This is an optimization exercise on Yosys and OpenROAD, whose aim is small area and a short achievable clock period, not a production implementation.
RTL that was checked went through simulation tests only; none was proved equivalent to the original.
Some runs may be left out. An edit can pass the tests and still lose a function that they never use.
No functional check of the RTL was part of runs 2 to 4.

Run 1, met2 routing:
Drawn at 1.5 px/µm.
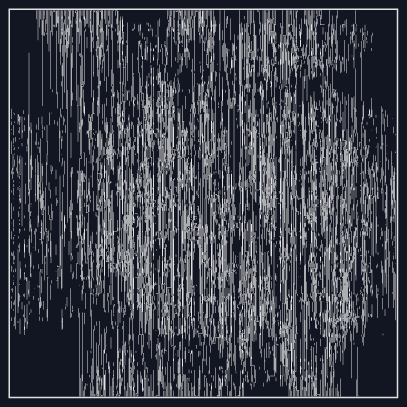
Run 1, sizing map:
Drawn at 2 px/µm.
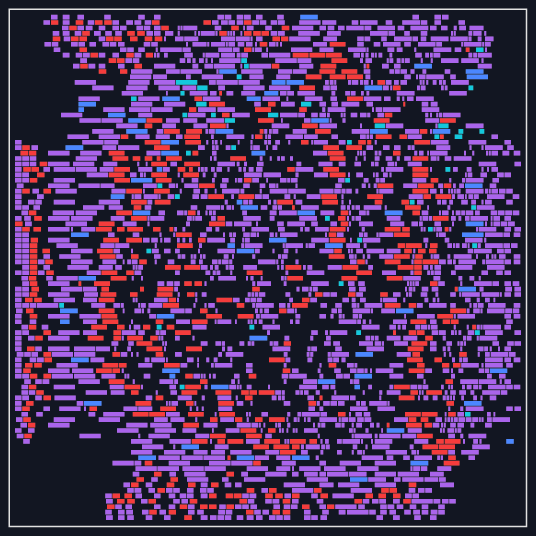
Run 1, I/O nets highlighted:
Drawn at 2 px/µm.
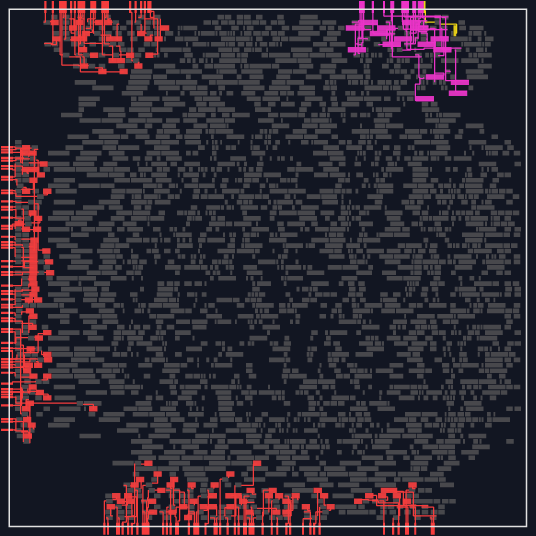
Run 1, signal wires by layer:
Drawn at 1.5 px/µm.
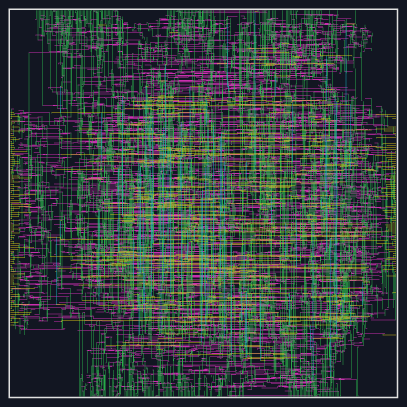
[flow/design.v]
module axis_hdr_insert_top (
	input          clk,
	input          rst_n,
	input          valid_in,
	input  [127:0] data_in,
	input  [15:0]  keep_in,
	input          last_in,
	output         ready_in,
	output         valid_out,
	output [127:0] data_out,
	output [15:0]  keep_out,
	output         last_out,
	input          ready_out,
	input          valid_insert,
	input  [127:0] data_insert,
	input  [15:0]  keep_insert,
	input  [3:0]   byte_insert_cnt,
	output         ready_insert
);
axi_stream_insert_header #(
	.DATA_WD      (128),
	.DATA_BYTE_WD (16),
	.BYTE_CNT_WD  (4)
) u_core (
	.clk             (clk),
	.rst_n           (rst_n),
	.valid_in        (valid_in),
	.data_in         (data_in),
	.keep_in         (keep_in),
	.last_in         (last_in),
	.ready_in        (ready_in),
	.valid_out       (valid_out),
	.data_out        (data_out),
	.keep_out        (keep_out),
	.last_out        (last_out),
	.ready_out       (ready_out),
	.valid_insert    (valid_insert),
	.data_insert     (data_insert),
	.keep_insert     (keep_insert),
	.byte_insert_cnt (byte_insert_cnt),
	.ready_insert    (ready_insert)
);
endmodule

module axi_stream_insert_header
#(
	parameter 						DATA_WD = 32,
	parameter 						DATA_BYTE_WD = DATA_WD / 8,
	parameter 						BYTE_CNT_WD = $clog2(DATA_BYTE_WD)
)(
	input 							clk,
	input 							rst_n,
	input 							valid_in,
	input 	[DATA_WD-1 : 0] 		data_in,
	input 	[DATA_BYTE_WD-1 : 0] 	keep_in,
	input 							last_in,
	output 							ready_in,
	output 							valid_out,
	output 	[DATA_WD-1 : 0] 		data_out,
	output 	[DATA_BYTE_WD-1 : 0] 	keep_out,
	output 							last_out,
	input 							ready_out,
	input 							valid_insert,
	input 	[DATA_WD-1 : 0] 		data_insert,
	input 	[DATA_BYTE_WD-1 : 0] 	keep_insert,
	input	[BYTE_CNT_WD-1 : 0]		byte_insert_cnt,
	output 							ready_insert
);
localparam NB = DATA_BYTE_WD;           
localparam SW = $clog2(NB + 1);         
function [SW-1:0] popcnt;
	input [NB-1:0] k;
	integer b;
	begin
		popcnt = 0;
		for (b = 0; b < NB; b = b + 1)
			popcnt = popcnt + k[b];
	end
endfunction
reg				r_ready_insert;
reg				r_in_active1;
reg				r_in_active2;
reg				r_valid_out;
reg				r_last_out;
reg	[2:0]		r_cnt;           
reg	[SW-1:0]	r_nhdr;          
reg	[DATA_WD-1:0]		r_data;
reg	[DATA_WD-1:0]		r_data1;
reg	[NB-1:0]	r_keep;
reg	[NB-1:0]	r_keep1;
reg	[DATA_WD-1:0]		r_data_out;
reg	[NB-1:0]	r_keep_out;
wire w_insert_active = valid_insert & r_ready_insert;
wire w_load         = r_ready_insert ? valid_insert : valid_in;
wire w_in_active    = valid_in & ~r_ready_insert;
wire w_flag         = r_in_active1 & ~r_in_active2;
wire w_out_en       = w_flag | r_valid_out;
assign ready_insert = r_ready_insert;
assign ready_in     = ~r_ready_insert;
assign valid_out    = r_valid_out;
assign last_out     = r_last_out;
assign data_out     = r_data_out;
assign keep_out     = r_keep_out;
always @(posedge clk or negedge rst_n) begin
	if (!rst_n) begin
		r_ready_insert <= 1'b1;
		r_in_active1   <= 1'b0;
		r_in_active2   <= 1'b0;
		r_valid_out    <= 1'b0;
		r_last_out     <= 1'b0;
	end else begin
		if (w_insert_active)
			r_ready_insert <= 1'b0;
		else if (last_in)
			r_ready_insert <= 1'b1;
		r_in_active1 <= w_in_active;
		r_in_active2 <= r_in_active1;
		if (w_flag)
			r_valid_out <= 1'b1;
		else if (r_last_out)
			r_valid_out <= 1'b0;
		r_last_out <= r_valid_out & (r_cnt == 3'd4);
	end
end
always @(posedge clk) begin
	if (w_flag)
		r_cnt <= 3'd0;
	else
		r_cnt <= r_cnt + 3'd1;
	if (w_insert_active)
		r_nhdr <= popcnt(keep_insert);
	if (w_load) begin
		r_data <= r_ready_insert ? data_insert : data_in;
		r_keep <= r_ready_insert ? keep_insert : keep_in;
	end
	r_data1 <= r_data;
	r_keep1 <= r_keep;
end
wire [2*DATA_WD-1:0] w_win = {r_data1, r_data};
wire [2*DATA_WD-1:0] w_s4  = {r_data1, r_nhdr[SW-1] ? r_data1 : r_data};
wire [2*DATA_WD-1:0] w_shift = w_s4 >> {r_nhdr[SW-2:0], 3'b000};
wire [2*NB-1:0] w_kwin = {r_keep1, {NB{1'b0}}};
wire [2*NB-1:0] w_kshift = w_kwin >> r_nhdr;
always @(posedge clk or negedge rst_n) begin
	if (!rst_n) begin
		r_data_out <= {DATA_WD{1'b0}};
		r_keep_out <= {NB{1'b0}};
	end else begin
		if (w_out_en)
			r_data_out <= w_shift[DATA_WD-1:0];
		if (w_flag)
			r_keep_out <= {NB{1'b1}};
		else if ((r_cnt == 3'd4) && r_valid_out && ready_out)
			r_keep_out <= w_kshift[NB-1:0];
	end
end
endmodule
[flow/run.sh]
#!/bin/bash
# synth_recipe.tcl (not shown) runs the flow's synth.tcl, then flattens the netlist and writes it again
# the make line also repeats each setting of config.mk as NAME=value (left out here)
make -C /OpenROAD-flow-scripts/flow DESIGN_CONFIG=/design/flow/config.mk WORK_HOME=/design/flow/orfs CLKGATE_MAP_FILE= SYNTH_SCRIPT=/design/flow/synth_recipe.tcl finish
[flow/config.mk]
export PLATFORM = sky130hd
export DESIGN_NAME = axis_hdr_insert_top
export DESIGN_NICKNAME = axis_hdr_insert_top
export VERILOG_FILES = /design/flow/design.v
export SDC_FILE = /design/flow/constraint.sdc
export NUM_CORES = 4
export LEC_CHECK = 0
export CAP_MARGIN = 20
export CORE_MARGIN = 2
export CORE_UTILIZATION = 40
export SLEW_MARGIN = 20
[flow/constraint.sdc]
create_clock -name core_clock -period 7.0 [get_ports {clk}]
set_input_delay 1.4000 -clock core_clock [delete_from_list [all_inputs] [get_ports {clk}]]
set_output_delay 1.4000 -clock core_clock [all_outputs]
set_load 0.01 [all_outputs]
==> impl_results.md, run 1 <==
- Synth Area per Inst: 12.01 µm²
- Cell Area, Synth: 25780 µm²
- Synth Register Bits: 445
- Synth top area share: 17.36%
- Final Hold Viols: 0
- Gr usage total: 29.56%
- Async set or reset register ratio after synthesis: 33.48%
- Post-synth EDFFs: 149
- Final setup fails: 0
- Detail Route Antenna Nets: 0
- Setup ws final: 2.211 ns
- Rel. slew slack: 19.39%
- Setup WS pre-CTS: 1.582 ns
- CTS Buffer Depth: 3
- Row count: 93
- Synthesis-to-layout area growth: 25.11%
- Final Slew Violations: 0
- Pin count of the biggest net entering global routing: 134
- Post-synth cell types: 57
- Final net count: 2799
- I/O Buffers: 441
- Worst min-delay path class: flop to flop
- CP top delay family: adder cells
- Initial DRC Count: 1907
- Finished Layout Cells: 3381
- Hold Slack: 0.3379 ns
- Initial antenna violation count: 6
- Synth top cells by count: mux2_2, nand2_1, mux2i_1
- First-pass GRT wire length: 143.3 mm
- Post_cts resized: 0
- Routed length per instance: 29.40 µm
- I/O Pins: 446
- Crit path max fanout: 2
- Crit path required time: 7.35 ns
- Met2 wire length: 44.71 mm
- CTS sink count: 445
- Status: finished clean
- Core region area: 64120 µm²
- Die Width: 257.9 µm
- CP Data Arrival Time: 5.14 ns
- Dpl cells: 3289
- Minimum clock period: 4.789 ns
- Worst-path clk slew: 0.06 ns
- Setup tns final: 0 ns
- Initial Util: 40.21%
- Vias: 20309
- Clk latency of the worst-skew pair: 0.61 ns
- Syn_nets: 2462
- CTS Buf Count: 48
- Total grt overflow: 0
- Drt total wl: 99.39 mm
- Most frequent CP cell: fa_1
- Vias in the first global route: 20079
- Fraction of the yosys area taken by sequential cells: 43.24%
- Met1 WL: 41.75 mm
- Mapped Cells: 2147
- Root buffer cell: clkbuf_16
- Share of layout cells above drive strength 1: 22.39%
- CP bufs+invs: 2
- Kind of critical path: input port to flop
- Postcts setup bufs: 0
- TritonCTS clock tree: done
- Die area: 66500 µm²
- RSZ-0062 raised after global routing: no
- Area leader, netlist: edfxtp_1
- Skew final: 0.01525 ns
- Worst Max-Slew Pin Slew: 1.194 ns
- Drt pass-1 iters: 6
- Fmax: 208.8 MHz
- Max-cap viol count: 0
- Die H: 257.9 µm
- Synth Warn #: 1
- Top Layer Used: met4
- H-Tree Depth: 2
- CP max stage delay: 0.51 ns
- Metal3 WL: 9.148 mm
- Post-CTS Hold Fix Bufs: 0
- Count leader, synth: mux2_2
About 'met2 routing':
longest straight run: 119 µm
nets with wire on the layer: 2447
main direction: vertical
share of all routed wire: 45%
wire length on this layer: 44.7 mm

About 'sizing map':
| size | color | cells | most used |
|---|---|---|---|
| x1 and smaller | purple | 1959 | clkdlybuf4s50_1 |
| x3 and x4 | cyan | 43 | buf_4 |
| x6 and larger | blue | 66 | clkbuf_16 |
| x2 | red | 456 | mux2_2 |

About 'I/O nets highlighted':
| port | color | bits | direction | edge | end cells | buffers | wire |
|---|---|---|---|---|---|---|---|
| data_in | red | 128 | input | 53 left, 50 bottom, 25 top | 128 | 128 | 2480 µm |
| ready_out | yellow | 1 | input | top | 2 | 1 | 23.6 µm |
| keep_out | magenta | 16 | output | top | 16 | 16 | 689 µm |

About 'signal wires by layer':
| layer | color | wire length |
|---|---|---|
| M1 | magenta | 41.8 mm |
| M4 | cyan | 3780 µm |
| M3 | yellow | 9150 µm |
| M2 | green | 44.7 mm |

-- run 1: logic make-up (layout without fill, tap and decap cells) --
logic type / count (synthesis) / in the layout / synth area share, %
other: 0 / 2 / 0
XOR/XNOR: 3 / 3 / 0.1019
flip-flops: 445 / 445 / 43.24
AND/OR/NAND/NOR: 452 / 452 / 7.659
AO/OA/AOI/OAI: 377 / 377 / 9.751
buffers and inverters: 228 / 605 / 4.145
adder cells (fa/ha/maj): 17 / 17 / 1.116
multiplexers: 625 / 625 / 33.99
-- run 1: metrics by stage --
| stage | area (µm²) | util (%) |
|---|---|---|
| 3_5_place_dp | 30690 | 47.86 |
| 5_1_grt | 32250 | 50.30 |
| 2_1_floorplan | 25780 | - |
| 4_1_cts | 32250 | 50.30 |
| 6_report | 32250 | 50.30 |
| 3_3_place_gp | 30690 | 47.86 |
-- run 1: cells in the final DEF, fill, tap and decap left out, types with 10 or more instances in the layout --
| cell | netlist | routed |
|---|---|---|
| mux2_2 | 264 | 264 |
| mux4_2 | 171 | 171 |
| o311ai_0 | 10 | 10 |
| a22oi_1 | 39 | 39 |
| edfxtp_1 | 149 | 149 |
| fa_1 | 10 | 10 |
| inv_1 | 42 | 41 |
| a211oi_1 | 14 | 14 |
| clkdlybuf4s50_1 | 0 | 440 |
| dfrtp_1 | 148 | 148 |
| nand3_1 | 43 | 43 |
| o211ai_1 | 30 | 30 |
| o21ai_0 | 86 | 86 |
| a21oi_1 | 60 | 60 |
| nor2_1 | 82 | 79 |
| clkbuf_16 | 0 | 49 |
| buf_4 | 16 | 25 |
| mux2i_1 | 182 | 182 |
| dfxtp_1 | 147 | 147 |
| nand2b_1 | 27 | 27 |
| o221ai_1 | 12 | 12 |
| o31ai_1 | 20 | 20 |
| o22ai_1 | 16 | 16 |
| nand2_1 | 235 | 233 |
| o21ai_1 | 23 | 23 |
| and2_1 | 26 | 26 |
-- run 1: layout make-up --
type                       instances  area, µm²
fill                            5594      31860
multi-input combinational       1474      13590
sequential                       445      11150
timing repair buffer             471       4703
clock buffer                      57       1266
tap                              855       1070
clock inverter                    33      292.8
inverter                          44      172.7
antenna                            2      5.005
-- run 1: registers in the layout (all words and copies together), names as in the netlist --
register and flops:
u_core.r_data1 128, u_core.r_data 128, u_core.r_data_out 128, u_core.r_keep1 16
u_core.r_keep 16, u_core.r_keep_out 16, u_core.r_nhdr 5, u_core.r_cnt 3
u_core.r_in_active1 1, u_core.r_in_active2 1, u_core.r_last_out 1, u_core.r_ready_insert 1
u_core.r_valid_out 1
-- run 1: layer usage --
| layer | vias up | global-route usage [%] |
|---|---|---|
| met3 | 156 | 6.881 |
| met5 | - | 0 |
| met1 | 10322 | 41.25 |
| met2 | 973 | 45.23 |
| li1 | 8858 | - |
| met4 | 0 | 10.26 |
-- run 1: worst paths after layout --
| check | slack (ns) | end | cells after the start | from |
|---|---|---|---|---|
| max | 2.21 | u_core.r_nhdr[2] | 10 | keep_insert[0] |
| min | 0.34 | u_core.r_keep1[1] | 0 | u_core.r_keep[1] |
| max reg2reg | 3.32 | u_core.r_data_out[114] | 6 | u_core.r_nhdr[1] |
| min reg2reg | 0.34 | u_core.r_keep1[1] | 0 | u_core.r_keep[1] |
| max in group asynchronous | 4.66 | u_core.r_last_out | 2 | rst_n |
| min in group asynchronous | 0.86 | u_core.r_data_out[35] | 1 | rst_n |
--- run 2 (changed files replaced; the others as in run 1) ---
==> flow/design.v <==
module axis_hdr_insert_top (
	input          clk,
	input          rst_n,
	input          valid_in,
	input  [127:0] data_in,
	input  [15:0]  keep_in,
	input          last_in,
	output         ready_in,
	output         valid_out,
	output [127:0] data_out,
	output [15:0]  keep_out,
	output         last_out,
	input          ready_out,
	input          valid_insert,
	input  [127:0] data_insert,
	input  [15:0]  keep_insert,
	input  [3:0]   byte_insert_cnt,
	output         ready_insert
);
axi_stream_insert_header #(
	.DATA_WD      (128),
	.DATA_BYTE_WD (16),
	.BYTE_CNT_WD  (4)
) u_core (
	.clk             (clk),
	.rst_n           (rst_n),
	.valid_in        (valid_in),
	.data_in         (data_in),
	.keep_in         (keep_in),
	.last_in         (last_in),
	.ready_in        (ready_in),
	.valid_out       (valid_out),
	.data_out        (data_out),
	.keep_out        (keep_out),
	.last_out        (last_out),
	.ready_out       (ready_out),
	.valid_insert    (valid_insert),
	.data_insert     (data_insert),
	.keep_insert     (keep_insert),
	.byte_insert_cnt (byte_insert_cnt),
	.ready_insert    (ready_insert)
);
endmodule

`timescale 1ns / 1ps
module axi_stream_insert_header 
#(
	parameter 						DATA_WD = 32,
	parameter 						DATA_BYTE_WD = DATA_WD / 8, 
	parameter 						BYTE_CNT_WD = $clog2(DATA_BYTE_WD) 
)(
	input 							clk,
	input 							rst_n,
	input 							valid_in,
	input 	[DATA_WD-1 : 0] 		data_in,
	input 	[DATA_BYTE_WD-1 : 0] 	keep_in,
	input 							last_in,
	output 							ready_in,
	output 							valid_out,
	output 	[DATA_WD-1 : 0] 		data_out,
	output 	[DATA_BYTE_WD-1 : 0] 	keep_out,
	output 							last_out,
	input 							ready_out,
	input 							valid_insert,
	input 	[DATA_WD-1 : 0] 		data_insert,
	input 	[DATA_BYTE_WD-1 : 0] 	keep_insert,
	input	[BYTE_CNT_WD-1 : 0]		byte_insert_cnt,
	output 							ready_insert
);
function [DATA_WD:0]swar;
    input [DATA_WD:0] data_in;
    reg [DATA_WD:0] i;
    begin
        i = data_in;
        i = (i & 32'h55555555) + ({0, i[DATA_WD:1]} & 32'h55555555);
        i = (i & 32'h33333333) + ({0, i[DATA_WD:2]} & 32'h33333333);
        i = (i & 32'h0F0F0F0F) + ({0, i[DATA_WD:4]} & 32'h0F0F0F0F);
        i = i * (32'h01010101);
        swar = i[31:24];    
    end        
endfunction
wire	w_insert_active;
wire	w_in_active;
wire	w_out_active;
wire	w_in_active_flag;
wire	w_out_cnt_active;
reg						r_ready_insert;
reg	[DATA_BYTE_WD-1:0]	r_keep_insert;
reg	[DATA_WD-1:0]		r_data;
reg	[DATA_WD-1:0]		r_data1;
reg	[DATA_BYTE_WD-1:0]	r_keep;
reg	[DATA_BYTE_WD-1:0]	r_keep1;
reg						r_in_active1;
reg						r_in_active2;
reg	[4:0]				r_out_cnt;
reg	[DATA_WD*2-1:0]		r_data01_out;
reg 					r_valid_out;
reg	[DATA_BYTE_WD-1:0]	r_keep_out;
reg 					r_last_out;
assign	w_insert_active = 	valid_insert && ready_insert;
assign  w_in_active 	= 	valid_in && ready_in;
assign	w_out_active 	= 	valid_out && ready_out;
assign	ready_insert 	= 	r_ready_insert;
assign	ready_in 		= 	~ready_insert;
assign	data_out 		= 	r_data01_out[DATA_WD-1:0];
assign	last_out		= 	r_last_out;
assign	keep_out		= 	r_keep_out;
assign	valid_out		= 	r_valid_out;
always@(posedge clk or negedge rst_n)begin
	if(!rst_n)
		r_ready_insert <= 1'b1;
	else if(w_insert_active)
		r_ready_insert <= 1'b0;
	else if(last_in)
		r_ready_insert <= 1'b1;
	else
		r_ready_insert <= r_ready_insert;
end
always@(posedge clk or negedge rst_n)begin
	if(!rst_n)
		r_keep_insert <= {DATA_BYTE_WD{1'b0}}; 
	else if(w_insert_active)
		r_keep_insert <= keep_insert;
	else
		r_keep_insert <= r_keep_insert;
end
always@(posedge clk or negedge rst_n)begin
	if(!rst_n)begin
		r_in_active1 <= 0;
		r_in_active2 <= 0;
	end
	else begin
		r_in_active1 <= w_in_active;
		r_in_active2 <= r_in_active1;
	end
end
assign w_in_active_flag = r_in_active1 && (~r_in_active2);
always@(posedge clk or negedge rst_n)begin
	if(!rst_n)begin
		r_data <= 0;
		r_keep <= 0;
	end
	else if(w_insert_active)begin
		r_data <= data_insert;
		r_keep <= keep_insert;
	end
	else if(w_in_active)begin
		r_data <= data_in;
		r_keep <= keep_in;
	end
	else begin
		r_data <= r_data;
		r_keep <= r_keep;
	end
end
always@(posedge clk or negedge rst_n)begin
	if(!rst_n)begin
		r_data1 <= 0;
		r_keep1 <= 0;
	end
	else begin
		r_data1 <= r_data;
		r_keep1 <= r_keep;
	end
end
always@(posedge clk or negedge rst_n)begin
	if(!rst_n)
		r_valid_out <= 1'b0;
	else if(w_in_active_flag)
		r_valid_out <= 1'b1;
	else if(last_out)
		r_valid_out <= 1'b0;
	else
		r_valid_out <= r_valid_out;
end
always@(posedge clk or negedge rst_n)begin
	if(!rst_n)
		r_out_cnt <= 0;
	else if(valid_out && last_out)
		r_out_cnt <= 0;
	else if(w_in_active_flag)
		r_out_cnt <= 0;
	else
		r_out_cnt <= r_out_cnt +1;
end
always@(posedge clk or negedge rst_n)begin
	if(!rst_n)
		r_last_out <= 1'b0;
	else if(valid_out && (r_out_cnt == 4))
		r_last_out <= 1'b1;
	else
		r_last_out <= 1'b0;
end
always@(posedge clk or negedge rst_n)begin
	if(!rst_n)
		r_data01_out <= 0;
	else if(w_in_active_flag || valid_out)
		r_data01_out <= {r_data1,r_data} >> swar(r_keep_insert)*8;
	else
		r_data01_out <= r_data01_out;
end
always@(posedge clk or negedge rst_n)begin
	if(!rst_n)
		r_keep_out <= 0;
	else if(w_in_active_flag)
		r_keep_out <= {DATA_BYTE_WD{1'b1}};
	else if( (r_out_cnt == 4) && w_out_active )
		r_keep_out <= r_keep1 << ( DATA_BYTE_WD - swar(r_keep_insert) );
	else 
		r_keep_out <= r_keep_out;
end
endmodule
Run 2, the clock network:
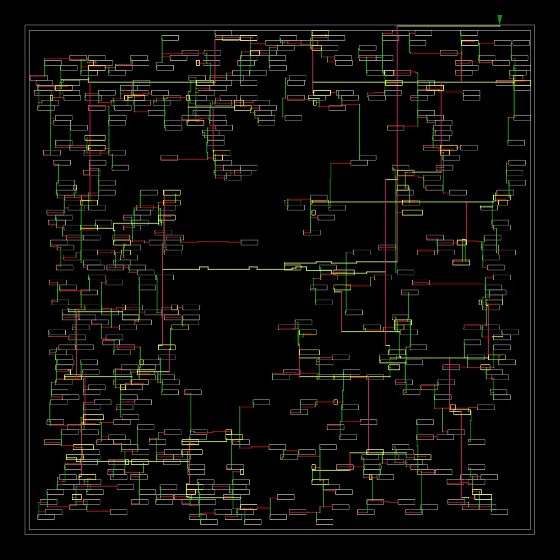
CTS Buf Count: 54
CTS sink count: 458

==> run 2 against run 1 <==
Against the previous run: still clean on timing, DRC and antenna; clock-buffer cell count is 19 higher; first-iteration DRC count increased by 120%; sequential share of layout area decreased by 4.3 points; wire length is 51% higher; global-route usage up 8.6 points; cell count is 25% higher; sequential cell count increased by 13; critical path depth grew 11; synthesized cell count is 30% higher; synthesized area grew 16%; critical path type is now flop to flop; largest cell class unchanged; highest routed layer is now met5.
==> impl_results.md, run 2 <==
- Rel. slew slack: 23.93% (was 19.39%)
- Most common cell after layout, fill and taps aside: nand2_1 (was clkdlybuf4s50_1)
- H-Tree Depth: 2 (unchanged)
- Post-Place Cell Area: 35950 µm² (was 30690 µm²)
- Count leader, synth: nand2_1 (was mux2_2)
- Vias in the first global route: 26951 (was 20079)
- Root buffer cell: clkbuf_16 (unchanged)
- Share of layout cells above drive strength 1: 17.66% (was 22.39%)
- Initial antenna violation count: 7 (was 6)
- Final Hold Viols: 0 (unchanged)
- # fillers: 6670 (was 5594)
- Synth top cells by count: nand2_1, dfrtp_1, mux2i_1 (was mux2_2, nand2_1, mux2i_1)
- Setup WS pre-CTS: 0.5069 ns (was 1.582 ns)
- Setup ws final: 0.3121 ns (was 2.211 ns)
- Total grt overflow: 0 (unchanged)
- CP top delay family: adder cells (unchanged)
- Die H: 277.7 µm (was 257.9 µm)
- I/O Pins: 446 (unchanged)
- CP bufs+invs: 5 (was 2)
- Drt pass-1 iters: 8 (was 6)
- Worst-path clk slew: 0.06 ns (about the same)
- Status: finished clean (unchanged)
- Final Slew Violations: 0 (unchanged)
- Synth top area share: 38.17% (was 17.36%)
- Post-synth EDFFs: 0 (was 149)
- Synth Area per Inst: 10.75 µm² (was 12.01 µm²)
- Minimum clock period: 6.688 ns (was 4.789 ns)
- Post-CTS Hold Fix Bufs: 0 (unchanged)
- Die area: 77110 µm² (was 66500 µm²)
- First-pass GRT wire length: 210.4 mm (was 143.3 mm)
- Postcts setup bufs: 0 (unchanged)
- Fmax: 149.5 MHz (was 208.8 MHz)
- Fin area: 37900 µm² (was 32250 µm²)
- Initial DRC Count: 4263 (was 1907)
- Dpl cells: 4113 (was 3289)
- Synth Warn #: 1 (unchanged)
- I/O Buffers: 441 (unchanged)
- Max-cap viol count: 0 (unchanged)
- Regs by FF count: u_core.r_data01_out (128), u_core.r_data1 (128), u_core.r_data (128) (was u_core.r_data1 (128), u_core.r_data (128), u_core.r_data_out (128))
- Final Util: 51.00% (was 50.30%)
- Worst min-delay path class: flop to flop (unchanged)
- Synthesis-to-layout area growth: 26.50% (was 25.11%)
Run 2, sizing map:
Drawn at 2 px/µm.
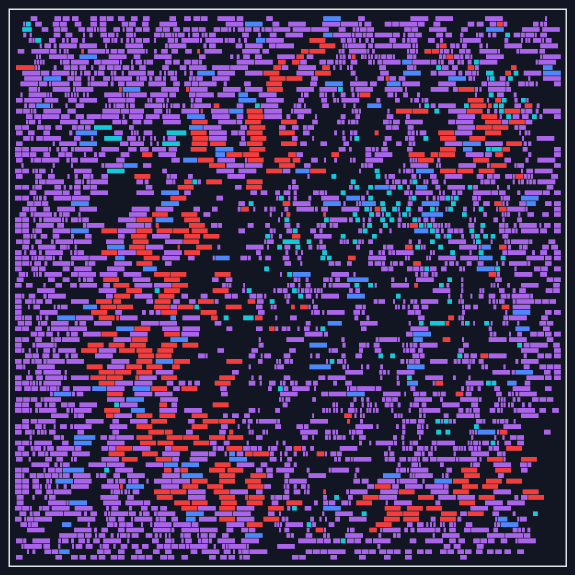
| size | color | cells | most used |
|---|---|---|---|
| x2 | red | 321 | mux4_2 |
| x6 and larger | blue | 103 | clkbuf_16 |
| x1 and smaller | purple | 2672 | nand2_1 |
| x3 and x4 | cyan | 149 | buf_4 |

-- run 2: worst register-to-register path, cell delays in order, from the launching register on --
cell and delay, ns:
dfrtp_1 0.38, ha_1 0.31, ha_1 0.24, fa_1 0.53, fa_1 0.42, xor2_1 0.22
ha_1 0.22, inv_1 0.07, fa_1 0.46, inv_1 0.07, ha_1 0.16, inv_1 0.07
fa_1 0.53, inv_1 0.06, ha_4 0.16, fa_4 0.73, buf_4 0.32, nand2b_1 0.50
o22ai_1 0.65, a22o_1 0.28, a221oi_1 0.09, a21oi_1 0.15
-- run 2: logic make-up after synthesis --
kind of cell	synth area share, %
fa+ha+maj	2.146
mux	29.88
compound gates	15.16
flops	38.26
buf+inv	4.322
simple gates	9.943
xor+xnor	0.2923
-- run 2: area by class of cell --
type / instances / area, µm² / share of cell area (%)
inverters: 27 / 102.6 / 0.2707
well taps: 969 / 1212 / 3.199
multi-input cells: 2062 / 17320 / 45.71
clock buffers: 76 / 1605 / 4.235
flip-flops and latches: 458 / 11460 / 30.24
clock inverters: 25 / 335.3 / 0.8847
repair buffers: 597 / 5853 / 15.44
diodes: 3 / 7.507 / 0.01981
-- run 2: metal layers --
layer	vias up	GRT usage, %	part of all wire [%]
met5	-	0	0.0047
met4	2	10.99	3.3
met3	278	11.00	13
met2	2085	51.27	40
met1	14342	58.77	44
li1	11430	-	-
-- run 2: worst paths after layout --
check / slack, ns / depth (start not counted) / endpoint / from
max: 0.31 / 21 / u_core.r_data01_out[14] / u_core.r_keep_insert[14]
min in group asynchronous: 0.76 / 1 / u_core.r_data[31] / rst_n
max in group asynchronous: 4.74 / 2 / u_core.r_keep_out[1] / rst_n
min: 0.37 / 0 / u_core.r_keep1[8] / u_core.r_keep[8]
max reg2reg: 0.31 / 21 / u_core.r_data01_out[14] / u_core.r_keep_insert[14]
min reg2reg: 0.37 / 0 / u_core.r_keep1[8] / u_core.r_keep[8]
-- run 2: metrics by stage --
stage | hold WS (ns)
floorplan | 0.3530
global placement | 0.3626
detailed placement | 0.3592
CTS | 0.3709
global route | 0.3831
finish | 0.3719
--- run 3 (changed files replaced; the others as in run 2) ---
removed: flow/run.sh
==> flow/design.v <==
module axis_hdr_insert_top (
	input          clk,
	input          rst_n,
	input          valid_in,
	input  [127:0] data_in,
	input  [15:0]  keep_in,
	input          last_in,
	output         ready_in,
	output         valid_out,
	output [127:0] data_out,
	output [15:0]  keep_out,
	output         last_out,
	input          ready_out,
	input          valid_insert,
	input  [127:0] data_insert,
	input  [15:0]  keep_insert,
	input  [3:0]   byte_insert_cnt,
	output         ready_insert
);
axi_stream_insert_header #(
	.DATA_WD      (128),
	.DATA_BYTE_WD (16),
	.BYTE_CNT_WD  (4)
) u_core (
	.clk             (clk),
	.rst_n           (rst_n),
	.valid_in        (valid_in),
	.data_in         (data_in),
	.keep_in         (keep_in),
	.last_in         (last_in),
	.ready_in        (ready_in),
	.valid_out       (valid_out),
	.data_out        (data_out),
	.keep_out        (keep_out),
	.last_out        (last_out),
	.ready_out       (ready_out),
	.valid_insert    (valid_insert),
	.data_insert     (data_insert),
	.keep_insert     (keep_insert),
	.byte_insert_cnt (byte_insert_cnt),
	.ready_insert    (ready_insert)
);
endmodule

module axi_stream_insert_header
#(
	parameter 						DATA_WD = 32,
	parameter 						DATA_BYTE_WD = DATA_WD / 8,
	parameter 						BYTE_CNT_WD = $clog2(DATA_BYTE_WD)
)(
	input 							clk,
	input 							rst_n,
	input 							valid_in,
	input 	[DATA_WD-1 : 0] 		data_in,
	input 	[DATA_BYTE_WD-1 : 0] 	keep_in,
	input 							last_in,
	output 							ready_in,
	output 							valid_out,
	output 	[DATA_WD-1 : 0] 		data_out,
	output 	[DATA_BYTE_WD-1 : 0] 	keep_out,
	output 							last_out,
	input 							ready_out,
	input 							valid_insert,
	input 	[DATA_WD-1 : 0] 		data_insert,
	input 	[DATA_BYTE_WD-1 : 0] 	keep_insert,
	input	[BYTE_CNT_WD-1 : 0]		byte_insert_cnt,
	output 							ready_insert
);
localparam NB = DATA_BYTE_WD;           
localparam SW = $clog2(NB + 1);         
reg				r_ready_insert;
reg				r_in_active1;
reg				r_in_active2;
reg				r_valid_out;
reg				r_last_out;
reg	[2:0]		r_cnt;           
reg	[7:0]		r_tlo;           
reg	[7:0]		r_thi;           
reg	[DATA_WD-1:0]		r_data;
reg	[DATA_WD-1:0]		r_data1;
reg	[NB-1:0]	r_keep;
reg	[NB-1:0]	r_keep1;
reg	[DATA_WD-1:0]		r_data_out;
reg	[NB-1:0]	r_keep_out;
wire w_insert_active = valid_insert & r_ready_insert;
wire w_load         = r_ready_insert ? valid_insert : valid_in;
wire w_in_active    = valid_in & ~r_ready_insert;
wire w_hold         = ~w_load;
wire w_tlo_0_h = keep_insert[0] | keep_insert[1];
wire w_tlo_0_l = keep_insert[0] & keep_insert[1];
wire w_tlo_1_h = keep_insert[2] | keep_insert[3];
wire w_tlo_1_l = keep_insert[2] & keep_insert[3];
wire w_tlo_2_h = w_tlo_0_h | w_tlo_1_h;
wire w_tlo_2_l = w_tlo_0_h & w_tlo_1_h;
wire w_tlo_3_h = w_tlo_0_l | w_tlo_1_l;
wire w_tlo_3_l = w_tlo_0_l & w_tlo_1_l;
wire w_tlo_4_h = w_tlo_3_h | w_tlo_2_l;
wire w_tlo_4_l = w_tlo_3_h & w_tlo_2_l;
wire w_tlo_5_h = keep_insert[4] | keep_insert[5];
wire w_tlo_5_l = keep_insert[4] & keep_insert[5];
wire w_tlo_6_h = keep_insert[6] | keep_insert[7];
wire w_tlo_6_l = keep_insert[6] & keep_insert[7];
wire w_tlo_7_h = w_tlo_5_h | w_tlo_6_h;
wire w_tlo_7_l = w_tlo_5_h & w_tlo_6_h;
wire w_tlo_8_h = w_tlo_5_l | w_tlo_6_l;
wire w_tlo_8_l = w_tlo_5_l & w_tlo_6_l;
wire w_tlo_9_h = w_tlo_8_h | w_tlo_7_l;
wire w_tlo_9_l = w_tlo_8_h & w_tlo_7_l;
wire w_tlo_10_h = w_tlo_2_h | w_tlo_7_h;
wire w_tlo_10_l = w_tlo_2_h & w_tlo_7_h;
wire w_tlo_11_h = w_tlo_4_l | w_tlo_9_l;
wire w_tlo_11_l = w_tlo_4_l & w_tlo_9_l;
wire w_tlo_12_h = w_tlo_11_h | w_tlo_10_l;
wire w_tlo_12_l = w_tlo_11_h & w_tlo_10_l;
wire w_tlo_13_h = w_tlo_4_h | w_tlo_9_h;
wire w_tlo_13_l = w_tlo_4_h & w_tlo_9_h;
wire w_tlo_14_h = w_tlo_3_l | w_tlo_8_l;
wire w_tlo_14_l = w_tlo_3_l & w_tlo_8_l;
wire w_tlo_15_h = w_tlo_14_h | w_tlo_13_l;
wire w_tlo_15_l = w_tlo_14_h & w_tlo_13_l;
wire w_tlo_16_h = w_tlo_13_h | w_tlo_12_h;
wire w_tlo_16_l = w_tlo_13_h & w_tlo_12_h;
wire w_tlo_17_h = w_tlo_15_h | w_tlo_12_l;
wire w_tlo_17_l = w_tlo_15_h & w_tlo_12_l;
wire w_tlo_18_h = w_tlo_15_l | w_tlo_11_l;
wire w_tlo_18_l = w_tlo_15_l & w_tlo_11_l;
wire [7:0] w_tlo = {w_tlo_14_l, w_tlo_18_l, w_tlo_18_h, w_tlo_17_l, w_tlo_17_h, w_tlo_16_l, w_tlo_16_h, w_tlo_10_h};
wire w_thi_0_h = keep_insert[8] | keep_insert[9];
wire w_thi_0_l = keep_insert[8] & keep_insert[9];
wire w_thi_1_h = keep_insert[10] | keep_insert[11];
wire w_thi_1_l = keep_insert[10] & keep_insert[11];
wire w_thi_2_h = w_thi_0_h | w_thi_1_h;
wire w_thi_2_l = w_thi_0_h & w_thi_1_h;
wire w_thi_3_h = w_thi_0_l | w_thi_1_l;
wire w_thi_3_l = w_thi_0_l & w_thi_1_l;
wire w_thi_4_h = w_thi_3_h | w_thi_2_l;
wire w_thi_4_l = w_thi_3_h & w_thi_2_l;
wire w_thi_5_h = keep_insert[12] | keep_insert[13];
wire w_thi_5_l = keep_insert[12] & keep_insert[13];
wire w_thi_6_h = keep_insert[14] | keep_insert[15];
wire w_thi_6_l = keep_insert[14] & keep_insert[15];
wire w_thi_7_h = w_thi_5_h | w_thi_6_h;
wire w_thi_7_l = w_thi_5_h & w_thi_6_h;
wire w_thi_8_h = w_thi_5_l | w_thi_6_l;
wire w_thi_8_l = w_thi_5_l & w_thi_6_l;
wire w_thi_9_h = w_thi_8_h | w_thi_7_l;
wire w_thi_9_l = w_thi_8_h & w_thi_7_l;
wire w_thi_10_h = w_thi_2_h | w_thi_7_h;
wire w_thi_10_l = w_thi_2_h & w_thi_7_h;
wire w_thi_11_h = w_thi_4_l | w_thi_9_l;
wire w_thi_11_l = w_thi_4_l & w_thi_9_l;
wire w_thi_12_h = w_thi_11_h | w_thi_10_l;
wire w_thi_12_l = w_thi_11_h & w_thi_10_l;
wire w_thi_13_h = w_thi_4_h | w_thi_9_h;
wire w_thi_13_l = w_thi_4_h & w_thi_9_h;
wire w_thi_14_h = w_thi_3_l | w_thi_8_l;
wire w_thi_14_l = w_thi_3_l & w_thi_8_l;
wire w_thi_15_h = w_thi_14_h | w_thi_13_l;
wire w_thi_15_l = w_thi_14_h & w_thi_13_l;
wire w_thi_16_h = w_thi_13_h | w_thi_12_h;
wire w_thi_16_l = w_thi_13_h & w_thi_12_h;
wire w_thi_17_h = w_thi_15_h | w_thi_12_l;
wire w_thi_17_l = w_thi_15_h & w_thi_12_l;
wire w_thi_18_h = w_thi_15_l | w_thi_11_l;
wire w_thi_18_l = w_thi_15_l & w_thi_11_l;
wire [7:0] w_thi = {w_thi_14_l, w_thi_18_l, w_thi_18_h, w_thi_17_l, w_thi_17_h, w_thi_16_l, w_thi_16_h, w_thi_10_h};
wire w_flag         = r_in_active1 & ~r_in_active2;
wire w_out_en       = w_flag | r_valid_out;
assign ready_insert = r_ready_insert;
assign ready_in     = ~r_ready_insert;
assign valid_out    = r_valid_out;
assign last_out     = r_last_out;
assign data_out     = r_data_out;
assign keep_out     = r_keep_out;
always @(posedge clk or negedge rst_n) begin
	if (!rst_n) begin
		r_ready_insert <= 1'b1;
		r_in_active1   <= 1'b0;
		r_in_active2   <= 1'b0;
		r_valid_out    <= 1'b0;
		r_last_out     <= 1'b0;
	end else begin
		if (w_insert_active)
			r_ready_insert <= 1'b0;
		else if (last_in)
			r_ready_insert <= 1'b1;
		r_in_active1 <= w_in_active;
		r_in_active2 <= r_in_active1;
		if (w_flag)
			r_valid_out <= 1'b1;
		else if (r_last_out)
			r_valid_out <= 1'b0;
		r_last_out <= r_valid_out & (r_cnt == 3'd4);
	end
end
always @(posedge clk) begin
	if (w_flag)
		r_cnt <= 3'd0;
	else
		r_cnt <= r_cnt + 3'd1;
	if (w_insert_active) begin
		r_tlo <= w_tlo;
		r_thi <= w_thi;
	end
	r_data <= ({DATA_WD{w_insert_active}} & data_insert) |
	          ({DATA_WD{w_in_active}} & data_in) |
	          ({DATA_WD{w_hold}} & r_data);
	r_keep <= ({NB{w_insert_active}} & keep_insert) |
	          ({NB{w_in_active}} & keep_in) |
	          ({NB{w_hold}} & r_keep);
	r_data1 <= r_data;
	r_keep1 <= r_keep;
end
wire [8:0] w_ga = {r_tlo, 1'b1};    
wire [8:0] w_gb = {r_thi, 1'b1};
wire [16:1] w_tsum;
assign w_tsum[1] = (w_ga[0] & w_gb[1]) | (w_ga[1] & w_gb[0]);
assign w_tsum[2] = (w_ga[0] & w_gb[2]) | (w_ga[1] & w_gb[1]) | (w_ga[2] & w_gb[0]);
assign w_tsum[3] = (w_ga[0] & w_gb[3]) | (w_ga[1] & w_gb[2]) | (w_ga[2] & w_gb[1]) | (w_ga[3] & w_gb[0]);
assign w_tsum[4] = (w_ga[0] & w_gb[4]) | (w_ga[1] & w_gb[3]) | (w_ga[2] & w_gb[2]) | (w_ga[3] & w_gb[1]) | (w_ga[4] & w_gb[0]);
assign w_tsum[5] = (w_ga[0] & w_gb[5]) | (w_ga[1] & w_gb[4]) | (w_ga[2] & w_gb[3]) | (w_ga[3] & w_gb[2]) | (w_ga[4] & w_gb[1]) | (w_ga[5] & w_gb[0]);
assign w_tsum[6] = (w_ga[0] & w_gb[6]) | (w_ga[1] & w_gb[5]) | (w_ga[2] & w_gb[4]) | (w_ga[3] & w_gb[3]) | (w_ga[4] & w_gb[2]) | (w_ga[5] & w_gb[1]) | (w_ga[6] & w_gb[0]);
assign w_tsum[7] = (w_ga[0] & w_gb[7]) | (w_ga[1] & w_gb[6]) | (w_ga[2] & w_gb[5]) | (w_ga[3] & w_gb[4]) | (w_ga[4] & w_gb[3]) | (w_ga[5] & w_gb[2]) | (w_ga[6] & w_gb[1]) | (w_ga[7] & w_gb[0]);
assign w_tsum[8] = (w_ga[0] & w_gb[8]) | (w_ga[1] & w_gb[7]) | (w_ga[2] & w_gb[6]) | (w_ga[3] & w_gb[5]) | (w_ga[4] & w_gb[4]) | (w_ga[5] & w_gb[3]) | (w_ga[6] & w_gb[2]) | (w_ga[7] & w_gb[1]) | (w_ga[8] & w_gb[0]);
assign w_tsum[9] = (w_ga[1] & w_gb[8]) | (w_ga[2] & w_gb[7]) | (w_ga[3] & w_gb[6]) | (w_ga[4] & w_gb[5]) | (w_ga[5] & w_gb[4]) | (w_ga[6] & w_gb[3]) | (w_ga[7] & w_gb[2]) | (w_ga[8] & w_gb[1]);
assign w_tsum[10] = (w_ga[2] & w_gb[8]) | (w_ga[3] & w_gb[7]) | (w_ga[4] & w_gb[6]) | (w_ga[5] & w_gb[5]) | (w_ga[6] & w_gb[4]) | (w_ga[7] & w_gb[3]) | (w_ga[8] & w_gb[2]);
assign w_tsum[11] = (w_ga[3] & w_gb[8]) | (w_ga[4] & w_gb[7]) | (w_ga[5] & w_gb[6]) | (w_ga[6] & w_gb[5]) | (w_ga[7] & w_gb[4]) | (w_ga[8] & w_gb[3]);
assign w_tsum[12] = (w_ga[4] & w_gb[8]) | (w_ga[5] & w_gb[7]) | (w_ga[6] & w_gb[6]) | (w_ga[7] & w_gb[5]) | (w_ga[8] & w_gb[4]);
assign w_tsum[13] = (w_ga[5] & w_gb[8]) | (w_ga[6] & w_gb[7]) | (w_ga[7] & w_gb[6]) | (w_ga[8] & w_gb[5]);
assign w_tsum[14] = (w_ga[6] & w_gb[8]) | (w_ga[7] & w_gb[7]) | (w_ga[8] & w_gb[6]);
assign w_tsum[15] = (w_ga[7] & w_gb[8]) | (w_ga[8] & w_gb[7]);
assign w_tsum[16] = (w_ga[8] & w_gb[8]);
wire [SW-1:0] w_nhdr;
assign w_nhdr[0] = (w_tsum[1] & ~w_tsum[2]) | (w_tsum[3] & ~w_tsum[4]) | (w_tsum[5] & ~w_tsum[6]) | (w_tsum[7] & ~w_tsum[8]) | (w_tsum[9] & ~w_tsum[10]) | (w_tsum[11] & ~w_tsum[12]) | (w_tsum[13] & ~w_tsum[14]) | (w_tsum[15] & ~w_tsum[16]);
assign w_nhdr[1] = (w_tsum[2] & ~w_tsum[4]) | (w_tsum[6] & ~w_tsum[8]) | (w_tsum[10] & ~w_tsum[12]) | (w_tsum[14] & ~w_tsum[16]);
assign w_nhdr[2] = (w_tsum[4] & ~w_tsum[8]) | (w_tsum[12] & ~w_tsum[16]);
assign w_nhdr[3] = (w_tsum[8] & ~w_tsum[16]);
assign w_nhdr[4] = (w_tsum[16]);
wire [2*DATA_WD-1:0] w_win = {r_data1, r_data};
wire [2*DATA_WD-1:0] w_s4  = {r_data1, w_nhdr[SW-1] ? r_data1 : r_data};
wire [2*DATA_WD-1:0] w_shift = w_s4 >> {w_nhdr[SW-2:0], 3'b000};
wire [2*NB-1:0] w_kwin = {r_keep1, {NB{1'b0}}};
wire [2*NB-1:0] w_kshift = w_kwin >> w_nhdr;
always @(posedge clk or negedge rst_n) begin
	if (!rst_n) begin
		r_data_out <= {DATA_WD{1'b0}};
		r_keep_out <= {NB{1'b0}};
	end else begin
		if (w_out_en)
			r_data_out <= w_shift[DATA_WD-1:0];
		if (w_flag)
			r_keep_out <= {NB{1'b1}};
		else if ((r_cnt == 3'd4) && r_valid_out && ready_out)
			r_keep_out <= w_kshift[NB-1:0];
	end
end
endmodule
==> flow/flow/run.sh <==
#!/bin/bash
# Standard ORFS layout (standard.sh), except that the port buffers that
# global placement inserts on every input and output use a plain buffer cell.
set -euo pipefail
bash standard.sh "BUFFER_PORTS_ARGS=-buffer_cell sky130_fd_sc_hd__buf_2" finish > standard.log 2>&1
==> flow/standard.sh <==
#!/bin/bash
# synth_recipe.tcl (not shown) runs the flow's synth.tcl, then flattens the netlist and writes it again
# the make line also repeats each setting of config.mk as NAME=value (left out here)
make -C /OpenROAD-flow-scripts/flow DESIGN_CONFIG=/design/flow/config.mk WORK_HOME=/design/flow/orfs CLKGATE_MAP_FILE= SYNTH_SCRIPT=/design/flow/synth_recipe.tcl "${@:-finish}"
==> flow/config.mk <==
export PLATFORM = sky130hd
export DESIGN_NAME = axis_hdr_insert_top
export DESIGN_NICKNAME = axis_hdr_insert_top
export VERILOG_FILES = /design/flow/design.v
export SDC_FILE = /design/flow/constraint.sdc
export NUM_CORES = 4
export LEC_CHECK = 0
export CAP_MARGIN = 20
export CORE_MARGIN = 2
export CORE_UTILIZATION = 40
export SETUP_SLACK_MARGIN = 4.4
export SLEW_MARGIN = 20
Run 3, met2 routing:
Drawn at 1.5 px/µm.
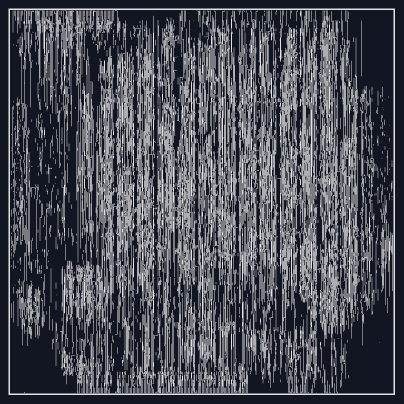
drt total wl: 129.9 mm
met2 Use GR: 56.27%
Vias: 26582

==> run 3 against run 2 <==
Against the previous run: clock-buffer cell count shrank 5; highest routed layer is now met4; still clean; utilization grew 6.0 points; critical path depth down 8; global-route usage fell by 1.2 points; die area down 15%; critical endpoint is now u_core.r_data_out[65].
==> impl_results.md, run 3 <==
- Status: finished clean (unchanged)
- Die Width: 255.7 µm (was 277.7 µm)
- Clk latency of the worst-skew pair: 0.62 ns (was 0.64 ns)
- # fillers: 5543 (was 6670)
- Synth top cells by count: nand2_1, mux2i_1, dfxtp_1 (was nand2_1, dfrtp_1, mux2i_1)
- Synthesis-to-layout area growth: 41.40% (was 26.50%)
- Predominant post-synthesis flop cell: dfxtp_1 (was dfrtp_1)
- Pin count of the biggest net entering global routing: 110 (was 211)
- Synth Warn #: 1 (unchanged)
- Count leader, synth: nand2_1 (unchanged)
- Area of the multi-input gates: 17090 µm² (was 17320 µm²)
- First-pass GRT wire length: 176.9 mm (was 210.4 mm)
- Final net count: 3662 (was 3544)
- Minimum clock period: 3.413 ns (was 6.688 ns)
- Finished Layout Cells: 4255 (was 4217)
- CTS Buf Count: 50 (was 54)
- Syn_nets: 3131 (was 3130)
- Rel. slew slack: 30.92% (was 23.93%)
- CP top delay family: multiplexers (was adder cells)
- Regs by FF count: u_core.r_data1 (128), u_core.r_data (128), u_core.r_data_out (128) (was u_core.r_data01_out (128), u_core.r_data1 (128), u_core.r_data (128))
- Skew final: 0.02627 ns (was 0.03270 ns)
- I/O Pins: 446 (unchanged)
- Final setup fails: 0 (unchanged)
- H-Tree Depth: 2 (unchanged)
- CP max stage delay: 0.50 ns (was 0.73 ns)
- RSZ-0062 raised after global routing: yes (was no)
- Cell Area, Synth: 25350 µm² (was 29960 µm²)
- Synth Area per Inst: 8.954 µm² (was 10.75 µm²)
- Detail Route Antenna Nets: 0 (unchanged)
- Initial Util: 40.33% (was 40.31%)
- I/O Buffers: 441 (unchanged)
- Top cells by area, synth: dfxtp_1, mux2i_1, dfrtp_1, nand2_1, a22oi_1 (was dfrtp_1, mux4_2, mux2i_1, nand2_1, o21ai_0)
- Die area: 65400 µm² (was 77110 µm²)
- Gr usage total: 36.94% (was 38.13%)
- Area leader, netlist: dfxtp_1 (was dfrtp_1)
- Root buffer cell: clkbuf_16 (unchanged)
- CP max-delay cell: edfxtp_1 (was fa_4)
- Die H: 255.7 µm (was 277.7 µm)
- Core region area: 62850 µm² (was 74320 µm²)
- Row count: 92 (was 100)
- Share of layout cells above drive strength 1: 39.45% (was 17.66%)
- TritonCTS clock tree: done (unchanged)
- Initial antenna violation count: 5 (was 7)
- Mapped Cells: 2831 (was 2786)
- Crit path required time: 7.45 ns (was 7.54 ns)
- Worst min-delay path class: flop to flop (unchanged)
- Most common cell after layout, fill and taps aside: nand2_1 (unchanged)
- Kind of critical path: flop to flop (unchanged)
- CP bufs+invs: 4 (was 5)
- Max-cap viol count: 0 (unchanged)
- Worst Max-Slew Pin Slew: 1.036 ns (was 1.136 ns)
- Remaining DRCs: 0 (unchanged)
- Via density: 6.247 (was 6.672)
- Vias in the first global route: 24834 (was 26951)
- Synth Register Bits: 456 (was 458)
- Crit path max fanout: 11 (was 24)
- Cells along the critical path: buf_4, a22oi_1, and3_1, a32oi_4, buf_6, nand3_4, buf_12, clkbuf_16, mux2_2, mux2i_2, o21ai_2, mux2i_4, a21oi_1 (was ha_1, ha_1, fa_1, fa_1, xor2_1, ha_1, inv_1, fa_1, inv_1, ha_1, inv_1, fa_1, inv_1, ha_4, fa_4, buf_4, nand2b_1, o22ai_1, a22o_1, a221oi_1, a21oi_1)
- Fmax: 293.0 MHz (was 149.5 MHz)
- Commonest cells after routing, fill and taps aside: nand2_1, buf_2, dfxtp_1 (was nand2_1, dfrtp_1, clkdlybuf4s50_1)
- Post-CTS Hold Fix Bufs: 0 (unchanged)
- Post-synth EDFFs: 16 (was 0)
- CP Data Arrival Time: 3.87 ns (was 7.23 ns)
- Fraction of the yosys area taken by sequential cells: 39.59% (was 38.26%)
- Synth top area share: 22.98% (was 38.17%)
- Dpl cells: 3918 (was 4113)
- Routed length per instance: 30.52 µm (was 35.48 µm)
- Setup tns final: 0 ns (unchanged)
- Final Slew Violations: 0 (unchanged)
- Drt pass-1 iters: 6 (was 8)
- CTS sink count: 456 (was 458)
- Async set or reset register ratio after synthesis: 32.68% (was 100.0%)
- Post-synth cell types: 57 (was 75)
- DP HPWL: 83.96 mm (was 113.0 mm)
- Fin crit share: 48.76% (was 95.54%)
- Worst Setup Start Kind: flop (unchanged)
- Total grt overflow: 0 (unchanged)
- Final Hold Viols: 0 (unchanged)
- CTS Buffer Depth: 3 (unchanged)
- Worst-path clk slew: 0.07 ns (was 0.06 ns)
- Initial DRC Count: 3013 (was 4263)
- GPL Wtd Cong: 1.004 (was 0.9928)
- FF/Latch Area: 10080 µm² (was 11460 µm²)
- Crit path capture type: flop (unchanged)
Run 3, I/O nets highlighted:
Drawn at 2 px/µm.
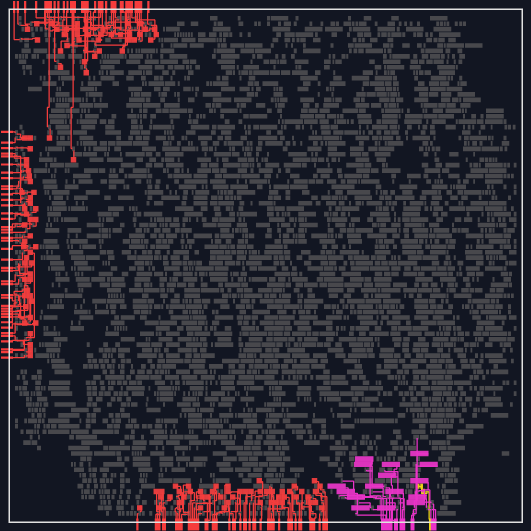
| port | color | bits | direction | edge | end cells | buffers | wire |
|---|---|---|---|---|---|---|---|
| ready_out | yellow | 1 | input | bottom | 3 | 1 | 25.5 µm |
| keep_out | magenta | 16 | output | bottom | 16 | 16 | 492 µm |
| data_in | red | 128 | input | 49 bottom, 41 left, 38 top | 128 | 128 | 2450 µm |

run 3: cell count changes after synthesis, moves of 35 or more:
cell / previous run / this run
o21ai_0: 232 / 68
dfxtp_1: 0 / 291
nand2_1: 473 / 669
mux2i_1: 329 / 417
ha_1: 37 / 2
mux4_2: 233 / 29
a22oi_1: 57 / 197
dfrtp_1: 457 / 148
nor2_1: 94 / 145
run 3: cell type report:
type / instances / share of cell area, %
well taps: 846 / 2.953
repair buffers: 708 / 16.15
clock buffers: 71 / 4.322
multi-input cells: 2135 / 47.69
diodes: 5 / 0.03491
flip-flops and latches: 456 / 28.11
clock inverters: 23 / 0.6179
inverters: 11 / 0.1257
run 3: worst paths after layout:
path                                   start                endpoint  slack (ns)  depth (start not counted)
setup / recovery             u_core.r_thi[5]   u_core.r_data_out[65]        3.59                         13
hold / removal             u_core.r_keep[10]      u_core.r_keep1[10]        0.35                          0
setup reg to reg             u_core.r_thi[5]   u_core.r_data_out[65]        3.59                         13
hold reg to reg            u_core.r_keep[10]      u_core.r_keep1[10]        0.35                          0
max in group asynchronous              rst_n    u_core.r_data_out[2]        4.91                          2
min in group asynchronous              rst_n  u_core.r_data_out[127]        0.87                          1
run 3: per-stage QoR:
step	util (%)	hold slack [ns]	area, µm²	worst slack [ns]
after detailed placement	44.55	0.3414	28000	2.693
after global placement	44.55	0.3394	28000	2.799
final	57.03	0.3491	35840	3.587
after floorplan	-	0.3306	25490	4.222
after CTS	53.37	0.3551	33540	3.703
after global routing	57.01	0.3591	35830	3.543
run 3: per-layer routing:
metal / part of all wire (%) / track usage (%)
met5: 0 / 0
met4: 5.8 / 17.95
met3: 12 / 9.596
met2: 43 / 56.27
met1: 39 / 48.74
run 3: cell families (layout without fill, tap and decap cells):
family	count (synthesis)	in the layout	share of synthesized area (%)
compound gates	650	653	18.14
xor+xnor	2	2	0.06911
buf+inv	251	813	4.857
flops	456	456	39.59
other cells	0	5	0
mux	515	515	22.11
fa+ha+maj	4	4	0.1777
simple gates	953	961	15.06
run 3: what timing repair did:
item / in CTS / in global routing
cloned: 28 / 19
setup endpoints to repair: 292 / 210
buffers inserted: 119 / 72
endpoints found under the hold margin: 0 / 0
pin swaps: 46 / 89
gates resized for setup: 479 / 257
==> run 4, diff against run 3 <==
--- a/flow/design.v
+++ b/flow/design.v
@@ -76,6 +76,8 @@
 reg	[2:0]		r_cnt;           
 reg	[7:0]		r_tlo;           
 reg	[7:0]		r_thi;           
+reg				r_n16;           
+reg				r_n8;            
 reg	[DATA_WD-1:0]		r_data;
 reg	[DATA_WD-1:0]		r_data1;
 reg	[NB-1:0]	r_keep;
@@ -164,6 +166,10 @@
 wire w_thi_18_h = w_thi_15_l | w_thi_11_l;
 wire w_thi_18_l = w_thi_15_l & w_thi_11_l;
 wire [7:0] w_thi = {w_thi_14_l, w_thi_18_l, w_thi_18_h, w_thi_17_l, w_thi_17_h, w_thi_16_l, w_thi_16_h, w_thi_10_h};
+wire [8:0] w_ia = {w_tlo, 1'b1};
+wire [8:0] w_ib = {w_thi, 1'b1};
+wire w_in_n16 = w_tlo[7] & w_thi[7];
+wire w_in_n8 = ((w_ia[0] & w_ib[8]) | (w_ia[1] & w_ib[7]) | (w_ia[2] & w_ib[6]) | (w_ia[3] & w_ib[5]) | (w_ia[4] & w_ib[4]) | (w_ia[5] & w_ib[3]) | (w_ia[6] & w_ib[2]) | (w_ia[7] & w_ib[1]) | (w_ia[8] & w_ib[0])) & ~w_in_n16;
 wire w_flag         = r_in_active1 & ~r_in_active2;
 wire w_out_en       = w_flag | r_valid_out;
 assign ready_insert = r_ready_insert;
@@ -201,6 +207,8 @@
 	if (w_insert_active) begin
 		r_tlo <= w_tlo;
 		r_thi <= w_thi;
+		r_n16 <= w_in_n16;
+		r_n8  <= w_in_n8;
 	end
 	r_data <= ({DATA_WD{w_insert_active}} & data_insert) |
 	          ({DATA_WD{w_in_active}} & data_in) |
@@ -221,7 +229,7 @@
 assign w_tsum[5] = (w_ga[0] & w_gb[5]) | (w_ga[1] & w_gb[4]) | (w_ga[2] & w_gb[3]) | (w_ga[3] & w_gb[2]) | (w_ga[4] & w_gb[1]) | (w_ga[5] & w_gb[0]);
 assign w_tsum[6] = (w_ga[0] & w_gb[6]) | (w_ga[1] & w_gb[5]) | (w_ga[2] & w_gb[4]) | (w_ga[3] & w_gb[3]) | (w_ga[4] & w_gb[2]) | (w_ga[5] & w_gb[1]) | (w_ga[6] & w_gb[0]);
 assign w_tsum[7] = (w_ga[0] & w_gb[7]) | (w_ga[1] & w_gb[6]) | (w_ga[2] & w_gb[5]) | (w_ga[3] & w_gb[4]) | (w_ga[4] & w_gb[3]) | (w_ga[5] & w_gb[2]) | (w_ga[6] & w_gb[1]) | (w_ga[7] & w_gb[0]);
-assign w_tsum[8] = (w_ga[0] & w_gb[8]) | (w_ga[1] & w_gb[7]) | (w_ga[2] & w_gb[6]) | (w_ga[3] & w_gb[5]) | (w_ga[4] & w_gb[4]) | (w_ga[5] & w_gb[3]) | (w_ga[6] & w_gb[2]) | (w_ga[7] & w_gb[1]) | (w_ga[8] & w_gb[0]);
+assign w_tsum[8] = r_n8 | r_n16;
 assign w_tsum[9] = (w_ga[1] & w_gb[8]) | (w_ga[2] & w_gb[7]) | (w_ga[3] & w_gb[6]) | (w_ga[4] & w_gb[5]) | (w_ga[5] & w_gb[4]) | (w_ga[6] & w_gb[3]) | (w_ga[7] & w_gb[2]) | (w_ga[8] & w_gb[1]);
 assign w_tsum[10] = (w_ga[2] & w_gb[8]) | (w_ga[3] & w_gb[7]) | (w_ga[4] & w_gb[6]) | (w_ga[5] & w_gb[5]) | (w_ga[6] & w_gb[4]) | (w_ga[7] & w_gb[3]) | (w_ga[8] & w_gb[2]);
 assign w_tsum[11] = (w_ga[3] & w_gb[8]) | (w_ga[4] & w_gb[7]) | (w_ga[5] & w_gb[6]) | (w_ga[6] & w_gb[5]) | (w_ga[7] & w_gb[4]) | (w_ga[8] & w_gb[3]);
@@ -229,29 +237,63 @@
 assign w_tsum[13] = (w_ga[5] & w_gb[8]) | (w_ga[6] & w_gb[7]) | (w_ga[7] & w_gb[6]) | (w_ga[8] & w_gb[5]);
 assign w_tsum[14] = (w_ga[6] & w_gb[8]) | (w_ga[7] & w_gb[7]) | (w_ga[8] & w_gb[6]);
 assign w_tsum[15] = (w_ga[7] & w_gb[8]) | (w_ga[8] & w_gb[7]);
-assign w_tsum[16] = (w_ga[8] & w_gb[8]);
+assign w_tsum[16] = r_n16;
 wire [SW-1:0] w_nhdr;
+assign w_nhdr[4] = r_n16;
+assign w_nhdr[3] = r_n8;
 assign w_nhdr[0] = (w_tsum[1] & ~w_tsum[2]) | (w_tsum[3] & ~w_tsum[4]) | (w_tsum[5] & ~w_tsum[6]) | (w_tsum[7] & ~w_tsum[8]) | (w_tsum[9] & ~w_tsum[10]) | (w_tsum[11] & ~w_tsum[12]) | (w_tsum[13] & ~w_tsum[14]) | (w_tsum[15] & ~w_tsum[16]);
 assign w_nhdr[1] = (w_tsum[2] & ~w_tsum[4]) | (w_tsum[6] & ~w_tsum[8]) | (w_tsum[10] & ~w_tsum[12]) | (w_tsum[14] & ~w_tsum[16]);
 assign w_nhdr[2] = (w_tsum[4] & ~w_tsum[8]) | (w_tsum[12] & ~w_tsum[16]);
-assign w_nhdr[3] = (w_tsum[8] & ~w_tsum[16]);
-assign w_nhdr[4] = (w_tsum[16]);
-wire [2*DATA_WD-1:0] w_win = {r_data1, r_data};
-wire [2*DATA_WD-1:0] w_s4  = {r_data1, w_nhdr[SW-1] ? r_data1 : r_data};
-wire [2*DATA_WD-1:0] w_shift = w_s4 >> {w_nhdr[SW-2:0], 3'b000};
-wire [2*NB-1:0] w_kwin = {r_keep1, {NB{1'b0}}};
-wire [2*NB-1:0] w_kshift = w_kwin >> w_nhdr;
+wire [2*DATA_WD-1:0] w_win  = {r_data1, r_data};
+wire [2*NB-1:0]      w_kwin = {r_keep1, {NB{1'b0}}};
+reg  [8*(2*NB-1)-1:0] w_s16;
+reg  [8*(NB+7)-1:0]   w_s8;
+reg  [8*(NB+3)-1:0]   w_s4;
+reg  [8*(NB+1)-1:0]   w_s2;
+reg  [8*NB-1:0]       w_shift;
+reg  [2*NB-2:0]       w_k16;
+reg  [NB+6:0]         w_k8;
+reg  [NB+2:0]         w_k4;
+reg  [NB:0]           w_k2;
+reg  [NB-1:0]         w_kshift;
+integer j;
+always @* begin
+	for (j = 0; j < NB; j = j + 1) begin
+		w_s16[8*j +: 8] = w_nhdr[4] ? w_win[8*(j+NB) +: 8] : w_win[8*j +: 8];
+		w_k16[j]        = w_nhdr[4] ? w_kwin[j+NB] : w_kwin[j];
+	end
+	for (j = NB; j < 2*NB-1; j = j + 1) begin
+		w_s16[8*j +: 8] = w_win[8*j +: 8];
+		w_k16[j]        = w_kwin[j];
+	end
+	for (j = 0; j < NB+7; j = j + 1) begin
+		w_s8[8*j +: 8] = w_nhdr[3] ? w_s16[8*(j+8) +: 8] : w_s16[8*j +: 8];
+		w_k8[j]        = w_nhdr[3] ? w_k16[j+8] : w_k16[j];
+	end
+	for (j = 0; j < NB+3; j = j + 1) begin
+		w_s4[8*j +: 8] = w_nhdr[2] ? w_s8[8*(j+4) +: 8] : w_s8[8*j +: 8];
+		w_k4[j]        = w_nhdr[2] ? w_k8[j+4] : w_k8[j];
+	end
+	for (j = 0; j < NB+1; j = j + 1) begin
+		w_s2[8*j +: 8] = w_nhdr[1] ? w_s4[8*(j+2) +: 8] : w_s4[8*j +: 8];
+		w_k2[j]        = w_nhdr[1] ? w_k4[j+2] : w_k4[j];
+	end
+	for (j = 0; j < NB; j = j + 1) begin
+		w_shift[8*j +: 8] = w_nhdr[0] ? w_s2[8*(j+1) +: 8] : w_s2[8*j +: 8];
+		w_kshift[j]       = w_nhdr[0] ? w_k2[j+1] : w_k2[j];
+	end
+end
 always @(posedge clk or negedge rst_n) begin
 	if (!rst_n) begin
 		r_data_out <= {DATA_WD{1'b0}};
 		r_keep_out <= {NB{1'b0}};
 	end else begin
 		if (w_out_en)
-			r_data_out <= w_shift[DATA_WD-1:0];
+			r_data_out <= w_shift;
 		if (w_flag)
 			r_keep_out <= {NB{1'b1}};
 		else if ((r_cnt == 3'd4) && r_valid_out && ready_out)
-			r_keep_out <= w_kshift[NB-1:0];
+			r_keep_out <= w_kshift;
 	end
 end
 endmodule
--- a/flow/config.mk
+++ b/flow/config.mk
@@ -8,5 +8,5 @@
 export CAP_MARGIN = 20
 export CORE_MARGIN = 2
 export CORE_UTILIZATION = 40
-export SETUP_SLACK_MARGIN = 4.4
+export SETUP_SLACK_MARGIN = 4.2
 export SLEW_MARGIN = 20
Run 4, signal wires by layer:
Drawn at 1.5 px/µm.
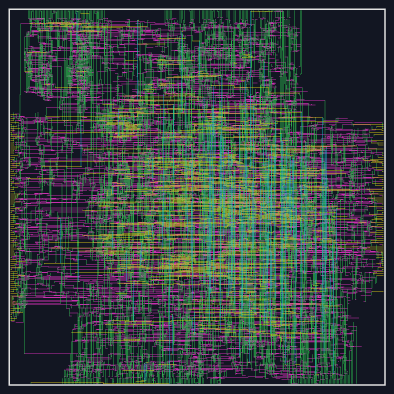
gr usage total: 30.87%
drt total wl: 102.9 mm
Vias: 23713

==> run 4 against run 3 <==
Against the previous run: highest routed layer unchanged; sequential cell count up 2; still clean; utilization about the same; die area down 4.9%; non-clock buffer count down 86; hold slack better by 0.0028 ns; synthesized area down 5.0%; synthesized cell count down 7.9%; critical path depth down 1.
==> impl_results.md, run 4 <==
- Root buffer cell: clkbuf_16 (unchanged)
- Synth Warn #: 1 (unchanged)
- Die Width: 249.4 µm (was 255.7 µm)
- Setup ws final: 3.818 ns (was 3.587 ns)
- Kind of critical path: flop to flop (unchanged)
- Remaining DRCs: 0 (unchanged)
- Synth Area in Simple Gates: 13.45% (was 15.06%)
- Synth Area in XOR/XNOR: 0.07270% (was 0.06910%)
- Max-cap viol count: 0 (unchanged)
- Initial Util: 40.67% (was 40.33%)
- Crit path required time: 7.47 ns (was 7.45 ns)
- Pin count of the biggest net entering global routing: 103 (was 110)
- Cells along the critical path: a222oi_1, bufbuf_16, nand2_8, o21ai_4, buf_12, buf_12, buf_16, buf_16, mux2i_4, mux2i_2, mux2i_2, a21oi_1 (was buf_4, a22oi_1, and3_1, a32oi_4, buf_6, nand3_4, buf_12, clkbuf_16, mux2_2, mux2i_2, o21ai_2, mux2i_4, a21oi_1)
- Synth Register Bits: 458 (was 456)
- CTS Buf Count: 49 (was 50)
- CTS sink count: 458 (was 456)
- Count leader, synth: nand2_1 (unchanged)
- Final net count: 3359 (was 3662)
- RSZ-0062 raised after global routing: yes (unchanged)
- Most common cell after layout, fill and taps aside: nand2_1 (unchanged)
- Drt pass-1 iters: 7 (was 6)
- Syn_nets: 2907 (was 3131)
- Row count: 89 (was 92)
- Minimum clock period: 3.182 ns (was 3.413 ns)
- Setup tns final: 0 ns (unchanged)
- Post-synth cell types: 79 (was 57)
- Die area: 62210 µm² (was 65400 µm²)
- GPL Wtd Cong: 1.004 (about the same)
- Fraction of the yosys area taken by sequential cells: 41.90% (was 39.59%)
- CP bufs+invs: 5 (was 4)
- Regs by FF count: u_core.r_data1 (128), u_core.r_data (128), u_core.r_data_out (128) (unchanged)
- Cell Area, Synth: 24090 µm² (was 25350 µm²)
- Skew final: 0.03177 ns (was 0.02627 ns)
- Async set or reset register ratio after synthesis: 32.53% (was 32.68%)
- I/O Pins: 446 (unchanged)
- Synthesis-to-layout area growth: 40.18% (was 41.40%)
- Main combinational cell family by area after synthesis: compound AO/OA/AOI/OAI gates (was multiplexers)
- Mapped Cells: 2607 (was 2831)
- Mux cell area share after synthesis: 19.31% (was 22.11%)
- Die H: 249.4 µm (was 255.7 µm)
- Synth top area share: 24.18% (was 22.98%)
- H-Tree Depth: 2 (unchanged)
- CP Data Arrival Time: 3.65 ns (was 3.87 ns)
- Setup WS pre-CTS: 2.606 ns (was 2.693 ns)
- Core region area: 59240 µm² (was 62850 µm²)
- Rel. slew slack: 18.75% (was 30.92%)
- Synth Area per Inst: 9.242 µm² (was 8.954 µm²)
- Vias in the first global route: 21886 (was 24834)
- Detail Route Antenna Nets: 0 (unchanged)
- CP top delay family: multiplexers (unchanged)
- # fillers: 5039 (was 5543)
- Initial DRC Count: 2860 (was 3013)
- Worst Setup Start Kind: flop (unchanged)
- Area leader, netlist: dfxtp_1 (unchanged)
- Post-synth EDFFs: 18 (was 16)
- Worst Max-Slew Pin Slew: 1.206 ns (was 1.036 ns)
- Status: finished clean (unchanged)
- Total grt overflow: 0 (unchanged)
- Finished Layout Cells: 3872 (was 4255)
- Synth Area in Compound Gates: 19.84% (was 18.14%)
- Final setup fails: 0 (unchanged)
- Fin crit share: 45.45% (was 48.76%)
- CTS Buffer Depth: 3 (unchanged)
- Top cells by area, synth: dfxtp_1, dfrtp_1, mux2i_1, nand2_1, a22oi_1 (was dfxtp_1, mux2i_1, dfrtp_1, nand2_1, a22oi_1)
- TritonCTS clock tree: done (unchanged)
- Predominant post-synthesis flop cell: dfxtp_1 (unchanged)
- Synth top cells by count: nand2_1, mux2i_1, dfxtp_1 (unchanged)
- Commonest cells after routing, fill and taps aside: nand2_1, buf_2, dfxtp_1 (unchanged)
- Initial antenna violation count: 1 (was 5)
- Via density: 6.124 (was 6.247)
- Clk latency of the worst-skew pair: 0.62 ns (about the same)
- Share of layout cells above drive strength 1: 37.19% (was 39.45%)
- Post-CTS Hold Fix Bufs: 0 (unchanged)
- Worst min-delay path class: flop to flop (unchanged)
- I/O Buffers: 441 (unchanged)
- Fmax: 314.3 MHz (was 293.0 MHz)
- Crit path max fanout: 7 (was 11)
- Crit path capture type: flop (unchanged)
- Dpl cells: 3616 (was 3918)
- Worst-path clk slew: 0.06 ns (was 0.07 ns)
- CP max stage delay: 0.49 ns (was 0.50 ns)
- Synth Area in Adders: 0.4362% (was 0.1777%)
- DP HPWL: 67.95 mm (was 83.96 mm)
- Final Hold Viols: 0 (unchanged)
- Routed length per instance: 26.57 µm (was 30.52 µm)
- CP max-delay cell: mux2i_4 (was edfxtp_1)
- First-pass GRT wire length: 144.9 mm (was 176.9 mm)
Run 4, met2 routing:
Drawn at 1.5 px/µm.
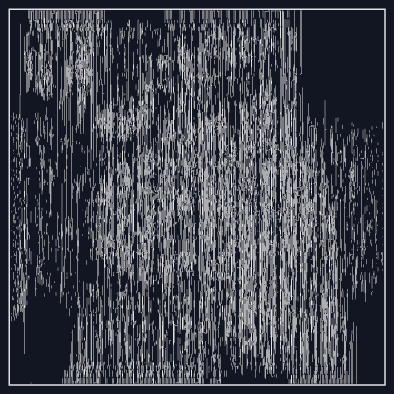
met2 Use GR: 46.32%

-- run 4: per-layer routing --
layer / vias to the layer above / part of all wire, % / wire length, µm / global-route usage, %
li1: 10501 / - / - / -
met1: 11529 / 41 / 41950 / 42.62
met2: 1398 / 44 / 45150 / 46.32
met3: 285 / 9.9 / 10230 / 6.581
met4: 0 / 5.4 / 5562 / 14.10
met5: - / 0 / 0 / 0
-- run 4: worst paths after layout --
path                                   from  cells after the start  slack (ns)                     end
max                         u_core.r_thi[5]                     12        3.82  u_core.r_data_out[112]
min                        u_core.r_keep[5]                      0        0.35       u_core.r_keep1[5]
max reg2reg                 u_core.r_thi[5]                     12        3.82  u_core.r_data_out[112]
min reg2reg                u_core.r_keep[5]                      0        0.35       u_core.r_keep1[5]
max in group asynchronous             rst_n                      3        5.04  u_core.r_data_out[103]
min in group asynchronous             rst_n                      1        0.66   u_core.r_data_out[17]
-- run 4: cell type report --
class / count / area (µm²) / share of cell area, %
tap: 773 / 967.2 / 2.864
timing repair buffer: 622 / 4981 / 14.75
sequential: 458 / 10100 / 29.89
inverter: 11 / 45.04 / 0.1334
multi-input combinational: 1917 / 16000 / 47.38
clock inverter: 22 / 292.8 / 0.8669
clock buffer: 68 / 1389 / 4.112
antenna: 1 / 2.502 / 0.007409
-- run 4: cell families (layout without fill, tap and decap cells) --
group,after synthesis,in the layout
buffers and inverters,246,723
flip-flops,458,458
AO/OA/AOI/OAI,685,686
AND/OR/NAND/NOR,786,799
multiplexers,420,420
other,0,1
XOR/XNOR,2,2
adder cells (fa/ha/maj),10,10
-- run 4: metrics by stage --
step	instance area, µm²	hold slack (ns)	util [%]
6_report	33770	0.3519	57.01
5_1_grt	33770	0.3583	57.01
4_1_cts	31880	0.3516	53.81
3_5_place_dp	26480	0.3416	44.70
3_3_place_gp	26480	0.3431	44.70
2_1_floorplan	24130	0.3306	-
-- run 4: repair_timing --
item | CTS | global route
endpoints found under the setup margin | 243 | 240
setup buffers | 83 | 32
cloned | 38 | 10
resized for setup | 409 | 230
pin swaps | 37 | 84
## Run 5: files that changed since run 4, shown whole
removed: flow/flow/run.sh
removed: flow/standard.sh
==> flow/design.v <==
module axis_hdr_insert_top (
	input          clk,
	input          rst_n,
	input          valid_in,
	input  [127:0] data_in,
	input  [15:0]  keep_in,
	input          last_in,
	output         ready_in,
	output         valid_out,
	output [127:0] data_out,
	output [15:0]  keep_out,
	output         last_out,
	input          ready_out,
	input          valid_insert,
	input  [127:0] data_insert,
	input  [15:0]  keep_insert,
	input  [3:0]   byte_insert_cnt,
	output         ready_insert
);
axi_stream_insert_header #(
	.DATA_WD      (128),
	.DATA_BYTE_WD (16),
	.BYTE_CNT_WD  (4)
) u_core (
	.clk             (clk),
	.rst_n           (rst_n),
	.valid_in        (valid_in),
	.data_in         (data_in),
	.keep_in         (keep_in),
	.last_in         (last_in),
	.ready_in        (ready_in),
	.valid_out       (valid_out),
	.data_out        (data_out),
	.keep_out        (keep_out),
	.last_out        (last_out),
	.ready_out       (ready_out),
	.valid_insert    (valid_insert),
	.data_insert     (data_insert),
	.keep_insert     (keep_insert),
	.byte_insert_cnt (byte_insert_cnt),
	.ready_insert    (ready_insert)
);
endmodule

module axi_stream_insert_header
#(
	parameter 						DATA_WD = 32,
	parameter 						DATA_BYTE_WD = DATA_WD / 8,
	parameter 						BYTE_CNT_WD = $clog2(DATA_BYTE_WD)
)(
	input 							clk,
	input 							rst_n,
	input 							valid_in,
	input 	[DATA_WD-1 : 0] 		data_in,
	input 	[DATA_BYTE_WD-1 : 0] 	keep_in,
	input 							last_in,
	output 							ready_in,
	output 							valid_out,
	output 	[DATA_WD-1 : 0] 		data_out,
	output 	[DATA_BYTE_WD-1 : 0] 	keep_out,
	output 							last_out,
	input 							ready_out,
	input 							valid_insert,
	input 	[DATA_WD-1 : 0] 		data_insert,
	input 	[DATA_BYTE_WD-1 : 0] 	keep_insert,
	input	[BYTE_CNT_WD-1 : 0]		byte_insert_cnt,
	output 							ready_insert
);
localparam NB = DATA_BYTE_WD;           
localparam SW = $clog2(NB + 1);         
reg				r_ready_insert;
reg				r_in_active1;
reg				r_in_active2;
reg				r_valid_out;
reg				r_last_out;
reg	[2:0]		r_cnt;           
reg	[SW-1:0]	r_nhdr;          
reg	[DATA_WD-1:0]		r_data;
reg	[DATA_WD-1:0]		r_data1;
reg	[NB-1:0]	r_keep;
reg	[NB-1:0]	r_keep1;
reg	[DATA_WD-1:0]		r_data_out;
reg	[NB-1:0]	r_keep_out;
wire w_insert_active = valid_insert & r_ready_insert;
wire w_load         = r_ready_insert ? valid_insert : valid_in;
wire w_in_active    = valid_in & ~r_ready_insert;
wire w_hold         = ~w_load;
wire [NB-1:0] w_s0 = keep_insert;
wire w_c0_h = w_s0[0] | w_s0[1];
wire w_c0_l = w_s0[0] & w_s0[1];
wire w_c1_h = w_s0[2] | w_s0[3];
wire w_c1_l = w_s0[2] & w_s0[3];
wire w_c2_h = w_c0_h | w_c1_h;
wire w_c2_l = w_c0_h & w_c1_h;
wire w_c3_h = w_c0_l | w_c1_l;
wire w_c3_l = w_c0_l & w_c1_l;
wire w_c4_h = w_c3_h | w_c2_l;
wire w_c4_l = w_c3_h & w_c2_l;
wire w_c5_h = w_s0[4] | w_s0[5];
wire w_c5_l = w_s0[4] & w_s0[5];
wire w_c6_h = w_s0[6] | w_s0[7];
wire w_c6_l = w_s0[6] & w_s0[7];
wire w_c7_h = w_c5_h | w_c6_h;
wire w_c7_l = w_c5_h & w_c6_h;
wire w_c8_h = w_c5_l | w_c6_l;
wire w_c8_l = w_c5_l & w_c6_l;
wire w_c9_h = w_c8_h | w_c7_l;
wire w_c9_l = w_c8_h & w_c7_l;
wire w_c10_h = w_c2_h | w_c7_h;
wire w_c10_l = w_c2_h & w_c7_h;
wire w_c11_h = w_c4_l | w_c9_l;
wire w_c11_l = w_c4_l & w_c9_l;
wire w_c12_h = w_c11_h | w_c10_l;
wire w_c12_l = w_c11_h & w_c10_l;
wire w_c13_h = w_c4_h | w_c9_h;
wire w_c13_l = w_c4_h & w_c9_h;
wire w_c14_h = w_c3_l | w_c8_l;
wire w_c14_l = w_c3_l & w_c8_l;
wire w_c15_h = w_c14_h | w_c13_l;
wire w_c15_l = w_c14_h & w_c13_l;
wire w_c16_h = w_c13_h | w_c12_h;
wire w_c16_l = w_c13_h & w_c12_h;
wire w_c17_h = w_c15_h | w_c12_l;
wire w_c17_l = w_c15_h & w_c12_l;
wire w_c18_h = w_c15_l | w_c11_l;
wire w_c18_l = w_c15_l & w_c11_l;
wire w_c19_h = w_s0[8] | w_s0[9];
wire w_c19_l = w_s0[8] & w_s0[9];
wire w_c20_h = w_s0[10] | w_s0[11];
wire w_c20_l = w_s0[10] & w_s0[11];
wire w_c21_h = w_c19_h | w_c20_h;
wire w_c21_l = w_c19_h & w_c20_h;
wire w_c22_h = w_c19_l | w_c20_l;
wire w_c22_l = w_c19_l & w_c20_l;
wire w_c23_h = w_c22_h | w_c21_l;
wire w_c23_l = w_c22_h & w_c21_l;
wire w_c24_h = w_s0[12] | w_s0[13];
wire w_c24_l = w_s0[12] & w_s0[13];
wire w_c25_h = w_s0[14] | w_s0[15];
wire w_c25_l = w_s0[14] & w_s0[15];
wire w_c26_h = w_c24_h | w_c25_h;
wire w_c26_l = w_c24_h & w_c25_h;
wire w_c27_h = w_c24_l | w_c25_l;
wire w_c27_l = w_c24_l & w_c25_l;
wire w_c28_h = w_c27_h | w_c26_l;
wire w_c28_l = w_c27_h & w_c26_l;
wire w_c29_h = w_c21_h | w_c26_h;
wire w_c29_l = w_c21_h & w_c26_h;
wire w_c30_h = w_c23_l | w_c28_l;
wire w_c30_l = w_c23_l & w_c28_l;
wire w_c31_h = w_c30_h | w_c29_l;
wire w_c31_l = w_c30_h & w_c29_l;
wire w_c32_h = w_c23_h | w_c28_h;
wire w_c32_l = w_c23_h & w_c28_h;
wire w_c33_h = w_c22_l | w_c27_l;
wire w_c33_l = w_c22_l & w_c27_l;
wire w_c34_h = w_c33_h | w_c32_l;
wire w_c34_l = w_c33_h & w_c32_l;
wire w_c35_h = w_c32_h | w_c31_h;
wire w_c35_l = w_c32_h & w_c31_h;
wire w_c36_h = w_c34_h | w_c31_l;
wire w_c36_l = w_c34_h & w_c31_l;
wire w_c37_h = w_c34_l | w_c30_l;
wire w_c37_l = w_c34_l & w_c30_l;
wire w_c38_h = w_c10_h | w_c29_h;
wire w_c38_l = w_c10_h & w_c29_h;
wire w_c39_h = w_c17_l | w_c36_l;
wire w_c39_l = w_c17_l & w_c36_l;
wire w_c40_h = w_c39_h | w_c38_l;
wire w_c40_l = w_c39_h & w_c38_l;
wire w_c41_h = w_c16_l | w_c35_l;
wire w_c41_l = w_c16_l & w_c35_l;
wire w_c42_h = w_c18_l | w_c37_l;
wire w_c42_l = w_c18_l & w_c37_l;
wire w_c43_h = w_c42_h | w_c41_l;
wire w_c43_l = w_c42_h & w_c41_l;
wire w_c44_h = w_c41_h | w_c40_h;
wire w_c44_l = w_c41_h & w_c40_h;
wire w_c45_h = w_c43_h | w_c40_l;
wire w_c45_l = w_c43_h & w_c40_l;
wire w_c46_h = w_c43_l | w_c39_l;
wire w_c46_l = w_c43_l & w_c39_l;
wire w_c47_h = w_c16_h | w_c35_h;
wire w_c47_l = w_c16_h & w_c35_h;
wire w_c48_h = w_c18_h | w_c37_h;
wire w_c48_l = w_c18_h & w_c37_h;
wire w_c49_h = w_c48_h | w_c47_l;
wire w_c49_l = w_c48_h & w_c47_l;
wire w_c50_h = w_c17_h | w_c36_h;
wire w_c50_l = w_c17_h & w_c36_h;
wire w_c51_h = w_c14_l | w_c33_l;
wire w_c51_l = w_c14_l & w_c33_l;
wire w_c52_h = w_c51_h | w_c50_l;
wire w_c52_l = w_c51_h & w_c50_l;
wire w_c53_h = w_c50_h | w_c49_h;
wire w_c53_l = w_c50_h & w_c49_h;
wire w_c54_h = w_c52_h | w_c49_l;
wire w_c54_l = w_c52_h & w_c49_l;
wire w_c55_h = w_c52_l | w_c48_l;
wire w_c55_l = w_c52_l & w_c48_l;
wire w_c56_h = w_c47_h | w_c44_h;
wire w_c56_l = w_c47_h & w_c44_h;
wire w_c57_h = w_c53_h | w_c44_l;
wire w_c57_l = w_c53_h & w_c44_l;
wire w_c58_h = w_c53_l | w_c45_h;
wire w_c58_l = w_c53_l & w_c45_h;
wire w_c59_h = w_c54_h | w_c45_l;
wire w_c59_l = w_c54_h & w_c45_l;
wire w_c60_h = w_c54_l | w_c46_h;
wire w_c60_l = w_c54_l & w_c46_h;
wire w_c61_h = w_c55_h | w_c46_l;
wire w_c61_l = w_c55_h & w_c46_l;
wire w_c62_h = w_c55_l | w_c42_l;
wire w_c62_l = w_c55_l & w_c42_l;
wire [NB-1:0] w_srt = {w_c51_l, w_c62_l, w_c62_h, w_c61_l, w_c61_h, w_c60_l, w_c60_h, w_c59_l, w_c59_h, w_c58_l, w_c58_h, w_c57_l, w_c57_h, w_c56_l, w_c56_h, w_c38_h};
wire [SW-1:0] w_hdr_cnt;
assign w_hdr_cnt[0] = (w_srt[0] & ~w_srt[1]) | (w_srt[2] & ~w_srt[3]) | (w_srt[4] & ~w_srt[5]) | (w_srt[6] & ~w_srt[7]) | (w_srt[8] & ~w_srt[9]) | (w_srt[10] & ~w_srt[11]) | (w_srt[12] & ~w_srt[13]) | (w_srt[14] & ~w_srt[15]);
assign w_hdr_cnt[1] = (w_srt[1] & ~w_srt[3]) | (w_srt[5] & ~w_srt[7]) | (w_srt[9] & ~w_srt[11]) | (w_srt[13] & ~w_srt[15]);
assign w_hdr_cnt[2] = (w_srt[3] & ~w_srt[7]) | (w_srt[11] & ~w_srt[15]);
assign w_hdr_cnt[3] = (w_srt[7] & ~w_srt[15]);
assign w_hdr_cnt[4] = (w_srt[15]);
wire w_flag         = r_in_active1 & ~r_in_active2;
wire w_out_en       = w_flag | r_valid_out;
assign ready_insert = r_ready_insert;
assign ready_in     = ~r_ready_insert;
assign valid_out    = r_valid_out;
assign last_out     = r_last_out;
assign data_out     = r_data_out;
assign keep_out     = r_keep_out;
always @(posedge clk or negedge rst_n) begin
	if (!rst_n) begin
		r_ready_insert <= 1'b1;
		r_in_active1   <= 1'b0;
		r_in_active2   <= 1'b0;
		r_valid_out    <= 1'b0;
		r_last_out     <= 1'b0;
	end else begin
		if (w_insert_active)
			r_ready_insert <= 1'b0;
		else if (last_in)
			r_ready_insert <= 1'b1;
		r_in_active1 <= w_in_active;
		r_in_active2 <= r_in_active1;
		if (w_flag)
			r_valid_out <= 1'b1;
		else if (r_last_out)
			r_valid_out <= 1'b0;
		r_last_out <= r_valid_out & (r_cnt == 3'd4);
	end
end
always @(posedge clk) begin
	if (w_flag)
		r_cnt <= 3'd0;
	else
		r_cnt <= r_cnt + 3'd1;
	if (w_insert_active)
		r_nhdr <= w_hdr_cnt;
	r_data <= ({DATA_WD{w_insert_active}} & data_insert) |
	          ({DATA_WD{w_in_active}} & data_in) |
	          ({DATA_WD{w_hold}} & r_data);
	r_keep <= ({NB{w_insert_active}} & keep_insert) |
	          ({NB{w_in_active}} & keep_in) |
	          ({NB{w_hold}} & r_keep);
	r_data1 <= r_data;
	r_keep1 <= r_keep;
end
wire [2*DATA_WD-1:0] w_win = {r_data1, r_data};
wire [2*DATA_WD-1:0] w_s4  = {r_data1, r_nhdr[SW-1] ? r_data1 : r_data};
wire [2*DATA_WD-1:0] w_shift = w_s4 >> {r_nhdr[SW-2:0], 3'b000};
wire [2*NB-1:0] w_kwin = {r_keep1, {NB{1'b0}}};
wire [2*NB-1:0] w_kshift = w_kwin >> r_nhdr;
always @(posedge clk or negedge rst_n) begin
	if (!rst_n) begin
		r_data_out <= {DATA_WD{1'b0}};
		r_keep_out <= {NB{1'b0}};
	end else begin
		if (w_out_en)
			r_data_out <= w_shift[DATA_WD-1:0];
		if (w_flag)
			r_keep_out <= {NB{1'b1}};
		else if ((r_cnt == 3'd4) && r_valid_out && ready_out)
			r_keep_out <= w_kshift[NB-1:0];
	end
end
endmodule
==> flow/run.sh <==
#!/bin/bash
# synth_recipe.tcl (not shown) runs the flow's synth.tcl, then flattens the netlist and writes it again
# the make line also repeats each setting of config.mk as NAME=value (left out here)
make -C /OpenROAD-flow-scripts/flow DESIGN_CONFIG=/design/flow/config.mk WORK_HOME=/design/flow/orfs CLKGATE_MAP_FILE= SYNTH_SCRIPT=/design/flow/synth_recipe.tcl finish
==> flow/config.mk <==
export PLATFORM = sky130hd
export DESIGN_NAME = axis_hdr_insert_top
export DESIGN_NICKNAME = axis_hdr_insert_top
export VERILOG_FILES = /design/flow/design.v
export SDC_FILE = /design/flow/constraint.sdc
export NUM_CORES = 4
export LEC_CHECK = 0
export CAP_MARGIN = 20
export CORE_MARGIN = 2
export CORE_UTILIZATION = 40
export SLEW_MARGIN = 20
Run 5, met2 routing:
Drawn at 1.5 px/µm.
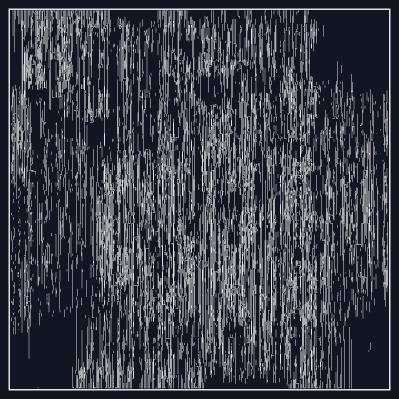
longest straight run: 121 µm
main direction: vertical
share of all routed wire: 45%
nets with wire on the layer: 2817

==> run 5 against run 4 <==
Against the previous run: still clean; via count is 3.7% lower; hold slack worse by 0.0045 ns; global-route usage down 3.0 points; design area fell by 7.9%; non-clock buffer count fell by 151; synthesized area is 2.6% higher; critical path type is now input port to flop; largest cell class unchanged; highest routed layer unchanged.
==> impl_results.md, run 5 <==
- CP Data Arrival Time: 4.24 ns (was 3.65 ns)
- Post-Place Cell Area: 29430 µm² (was 26480 µm²)
- Crit path max fanout: 8 (was 7)
- Worst min-delay path class: flop to flop (unchanged)
- Clk latency of the worst-skew pair: 0.61 ns (was 0.62 ns)
- Worst Setup Start Kind: input port (was flop)
- Rel. slew slack: 32.16% (was 18.75%)
- Root buffer cell: clkbuf_16 (unchanged)
- Fraction of the yosys area taken by sequential cells: 39.25% (was 41.90%)
- Vias in the first global route: 21199 (was 21886)
- DP HPWL: 71.43 mm (was 67.95 mm)
- R2R Setup Slk: 3.27 ns (was 3.82 ns)
- Drt pass-1 iters: 6 (was 7)
- Via density: 5.677 (was 6.124)
- CTS sink count: 445 (was 458)
- Worst Reg2Reg Path Length in Cells: 9 (was 12)
- Total grt overflow: 0 (unchanged)
- CTS Buffer Depth: 3 (unchanged)
- Drt total wl: 91.50 mm (was 102.9 mm)
- Status: finished clean (unchanged)
- Minimum clock period: 3.891 ns (was 3.182 ns)
- CP bufs+invs: 1 (was 5)
- Postcts setup bufs: 0 (was 83)
- Synth top cells by count: nand2_1, dfxtp_1, mux2i_1, nor2_1, o21ai_0 (was nand2_1, mux2i_1, dfxtp_1)
- Hold path endpoint: u_core.r_keep1[15] (was u_core.r_keep1[5])
- Most frequent CP cell: a21oi_1
- Max-cap viol count: 0 (unchanged)
- Vias: 22843 (was 23713)
- Gr usage total: 27.85% (was 30.87%)
- Final Slew Violations: 0 (unchanged)
- Skew final: 0.03176 ns (was 0.03177 ns)
- Post-synth cell types: 67 (was 79)
- Cell Area, Synth: 24730 µm² (was 24090 µm²)
- Commonest cells after routing, fill and taps aside: nand2_1, clkdlybuf4s50_1, dfxtp_1 (was nand2_1, buf_2, dfxtp_1)
- Post_cts resized: 0 (was 409)
- CP max stage delay: 0.58 ns (was 0.49 ns)
- Worst-path clk slew: 0.06 ns (about the same)
- Crit path required time: 7.35 ns (was 7.47 ns)
- RSZ-0062 raised after global routing: no (was yes)
- Detail Route Antenna Nets: 0 (unchanged)
- Share of layout cells above drive strength 1: 9.156% (was 37.19%)
- Worst path depth: 9 (was 12)
- Area leader, netlist: dfxtp_1 (unchanged)
- Fin crit share: 55.59% (was 45.45%)
- Post-CTS Hold Fix Bufs: 0 (unchanged)
- CP max-delay cell: clkdlybuf4s50_1 (was mux2i_4)
- Synth Register Bits: 445 (was 458)
- GPL Wtd Cong: 0.9888 (was 1.004)
- Min-Delay Path Depth: 0 (unchanged)
- Mapped Cells: 2926 (was 2607)
- CP top delay family: simple AND/OR/NAND/NOR gates (was multiplexers)
- Synth Warn #: 1 (unchanged)
- Final setup fails: 0 (unchanged)
- Initial Util: 40.29% (was 40.67%)
- I/O Buffers: 441 (unchanged)
- Most common cell after layout, fill and taps aside: nand2_1 (unchanged)
Run 5, I/O nets highlighted:
Drawn at 2 px/µm.
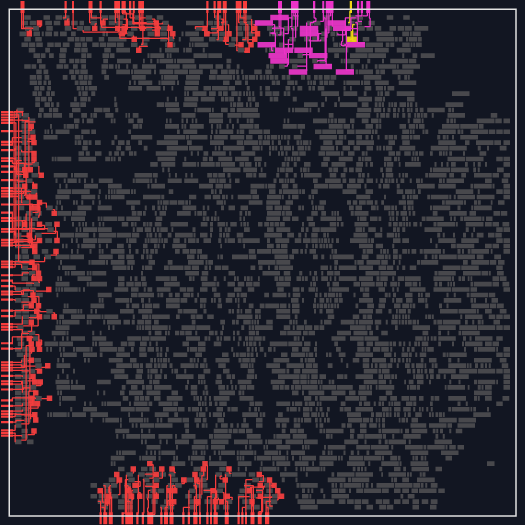
| port | color | bits | direction | edge | end cells | buffers | wire |
|---|---|---|---|---|---|---|---|
| keep_out | magenta | 16 | output | top | 16 | 16 | 424 µm |
| ready_out | yellow | 1 | input | top | 3 | 1 | 19.8 µm |
| data_in | red | 128 | input | 60 left, 40 bottom, 28 top | 128 | 128 | 2550 µm |

## run 5: cell types whose count changed after synthesis, sizes merged, moves of 25 or more
cell,change
nor2,+194
o21ai,+109
a21oi,+102
mux2,+98
a22oi,-93
mux2i,-76
clkbuf,+53
buf,-34
nor2b,+33
o211ai,+26
a221o,-25
or3,+25
## run 5: through the flow
stage	instances
after floorplan	2926
after global placement	3933
after detailed placement	3933
after CTS	4023
after global routing	4023
final	4024
## run 5: worst max-delay path by stage
| stage | startpoint | endpoint |
|---|---|---|
| 2_1_floorplan | keep_insert[12] | u_core.r_nhdr[1] |
| 3_3_place_gp | keep_insert[14] | u_core.r_nhdr[0] |
| 3_5_place_dp | keep_insert[13] | u_core.r_nhdr[1] |
| 4_1_cts | keep_insert[13] | u_core.r_nhdr[1] |
| 5_1_grt | keep_insert[14] | u_core.r_nhdr[1] |
| 6_report | keep_insert[8] | u_core.r_nhdr[1] |
## run 5: routing by layer
| metal | track usage (%) | routed length (µm) |
|---|---|---|
| met5 | 0 | 0 |
| met4 | 6.509 | 2007 |
| met3 | 4.233 | 6189 |
| met2 | 43.69 | 40960 |
| met1 | 40.20 | 42340 |
## run 5: cells by family after synthesis
logic type	share of synthesized area, %
AND/OR/NAND/NOR	16.12
AO/OA/AOI/OAI	19.74
flip-flops	39.25
multiplexers	20.29
buffers and inverters	4.220
adder cells (fa/ha/maj)	0.2732
XOR/XNOR	0.1063
## run 5: final cells by class
class                      instances  area, µm²
clock buffer                      68       1391
multi-input combinational       2220      14010
sequential                       445       9706
inverter                           7      35.03
timing repair buffer             471       4691
antenna                            1      2.502
fill                            5807      30280
tap                              790      988.4
clock inverter                    22      267.8
==> run 6, diff against run 5 <==
--- a/flow/config.mk
+++ b/flow/config.mk
@@ -8,4 +8,5 @@
 export CAP_MARGIN = 20
 export CORE_MARGIN = 2
 export CORE_UTILIZATION = 40
+export SETUP_SLACK_MARGIN = 4.3
 export SLEW_MARGIN = 20
Run 6, met2 routing:
Drawn at 1.5 px/µm.
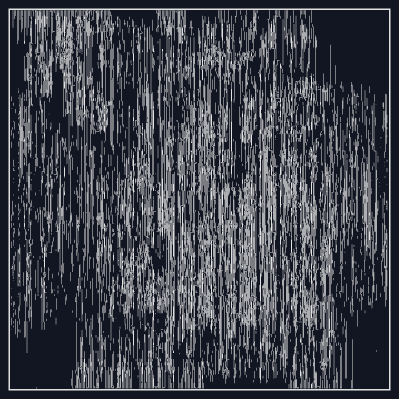
longest straight run: 101 µm
nets with wire on the layer: 2898
main direction: vertical
share of all routed wire: 44%
wire length on this layer: 43.8 mm

==> run 6 against run 5 <==
Against the previous run: global-route usage increased by 1.6 points; synthesized area unchanged; still clean on timing, DRC and antenna; non-clock buffer count increased by 75; setup slack improved by 0.69 ns; critical path depth unchanged; utilization increased by 2.5 points; die area unchanged; sequential cell count unchanged; critical endpoint unchanged.
==> impl_results.md, run 6 <==
- Final Slew Violations: 0 (unchanged)
- I/O Pins: 446 (unchanged)
- Initial antenna violation count: 9 (was 3)
- CTS Buffer Depth: 3 (unchanged)
- Crit path max fanout: 8 (unchanged)
- Skew final: 0.02149 ns (was 0.03176 ns)
- Pin count of the biggest net entering global routing: 127 (was 157)
- Predominant post-synthesis flop cell: dfxtp_1 (unchanged)
- Final setup fails: 0 (unchanged)
- First-pass GRT wire length: 142.5 mm (was 134.6 mm)
- Synthesis-to-layout area growth: 32.01% (was 25.74%)
- Core region area: 61370 µm² (unchanged)
- # fillers: 5703 (was 5807)
- CTS Buf Count: 48 (unchanged)
- Min-Delay Path Depth: 0 (unchanged)
- Top cells by area, synth: dfxtp_1, dfrtp_1, mux2i_1, nand2_1, mux2_2 (unchanged)
- Rel. slew slack: 37.98% (was 32.16%)
- Initial DRC Count: 2067 (was 2124)
- Worst Reg2Reg Path Length in Cells: 10 (was 9)
- Row count: 91 (unchanged)
- Synth Register Bits: 445 (unchanged)
- Commonest cells after routing, fill and taps aside: nand2_1, dfxtp_1, nor2_1 (was nand2_1, clkdlybuf4s50_1, dfxtp_1)
- Synth Area per Inst: 8.451 µm² (unchanged)
- CP max stage delay: 0.56 ns (was 0.58 ns)
- CP Data Arrival Time: 3.53 ns (was 4.24 ns)
- FF/Latch Area: 9718 µm² (was 9706 µm²)
- Root buffer cell: clkbuf_16 (unchanged)
- Vias: 23729 (was 22843)
- Fmax: 312.6 MHz (was 257.0 MHz)
- Routed length per instance: 24.06 µm (was 22.74 µm)
- Vias in the first global route: 21959 (was 21199)
- Gr usage total: 29.49% (was 27.85%)
- Area leader, netlist: dfxtp_1 (unchanged)
- Fraction of the yosys area taken by sequential cells: 39.25% (unchanged)
- Die area: 63830 µm² (unchanged)
- Async set or reset register ratio after synthesis: 33.48% (unchanged)
- Final net count: 3571 (was 3493)
- Setup WS pre-CTS: 2.589 ns (was 2.552 ns)
- H-Tree Depth: 2 (unchanged)
- CP max-delay cell: or4b_4 (was clkdlybuf4s50_1)
- Max-cap viol count: 0 (unchanged)
- Cell Area, Synth: 24730 µm² (unchanged)
- Final Util: 53.19% (was 50.67%)
- Total grt overflow: 0 (unchanged)
- Clk latency of the worst-skew pair: 0.60 ns (was 0.61 ns)
- Worst r2r src: u_core.r_nhdr[0] (unchanged)
- Die Width: 252.6 µm (unchanged)
- Detail Route Antenna Nets: 0 (unchanged)
- Reg2reg end: u_core.r_data_out[38] (was u_core.r_data_out[67])
- Synth top area share: 23.56% (unchanged)
- Cells along the critical path: buf_8, maj3_2, o21ai_4, or4b_4, o211a_1, nor4_4, or3_4, o22ai_1, or3b_1 (was clkdlybuf4s50_1, maj3_2, a21oi_1, a21oi_1, nor4_1, nor2_1, nor3_1, o22ai_1, or3b_1)
- Kind of critical path: input port to flop (unchanged)
- HP Start: u_core.r_keep[11] (was u_core.r_keep[15])
- R2R Setup Slk: 4.27 ns (was 3.27 ns)
- Regs by FF count: u_core.r_data1 (128), u_core.r_data (128), u_core.r_data_out (128) (unchanged)
- Area of the multi-input gates: 14490 µm² (was 14010 µm²)
- Share of layout cells above drive strength 1: 15.11% (was 9.156%)
- I/O Buffers: 441 (unchanged)
- GPL Wtd Cong: 0.9825 (was 0.9888)
- Mapped Cells: 2926 (unchanged)
- Most common cell after layout, fill and taps aside: nand2_1 (unchanged)
- DP HPWL: 71.10 mm (was 71.43 mm)
- Synth top cells by count: nand2_1, dfxtp_1, mux2i_1, nor2_1, o21ai_0 (unchanged)
- Worst Setup Start Kind: input port (unchanged)
- Worst Max-Slew Pin Slew: 0.9280 ns (was 1.007 ns)
- Status: finished clean (unchanged)
- Hold path endpoint: u_core.r_keep1[11] (was u_core.r_keep1[15])
Run 6, sizing map:
Drawn at 3 px/µm.
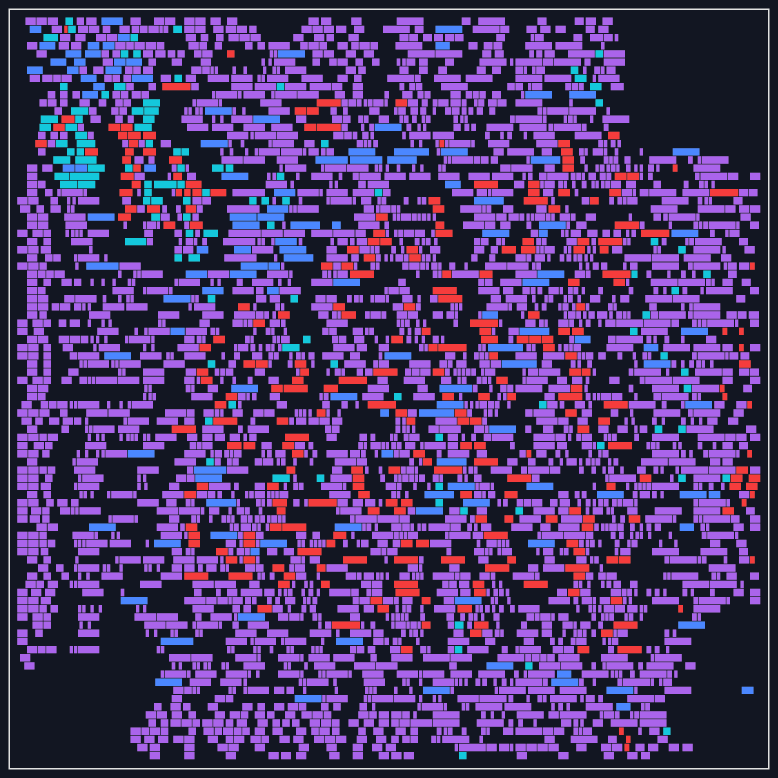
Signal buffers: 546
setup ws final: 3.801 ns

## run 6: cell counts after synthesis
No cell type changed its count.
## run 6: worst max-delay path by stage
stage | end | cells after the start
after floorplan | u_core.r_nhdr[1] | 9
after global routing | u_core.r_nhdr[1] | 10
after CTS | u_core.r_nhdr[1] | 10
after global placement | u_core.r_nhdr[0] | 9
final | u_core.r_nhdr[1] | 9
after detailed placement | u_core.r_nhdr[0] | 9
## run 6: layout make-up
cell class	count	share of cell area, %
Multi-Input combinational cell	2222	44.39
Tap cell	790	3.028
Clock buffer	69	4.300
Inverter	7	0.2070
Antenna cell	1	0.007665
Clock inverter	20	0.7665
Timing Repair inverter	1	0.02683
Sequential cell	445	29.77
Timing Repair Buffer	546	17.51
## run 6: logic make-up (layout without fill, tap and decap cells)
group                    after synthesis  after routing  share of synthesized area (%)
XOR/XNOR                               3              3                         0.1063
flip-flops                           445            445                          39.25
AO/OA/AOI/OAI                        786            786                          19.74
other                                  0              1                              0
AND/OR/NAND/NOR                      982            984                          16.12
multiplexers                         443            443                          20.29
adder cells (fa/ha/maj)                6              6                         0.2732
buffers and inverters                261            643                          4.220
## run 6: metrics by stage
stage | cells | hold slack (ns) | area, µm²
final | 4101 | 0.3502 | 32650
after global routing | 4100 | 0.3622 | 32640
after CTS | 4076 | 0.3502 | 32140
after detailed placement | 3927 | 0.3363 | 29450
after global placement | 3927 | 0.3404 | 29450
after floorplan | 2926 | 0.3306 | 24810
## run 6: what timing repair did
action,in CTS,in global routing
gates resized for setup,490,100
setup buffers,51,15
cloned,9,9
setup endpoints to repair,414,189
pin swaps,37,9
## run 6: layer usage
metal	vias to the layer above	part of all wire, %	GRT usage [%]	wire length (µm)
li1	11134	-	-	-
met2	1027	44	45.98	43790
met1	11407	45	41.73	44080
met4	10	3.1	8.014	3028
met5	-	0.067	0	66
met3	151	7.8	5.479	7729
## run 6: worst max-delay path: cells and delay by family
family,cells,cell delay [ns]
and+or+nand+nor,4,1.45
AOI/OAI and AO/OA,3,0.31
adders and majority gates,1,0.26
buffers and inverters,1,0.10
==> run 7, diff against run 6 <==
==> flow/flow/run.sh (new file) <==
#!/bin/bash
# Standard ORFS layout (standard.sh), except that the port buffers that
# global placement inserts on every input and output use a plain buffer cell.
set -euo pipefail
bash standard.sh "BUFFER_PORTS_ARGS=-buffer_cell sky130_fd_sc_hd__buf_2" finish > standard.log 2>&1
==> flow/standard.sh (new file) <==
#!/bin/bash
# synth_recipe.tcl (not shown) runs the flow's synth.tcl, then flattens the netlist and writes it again
# the make line also repeats each setting of config.mk as NAME=value (left out here)
make -C /OpenROAD-flow-scripts/flow DESIGN_CONFIG=/design/flow/config.mk WORK_HOME=/design/flow/orfs CLKGATE_MAP_FILE= SYNTH_SCRIPT=/design/flow/synth_recipe.tcl "${@:-finish}"
--- a/flow/config.mk
+++ b/flow/config.mk
@@ -8,5 +8,4 @@
 export CAP_MARGIN = 20
 export CORE_MARGIN = 2
 export CORE_UTILIZATION = 40
-export SETUP_SLACK_MARGIN = 4.3
 export SLEW_MARGIN = 20
removed: flow/run.sh
Run 7, the clock network:
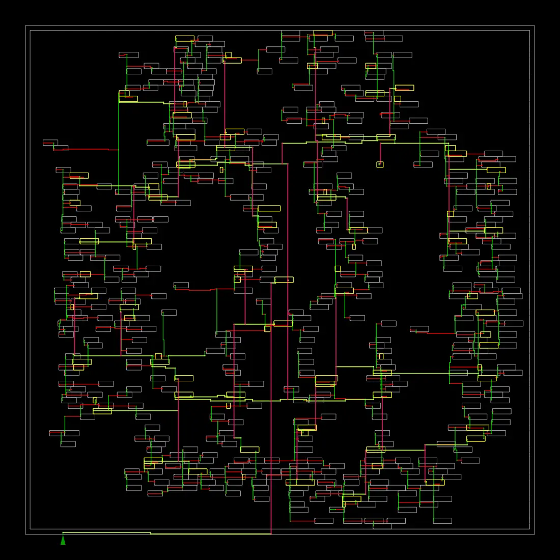
# clk buffers: 73
CTS sink count: 445
FFs & Latches: 445
skew final: 0.02540 ns

==> run 7 against run 6 <==
Against the previous run: via count fell by 3.2%; register-to-register slack got worse by 1.1 ns; sequential cell count did not move; still clean on timing, DRC and antenna; highest routed layer unchanged; non-clock buffer count fell by 80; utilization fell by 6.1 points; wire length fell by 7.0%; global-route usage fell by 1.7 points; clock-buffer cell count rose by 4; design area fell by 11%.
==> impl_results.md, run 7 <==
- Row count: 91 (unchanged)
- Routed length per instance: 22.81 µm (was 24.06 µm)
- Worst Max-Slew Pin Slew: 1.142 ns (was 0.9280 ns)
- Post-synth cell types: 67 (unchanged)
- Most common cell after layout, fill and taps aside: nand2_1 (unchanged)
- Predominant post-synthesis flop cell: dfxtp_1 (unchanged)
- Async set or reset register ratio after synthesis: 33.48% (unchanged)
- Die area: 63830 µm² (unchanged)
- Drt total wl: 91.76 mm (was 98.69 mm)
- Initial antenna violation count: 8 (was 9)
- Synth top area share: 23.56% (unchanged)
- CP top delay family: buffers and inverters (was simple AND/OR/NAND/NOR gates)
- Commonest cells after routing, fill and taps aside: nand2_1, buf_2, dfxtp_1 (was nand2_1, dfxtp_1, nor2_1)
- Fin crit share: 55.35% (was 45.69%)
- Count leader, synth: nand2_1 (unchanged)
- Worst path depth: 8 (was 9)
- Crit path required time: 7.44 ns (was 7.34 ns)
- CTS Buf Count: 49 (was 48)
- I/O Buffers: 441 (unchanged)
- Gr usage total: 27.81% (was 29.49%)
- Crit path max fanout: 140 (was 8)
- GPL Wtd Cong: 0.9564 (was 0.9825)
- Post_cts resized: 0 (was 490)
- RSZ-0062 raised after global routing: no (was yes)
- TritonCTS clock tree: done (unchanged)
- Initial Util: 40.29% (unchanged)
- Initial DRC Count: 1994 (was 2067)
- Die Width: 252.6 µm (unchanged)
- Cell Area, Synth: 24730 µm² (unchanged)
- Synth Register Bits: 445 (unchanged)
- Fmax: 258.1 MHz (was 312.6 MHz)
- Core region area: 61370 µm² (unchanged)
- Final Util: 47.13% (was 53.19%)
- Synth Warn #: 1 (unchanged)
- CP max-delay cell: buf_4 (was or4b_4)
- Synthesis-to-layout area growth: 16.98% (was 32.01%)
- CP Data Arrival Time: 4.31 ns (was 3.53 ns)
- R2R Setup Slk: 3.13 ns (was 4.27 ns)
- Root buffer cell: clkbuf_16 (unchanged)
- DP HPWL: 71.05 mm (was 71.10 mm)
- Vias in the first global route: 21031 (was 21959)
- Status: finished clean (unchanged)
- Crit path capture type: flop (unchanged)
- Worst min-delay path class: flop to flop (unchanged)
- Postcts setup bufs: 0 (was 51)
- Pin count of the biggest net entering global routing: 251 (was 127)
- Via density: 5.712 (was 5.786)
- Top cells by area, synth: dfxtp_1, dfrtp_1, mux2i_1, nand2_1, mux2_2 (unchanged)
- First-pass GRT wire length: 133.7 mm (was 142.5 mm)
- Worst Setup Start Kind: flop (was input port)
- Area leader, netlist: dfxtp_1 (unchanged)
- Vias: 22980 (was 23729)
- Min-Delay Path Depth: 0 (unchanged)
- Setup tns final: 0 ns (unchanged)
- Die H: 252.6 µm (unchanged)
- CTS Buffer Depth: 3 (unchanged)
- Final setup fails: 0 (unchanged)
- Final Hold Viols: 0 (unchanged)
- Worst Reg2Reg Path Length in Cells: 8 (was 10)
- Minimum clock period: 3.874 ns (was 3.199 ns)
Run 7, sizing map:
Drawn at 3 px/µm.
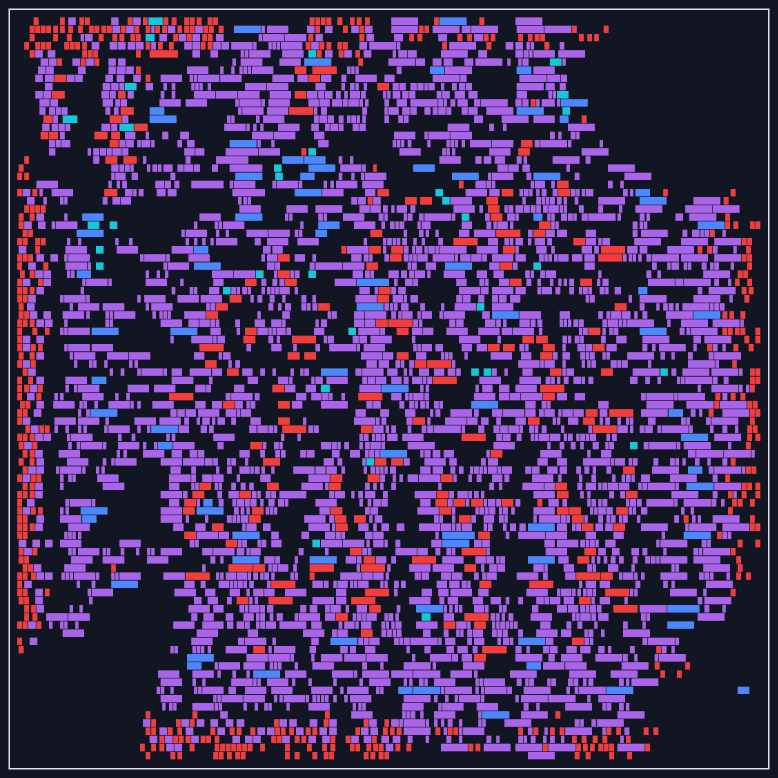
setup ws final: 3.126 ns
Signal buffers: 466

## run 7: worst reg2reg max path: stages, from the launching register on
cell,delay (ns)
edfxtp_1,0.37
buf_4,0.38
inv_8,0.80
buf_4,0.90
nor2_1,0.13
a21oi_1,0.18
o21ai_0,0.15
o21ai_0,0.66
a21oi_1,0.15
## run 7: cells by family after synthesis
kind of cell	after synthesis	share of synthesized area, %
simple gates	982	16.12
compound gates	786	19.74
flops	445	39.25
mux	443	20.29
buf+inv	261	4.220
fa+ha+maj	6	0.2732
xor+xnor	3	0.1063
## run 7: final cells by class
type | instances | area [µm²]
antenna | 3 | 7.507
clock buffer | 73 | 1509
clock inverter | 19 | 197.7
fill | 6001 | 32440
inverter | 7 | 35.03
multi-input combinational | 2220 | 14020
sequential | 445 | 9706
tap | 790 | 988.4
timing repair buffer | 466 | 2464
## run 7: through the flow
| stage | cells | hold slack [ns] | setup slack, ns | cell area (µm²) |
|---|---|---|---|---|
| after global routing | 4020 | 0.3545 | 2.885 | 28920 |
| after CTS | 4020 | 0.3486 | 3.063 | 28920 |
| after detailed placement | 3928 | 0.3383 | 2.981 | 27210 |
| after global placement | 3928 | 0.3407 | 2.993 | 27200 |
| final | 4023 | 0.3481 | 3.126 | 28930 |
| after floorplan | 2926 | 0.3306 | 3.369 | 24730 |
## run 7: worst max path at each step
stage	startpoint	end	slack (ns)
floorplan	keep_insert[12]	u_core.r_nhdr[1]	3.37
global placement	keep_insert[13]	u_core.r_nhdr[1]	2.99
detailed placement	keep_insert[13]	u_core.r_nhdr[1]	2.98
CTS	u_core.r_nhdr[1]	u_core.r_data_out[113]	3.06
global route	u_core.r_nhdr[1]	u_core.r_data_out[113]	2.89
finish	u_core.r_nhdr[1]	u_core.r_data_out[113]	3.13
## run 7: per-layer routing
metal | global-route usage [%] | vias to the layer above | part of all wire (%)
li1 | - | 10974 | -
met4 | 7.963 | 2 | 2.8
met3 | 4.439 | 113 | 7.1
met2 | 42.51 | 867 | 44
met5 | 0 | - | 0.013
met1 | 40.39 | 11024 | 46
==> run 8, diff against run 7 <==
--- a/flow/config.mk
+++ b/flow/config.mk
@@ -8,4 +8,5 @@
 export CAP_MARGIN = 20
 export CORE_MARGIN = 2
 export CORE_UTILIZATION = 40
+export SETUP_SLACK_MARGIN = 3.8
 export SLEW_MARGIN = 20
Run 8, I/O nets highlighted:
Drawn at 2 px/µm.
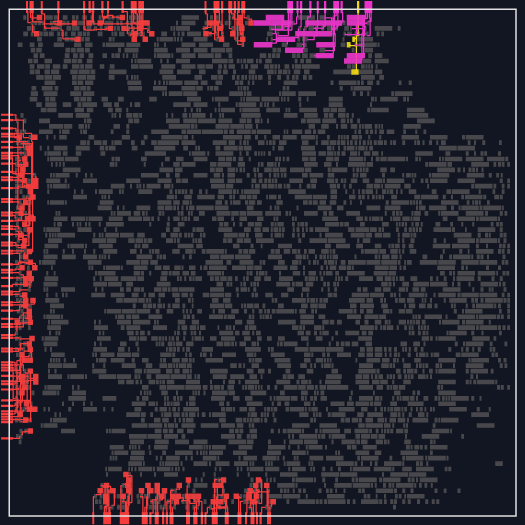
| port | color | bits | direction | edge | end cells | buffers | wire |
|---|---|---|---|---|---|---|---|
| ready_out | yellow | 1 | input | top | 3 | 1 | 38.3 µm |
| data_in | red | 128 | input | 60 left, 40 bottom, 28 top | 128 | 128 | 2050 µm |
| keep_out | magenta | 16 | output | top | 16 | 16 | 373 µm |

==> run 8 against run 7 <==
Against the previous run: first-iteration DRC count about the same; via count decreased by 0.21%; non-clock buffer count increased by 17; critical path type unchanged; critical endpoint is now u_core.r_data_out[37]; largest cell class unchanged.
==> impl_results.md, run 8 <==
- Crit path capture type: flop (unchanged)
- I/O Pins: 446 (unchanged)
- Main combinational cell family by area after synthesis: multiplexers (unchanged)
- Synth Area per Inst: 8.451 µm² (unchanged)
- Post-synth cell types: 67 (unchanged)
- Initial Util: 40.29% (unchanged)
- Synth Area in XOR/XNOR: 0.1063% (unchanged)
- Via density: 5.682 (was 5.712)
- I/O Buffers: 441 (unchanged)
- Worst Setup Start Kind: flop (unchanged)
- Worst min-delay path class: flop to flop (unchanged)
- Synth Area in Simple Gates: 16.12% (unchanged)
- Kind of critical path: flop to flop (unchanged)
- Cell Area, Synth: 24730 µm² (unchanged)
- Skew final: 0.02450 ns (was 0.02540 ns)
- Vias: 22931 (was 22980)
- Worst-path clk slew: 0.07 ns (was 0.06 ns)
- Pin count of the biggest net entering global routing: 186 (was 251)
- Core region area: 61370 µm² (unchanged)
- Final Hold Viols: 0 (unchanged)
- TritonCTS clock tree: done (unchanged)
- RSZ-0062 raised after global routing: yes (was no)
- Routed length per instance: 22.94 µm (was 22.81 µm)
- Synth top cells by count: nand2_1, dfxtp_1, mux2i_1, nor2_1, o21ai_0 (unchanged)
- Initial DRC Count: 1995 (was 1994)
- Total grt overflow: 0 (unchanged)
- Status: finished clean (unchanged)
- CP Data Arrival Time: 3.82 ns (was 4.31 ns)
- Final Util: 47.84% (was 47.13%)
- Mux cell area share after synthesis: 20.29% (unchanged)
- Synth top area share: 23.56% (unchanged)
- Clk latency of the worst-skew pair: 0.62 ns (was 0.61 ns)
- Crit path max fanout: 111 (was 140)
- Vias in the first global route: 21290 (was 21031)
- Fin area: 29360 µm² (was 28930 µm²)
- Synthesis-to-layout area growth: 18.74% (was 16.98%)
- Initial antenna violation count: 9 (was 8)
- Synth Area in Compound Gates: 19.74% (unchanged)
- Row count: 91 (unchanged)
- Post-CTS Hold Fix Bufs: 0 (unchanged)
- Die H: 252.6 µm (unchanged)
- CTS sink count: 445 (unchanged)
- First-pass GRT wire length: 134.3 mm (was 133.7 mm)
- Synth Area in Adders: 0.2732% (unchanged)
- Synth Warn #: 1 (unchanged)
- Worst Max-Slew Pin Slew: 1.144 ns (was 1.142 ns)
- Die area: 63830 µm² (unchanged)
- Drt pass-1 iters: 5 (was 6)
- Async set or reset register ratio after synthesis: 33.48% (unchanged)
- Fraction of the yosys area taken by sequential cells: 39.25% (unchanged)
- Drt total wl: 92.58 mm (was 91.76 mm)
- Mapped Cells: 2926 (unchanged)
- Most common cell after layout, fill and taps aside: nand2_1 (unchanged)
- Count leader, synth: nand2_1 (unchanged)
- Gr usage total: 27.79% (was 27.81%)
- Fmax: 306.6 MHz (was 258.1 MHz)
- Share of layout cells above drive strength 1: 24.38% (was 22.85%)
- GPL Wtd Cong: 0.9392 (was 0.9564)
- Fin crit share: 46.60% (was 55.35%)
- Final Slew Violations: 0 (unchanged)
- CTS Buf Count: 48 (was 49)
- Synth Register Bits: 445 (unchanged)
- Root buffer cell: clkbuf_16 (unchanged)
- Rel. slew slack: 22.74% (was 23.03%)
- H-Tree Depth: 2 (unchanged)
- Post-synth EDFFs: 5 (unchanged)
- Syn_nets: 3226 (unchanged)
- # fillers: 5926 (was 6001)
- Post-Place Cell Area: 27260 µm² (was 27210 µm²)
- Regs by FF count: u_core.r_data1 (128), u_core.r_data (128), u_core.r_data_out (128) (unchanged)
- Predominant post-synthesis flop cell: dfxtp_1 (unchanged)
- Detail Route Antenna Nets: 0 (unchanged)
- Setup tns final: 0 ns (unchanged)
- Final net count: 3507 (was 3489)
- Max-cap viol count: 0 (unchanged)
- Commonest cells after routing, fill and taps aside: nand2_1, buf_2, dfxtp_1 (unchanged)
Run 8, sizing map:
Drawn at 3 px/µm.
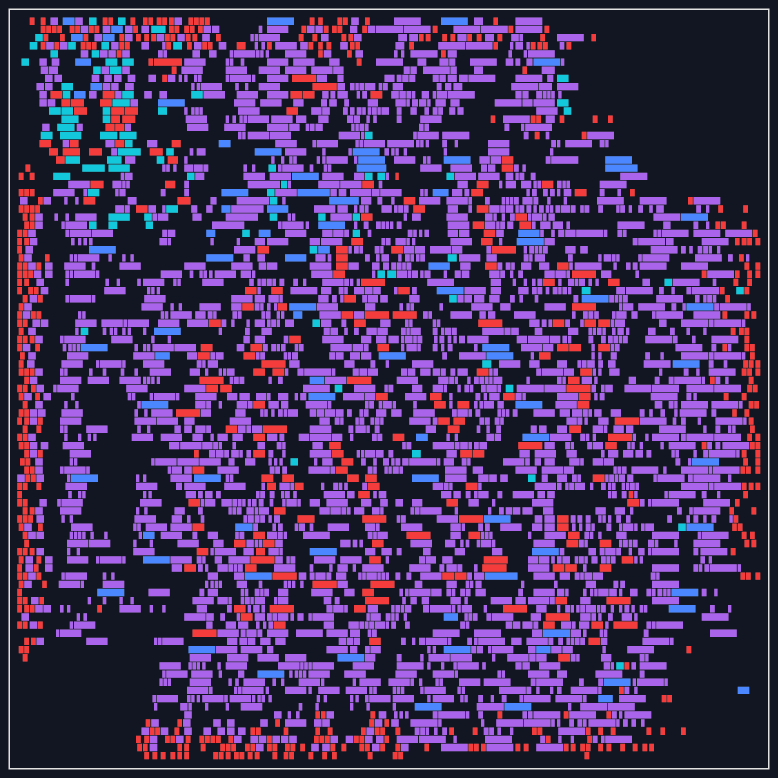
| size | color | cells | most used |
|---|---|---|---|
| x6 and larger | blue | 83 | clkbuf_16 |
| x3 and x4 | cyan | 82 | buf_4 |
| x1 and smaller | purple | 2454 | nand2_1 |
| x2 | red | 626 | buf_2 |

==> run 8: cell counts after synthesis <==
No cell type changed its count.
==> run 8: worst paths after layout <==
path	startpoint	cells after the start	endpoint	slack, ns
max	u_core.r_nhdr[0]	8	u_core.r_data_out[37]	3.74
min	u_core.r_keep[3]	0	u_core.r_keep1[3]	0.35
max reg2reg	u_core.r_nhdr[0]	8	u_core.r_data_out[37]	3.74
min reg2reg	u_core.r_keep[3]	0	u_core.r_keep1[3]	0.35
max in group asynchronous	rst_n	2	u_core.r_keep_out[8]	4.66
min in group asynchronous	rst_n	1	u_core.r_data_out[110]	0.90
==> run 8: what timing repair did <==
item / CTS / global route
resized for setup: 16 / 72
pin swaps: 1 / 17
setup endpoints to repair: 119 / 105
hold endpoints to repair: 0 / 0
cloned: 0 / 3
setup buffers: 4 / 12
==> run 8: logic make-up (layout without fill, tap and decap cells) <==
logic type / after synthesis / after routing
and+or+nand+nor: 982 / 983
AOI/OAI and AO/OA: 786 / 786
DFF: 445 / 445
muxes: 443 / 443
buffers and inverters: 261 / 579
adders and majority gates: 6 / 6
xor gates and xnor gates: 3 / 3
other: 0 / 1
==> run 8: worst max-delay path: stages, from the launching register on <==
cell and delay (ns):
edfxtp_1 0.32, buf_4 0.21, buf_12 0.43, mux2i_1 0.28, a21oi_1 0.35, mux2_2 0.24
nor2_1 0.04, o311ai_0 0.97, o21a_1 0.22
==> run 8: metal layers <==
metal	track usage, %	vias up	part of all wire [%]
met5	0	-	0.025
met4	8.504	4	3.2
met3	4.727	130	7.2
met2	42.40	862	43
met1	40.00	10932	46
li1	-	11003	-
==> run 8: stage by stage <==
step	hold WS (ns)	worst slack (ns)	std cells
after floorplan	0.3306	3.455	2926
after global placement	0.3384	3.089	3927
after detailed placement	0.3461	3.048	3927
after CTS	0.3575	3.800	4019
after global routing	0.3620	3.749	4035
final	0.3550	3.738	4036
==> run 8: layout make-up <==
cell class / count / area (µm²) / area share, %
diodes: 1 / 2.502 / 0.008523
clock buffers: 62 / 1346 / 4.585
clock inverters: 26 / 255.2 / 0.8693
inverters: 7 / 57.56 / 0.1960
multi-input cells: 2221 / 14280 / 48.64
flip-flops and latches: 445 / 9706 / 33.05
well taps: 790 / 988.4 / 3.366
repair buffers: 483 / 2713 / 9.239
repair inverters: 1 / 11.26 / 0.03835

==> layout pictures side by side <==
I/O nets highlighted.
Drawn at 2 px/µm.
Plate I
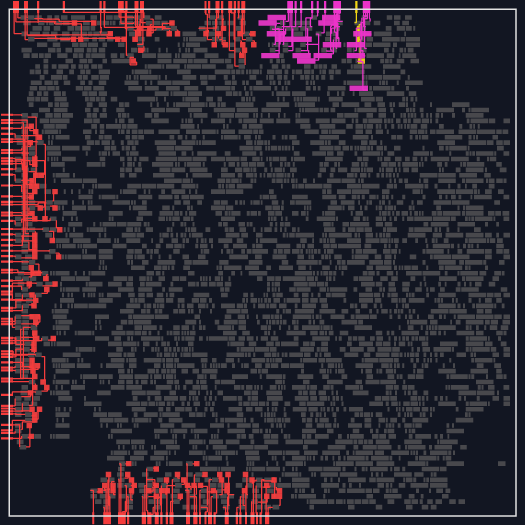
Plate II
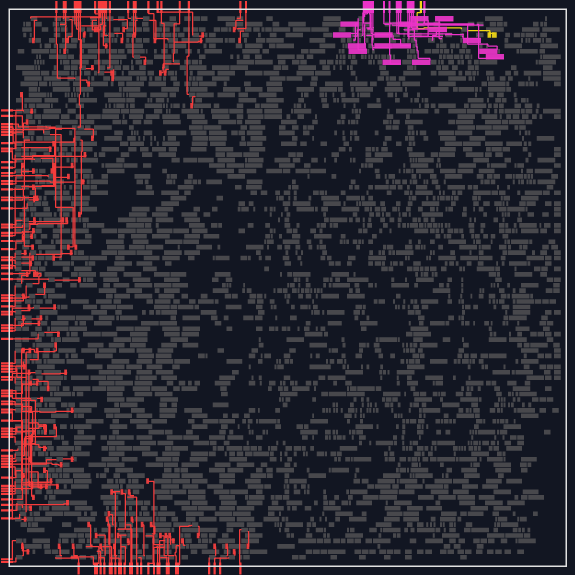
Plate I comes from run 6.
Plate II comes from run 2.
- largest die: Plate II


==> screenshots <==
Met2 routing.
Drawn at 1.5 px/µm.
image #1
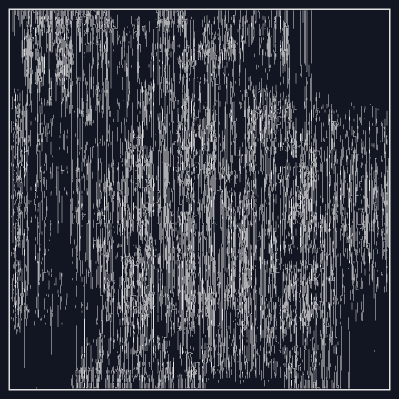
image #2
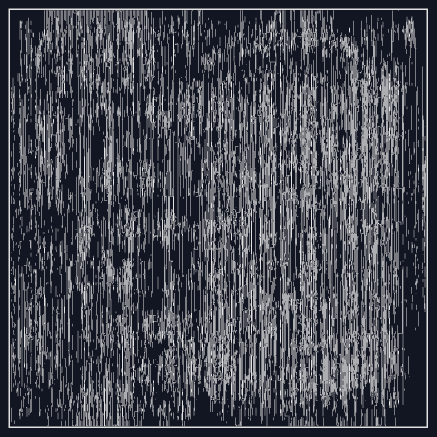
image #1: run 8
image #2: run 2
The one with the largest die is image #2.

Key to image #1:
longest straight run: 143 µm
nets with wire on the layer: 2805
share of all routed wire: 43%

[port drivers added, routing unchanged]
In the flow no input, the clock included, has a driving cell. The finished layouts below were timed again as built, in two steps. Step 1 (the two cells are an assumption about what drives the block):
set clk [get_ports {clk}]
set_driving_cell -lib_cell sky130_fd_sc_hd__clkbuf_16 $clk
set_driving_cell -lib_cell sky130_fd_sc_hd__buf_2 [delete_from_list [all_inputs] $clk]
Step 2 moves the port delays by t, midway between the first and last clock arrival at a register: inputs arrive t later, outputs are due t later. That takes back most of the time a late clock gives input paths. a / b / c = ideal ports / drivers / drivers and shift; a / b = the first two.
| run | shift t [ns] | slack for setup (ns) | worst register clock-pin slew, ns | worst slew at a driven data input, ns |
|---|---|---|---|---|
| run 1 | 0.661 | 2.211 / 2.245 / 1.584 | 0.07 / 0.07 | 0.05 |
| run 2 | 0.686 | 0.312 / 0.312 / 0.312 | 0.07 / 0.07 | 0.07 |
| run 3 | 0.669 | 3.587 / 3.587 / 3.587 | 0.07 / 0.07 | 0.06 |
| run 4 | 0.665 | 3.818 / 3.818 / 3.588 | 0.07 / 0.07 | 0.04 |
| run 5 | 0.653 | 3.109 / 3.131 / 2.478 | 0.07 / 0.07 | 0.07 |
| run 6 | 0.650 | 3.801 / 3.787 / 3.137 | 0.07 / 0.07 | 0.08 |
| run 7 | 0.654 | 3.126 / 3.126 / 2.862 | 0.07 / 0.07 | 0.06 |
| run 8 | 0.666 | 3.738 / 3.738 / 3.191 | 0.07 / 0.07 | 0.07 |
After both steps every run listed still meets setup and hold. For run 6, which loses most, drivers alone change the setup slack by -0.014 ns; drivers and shift together by -0.664 ns.
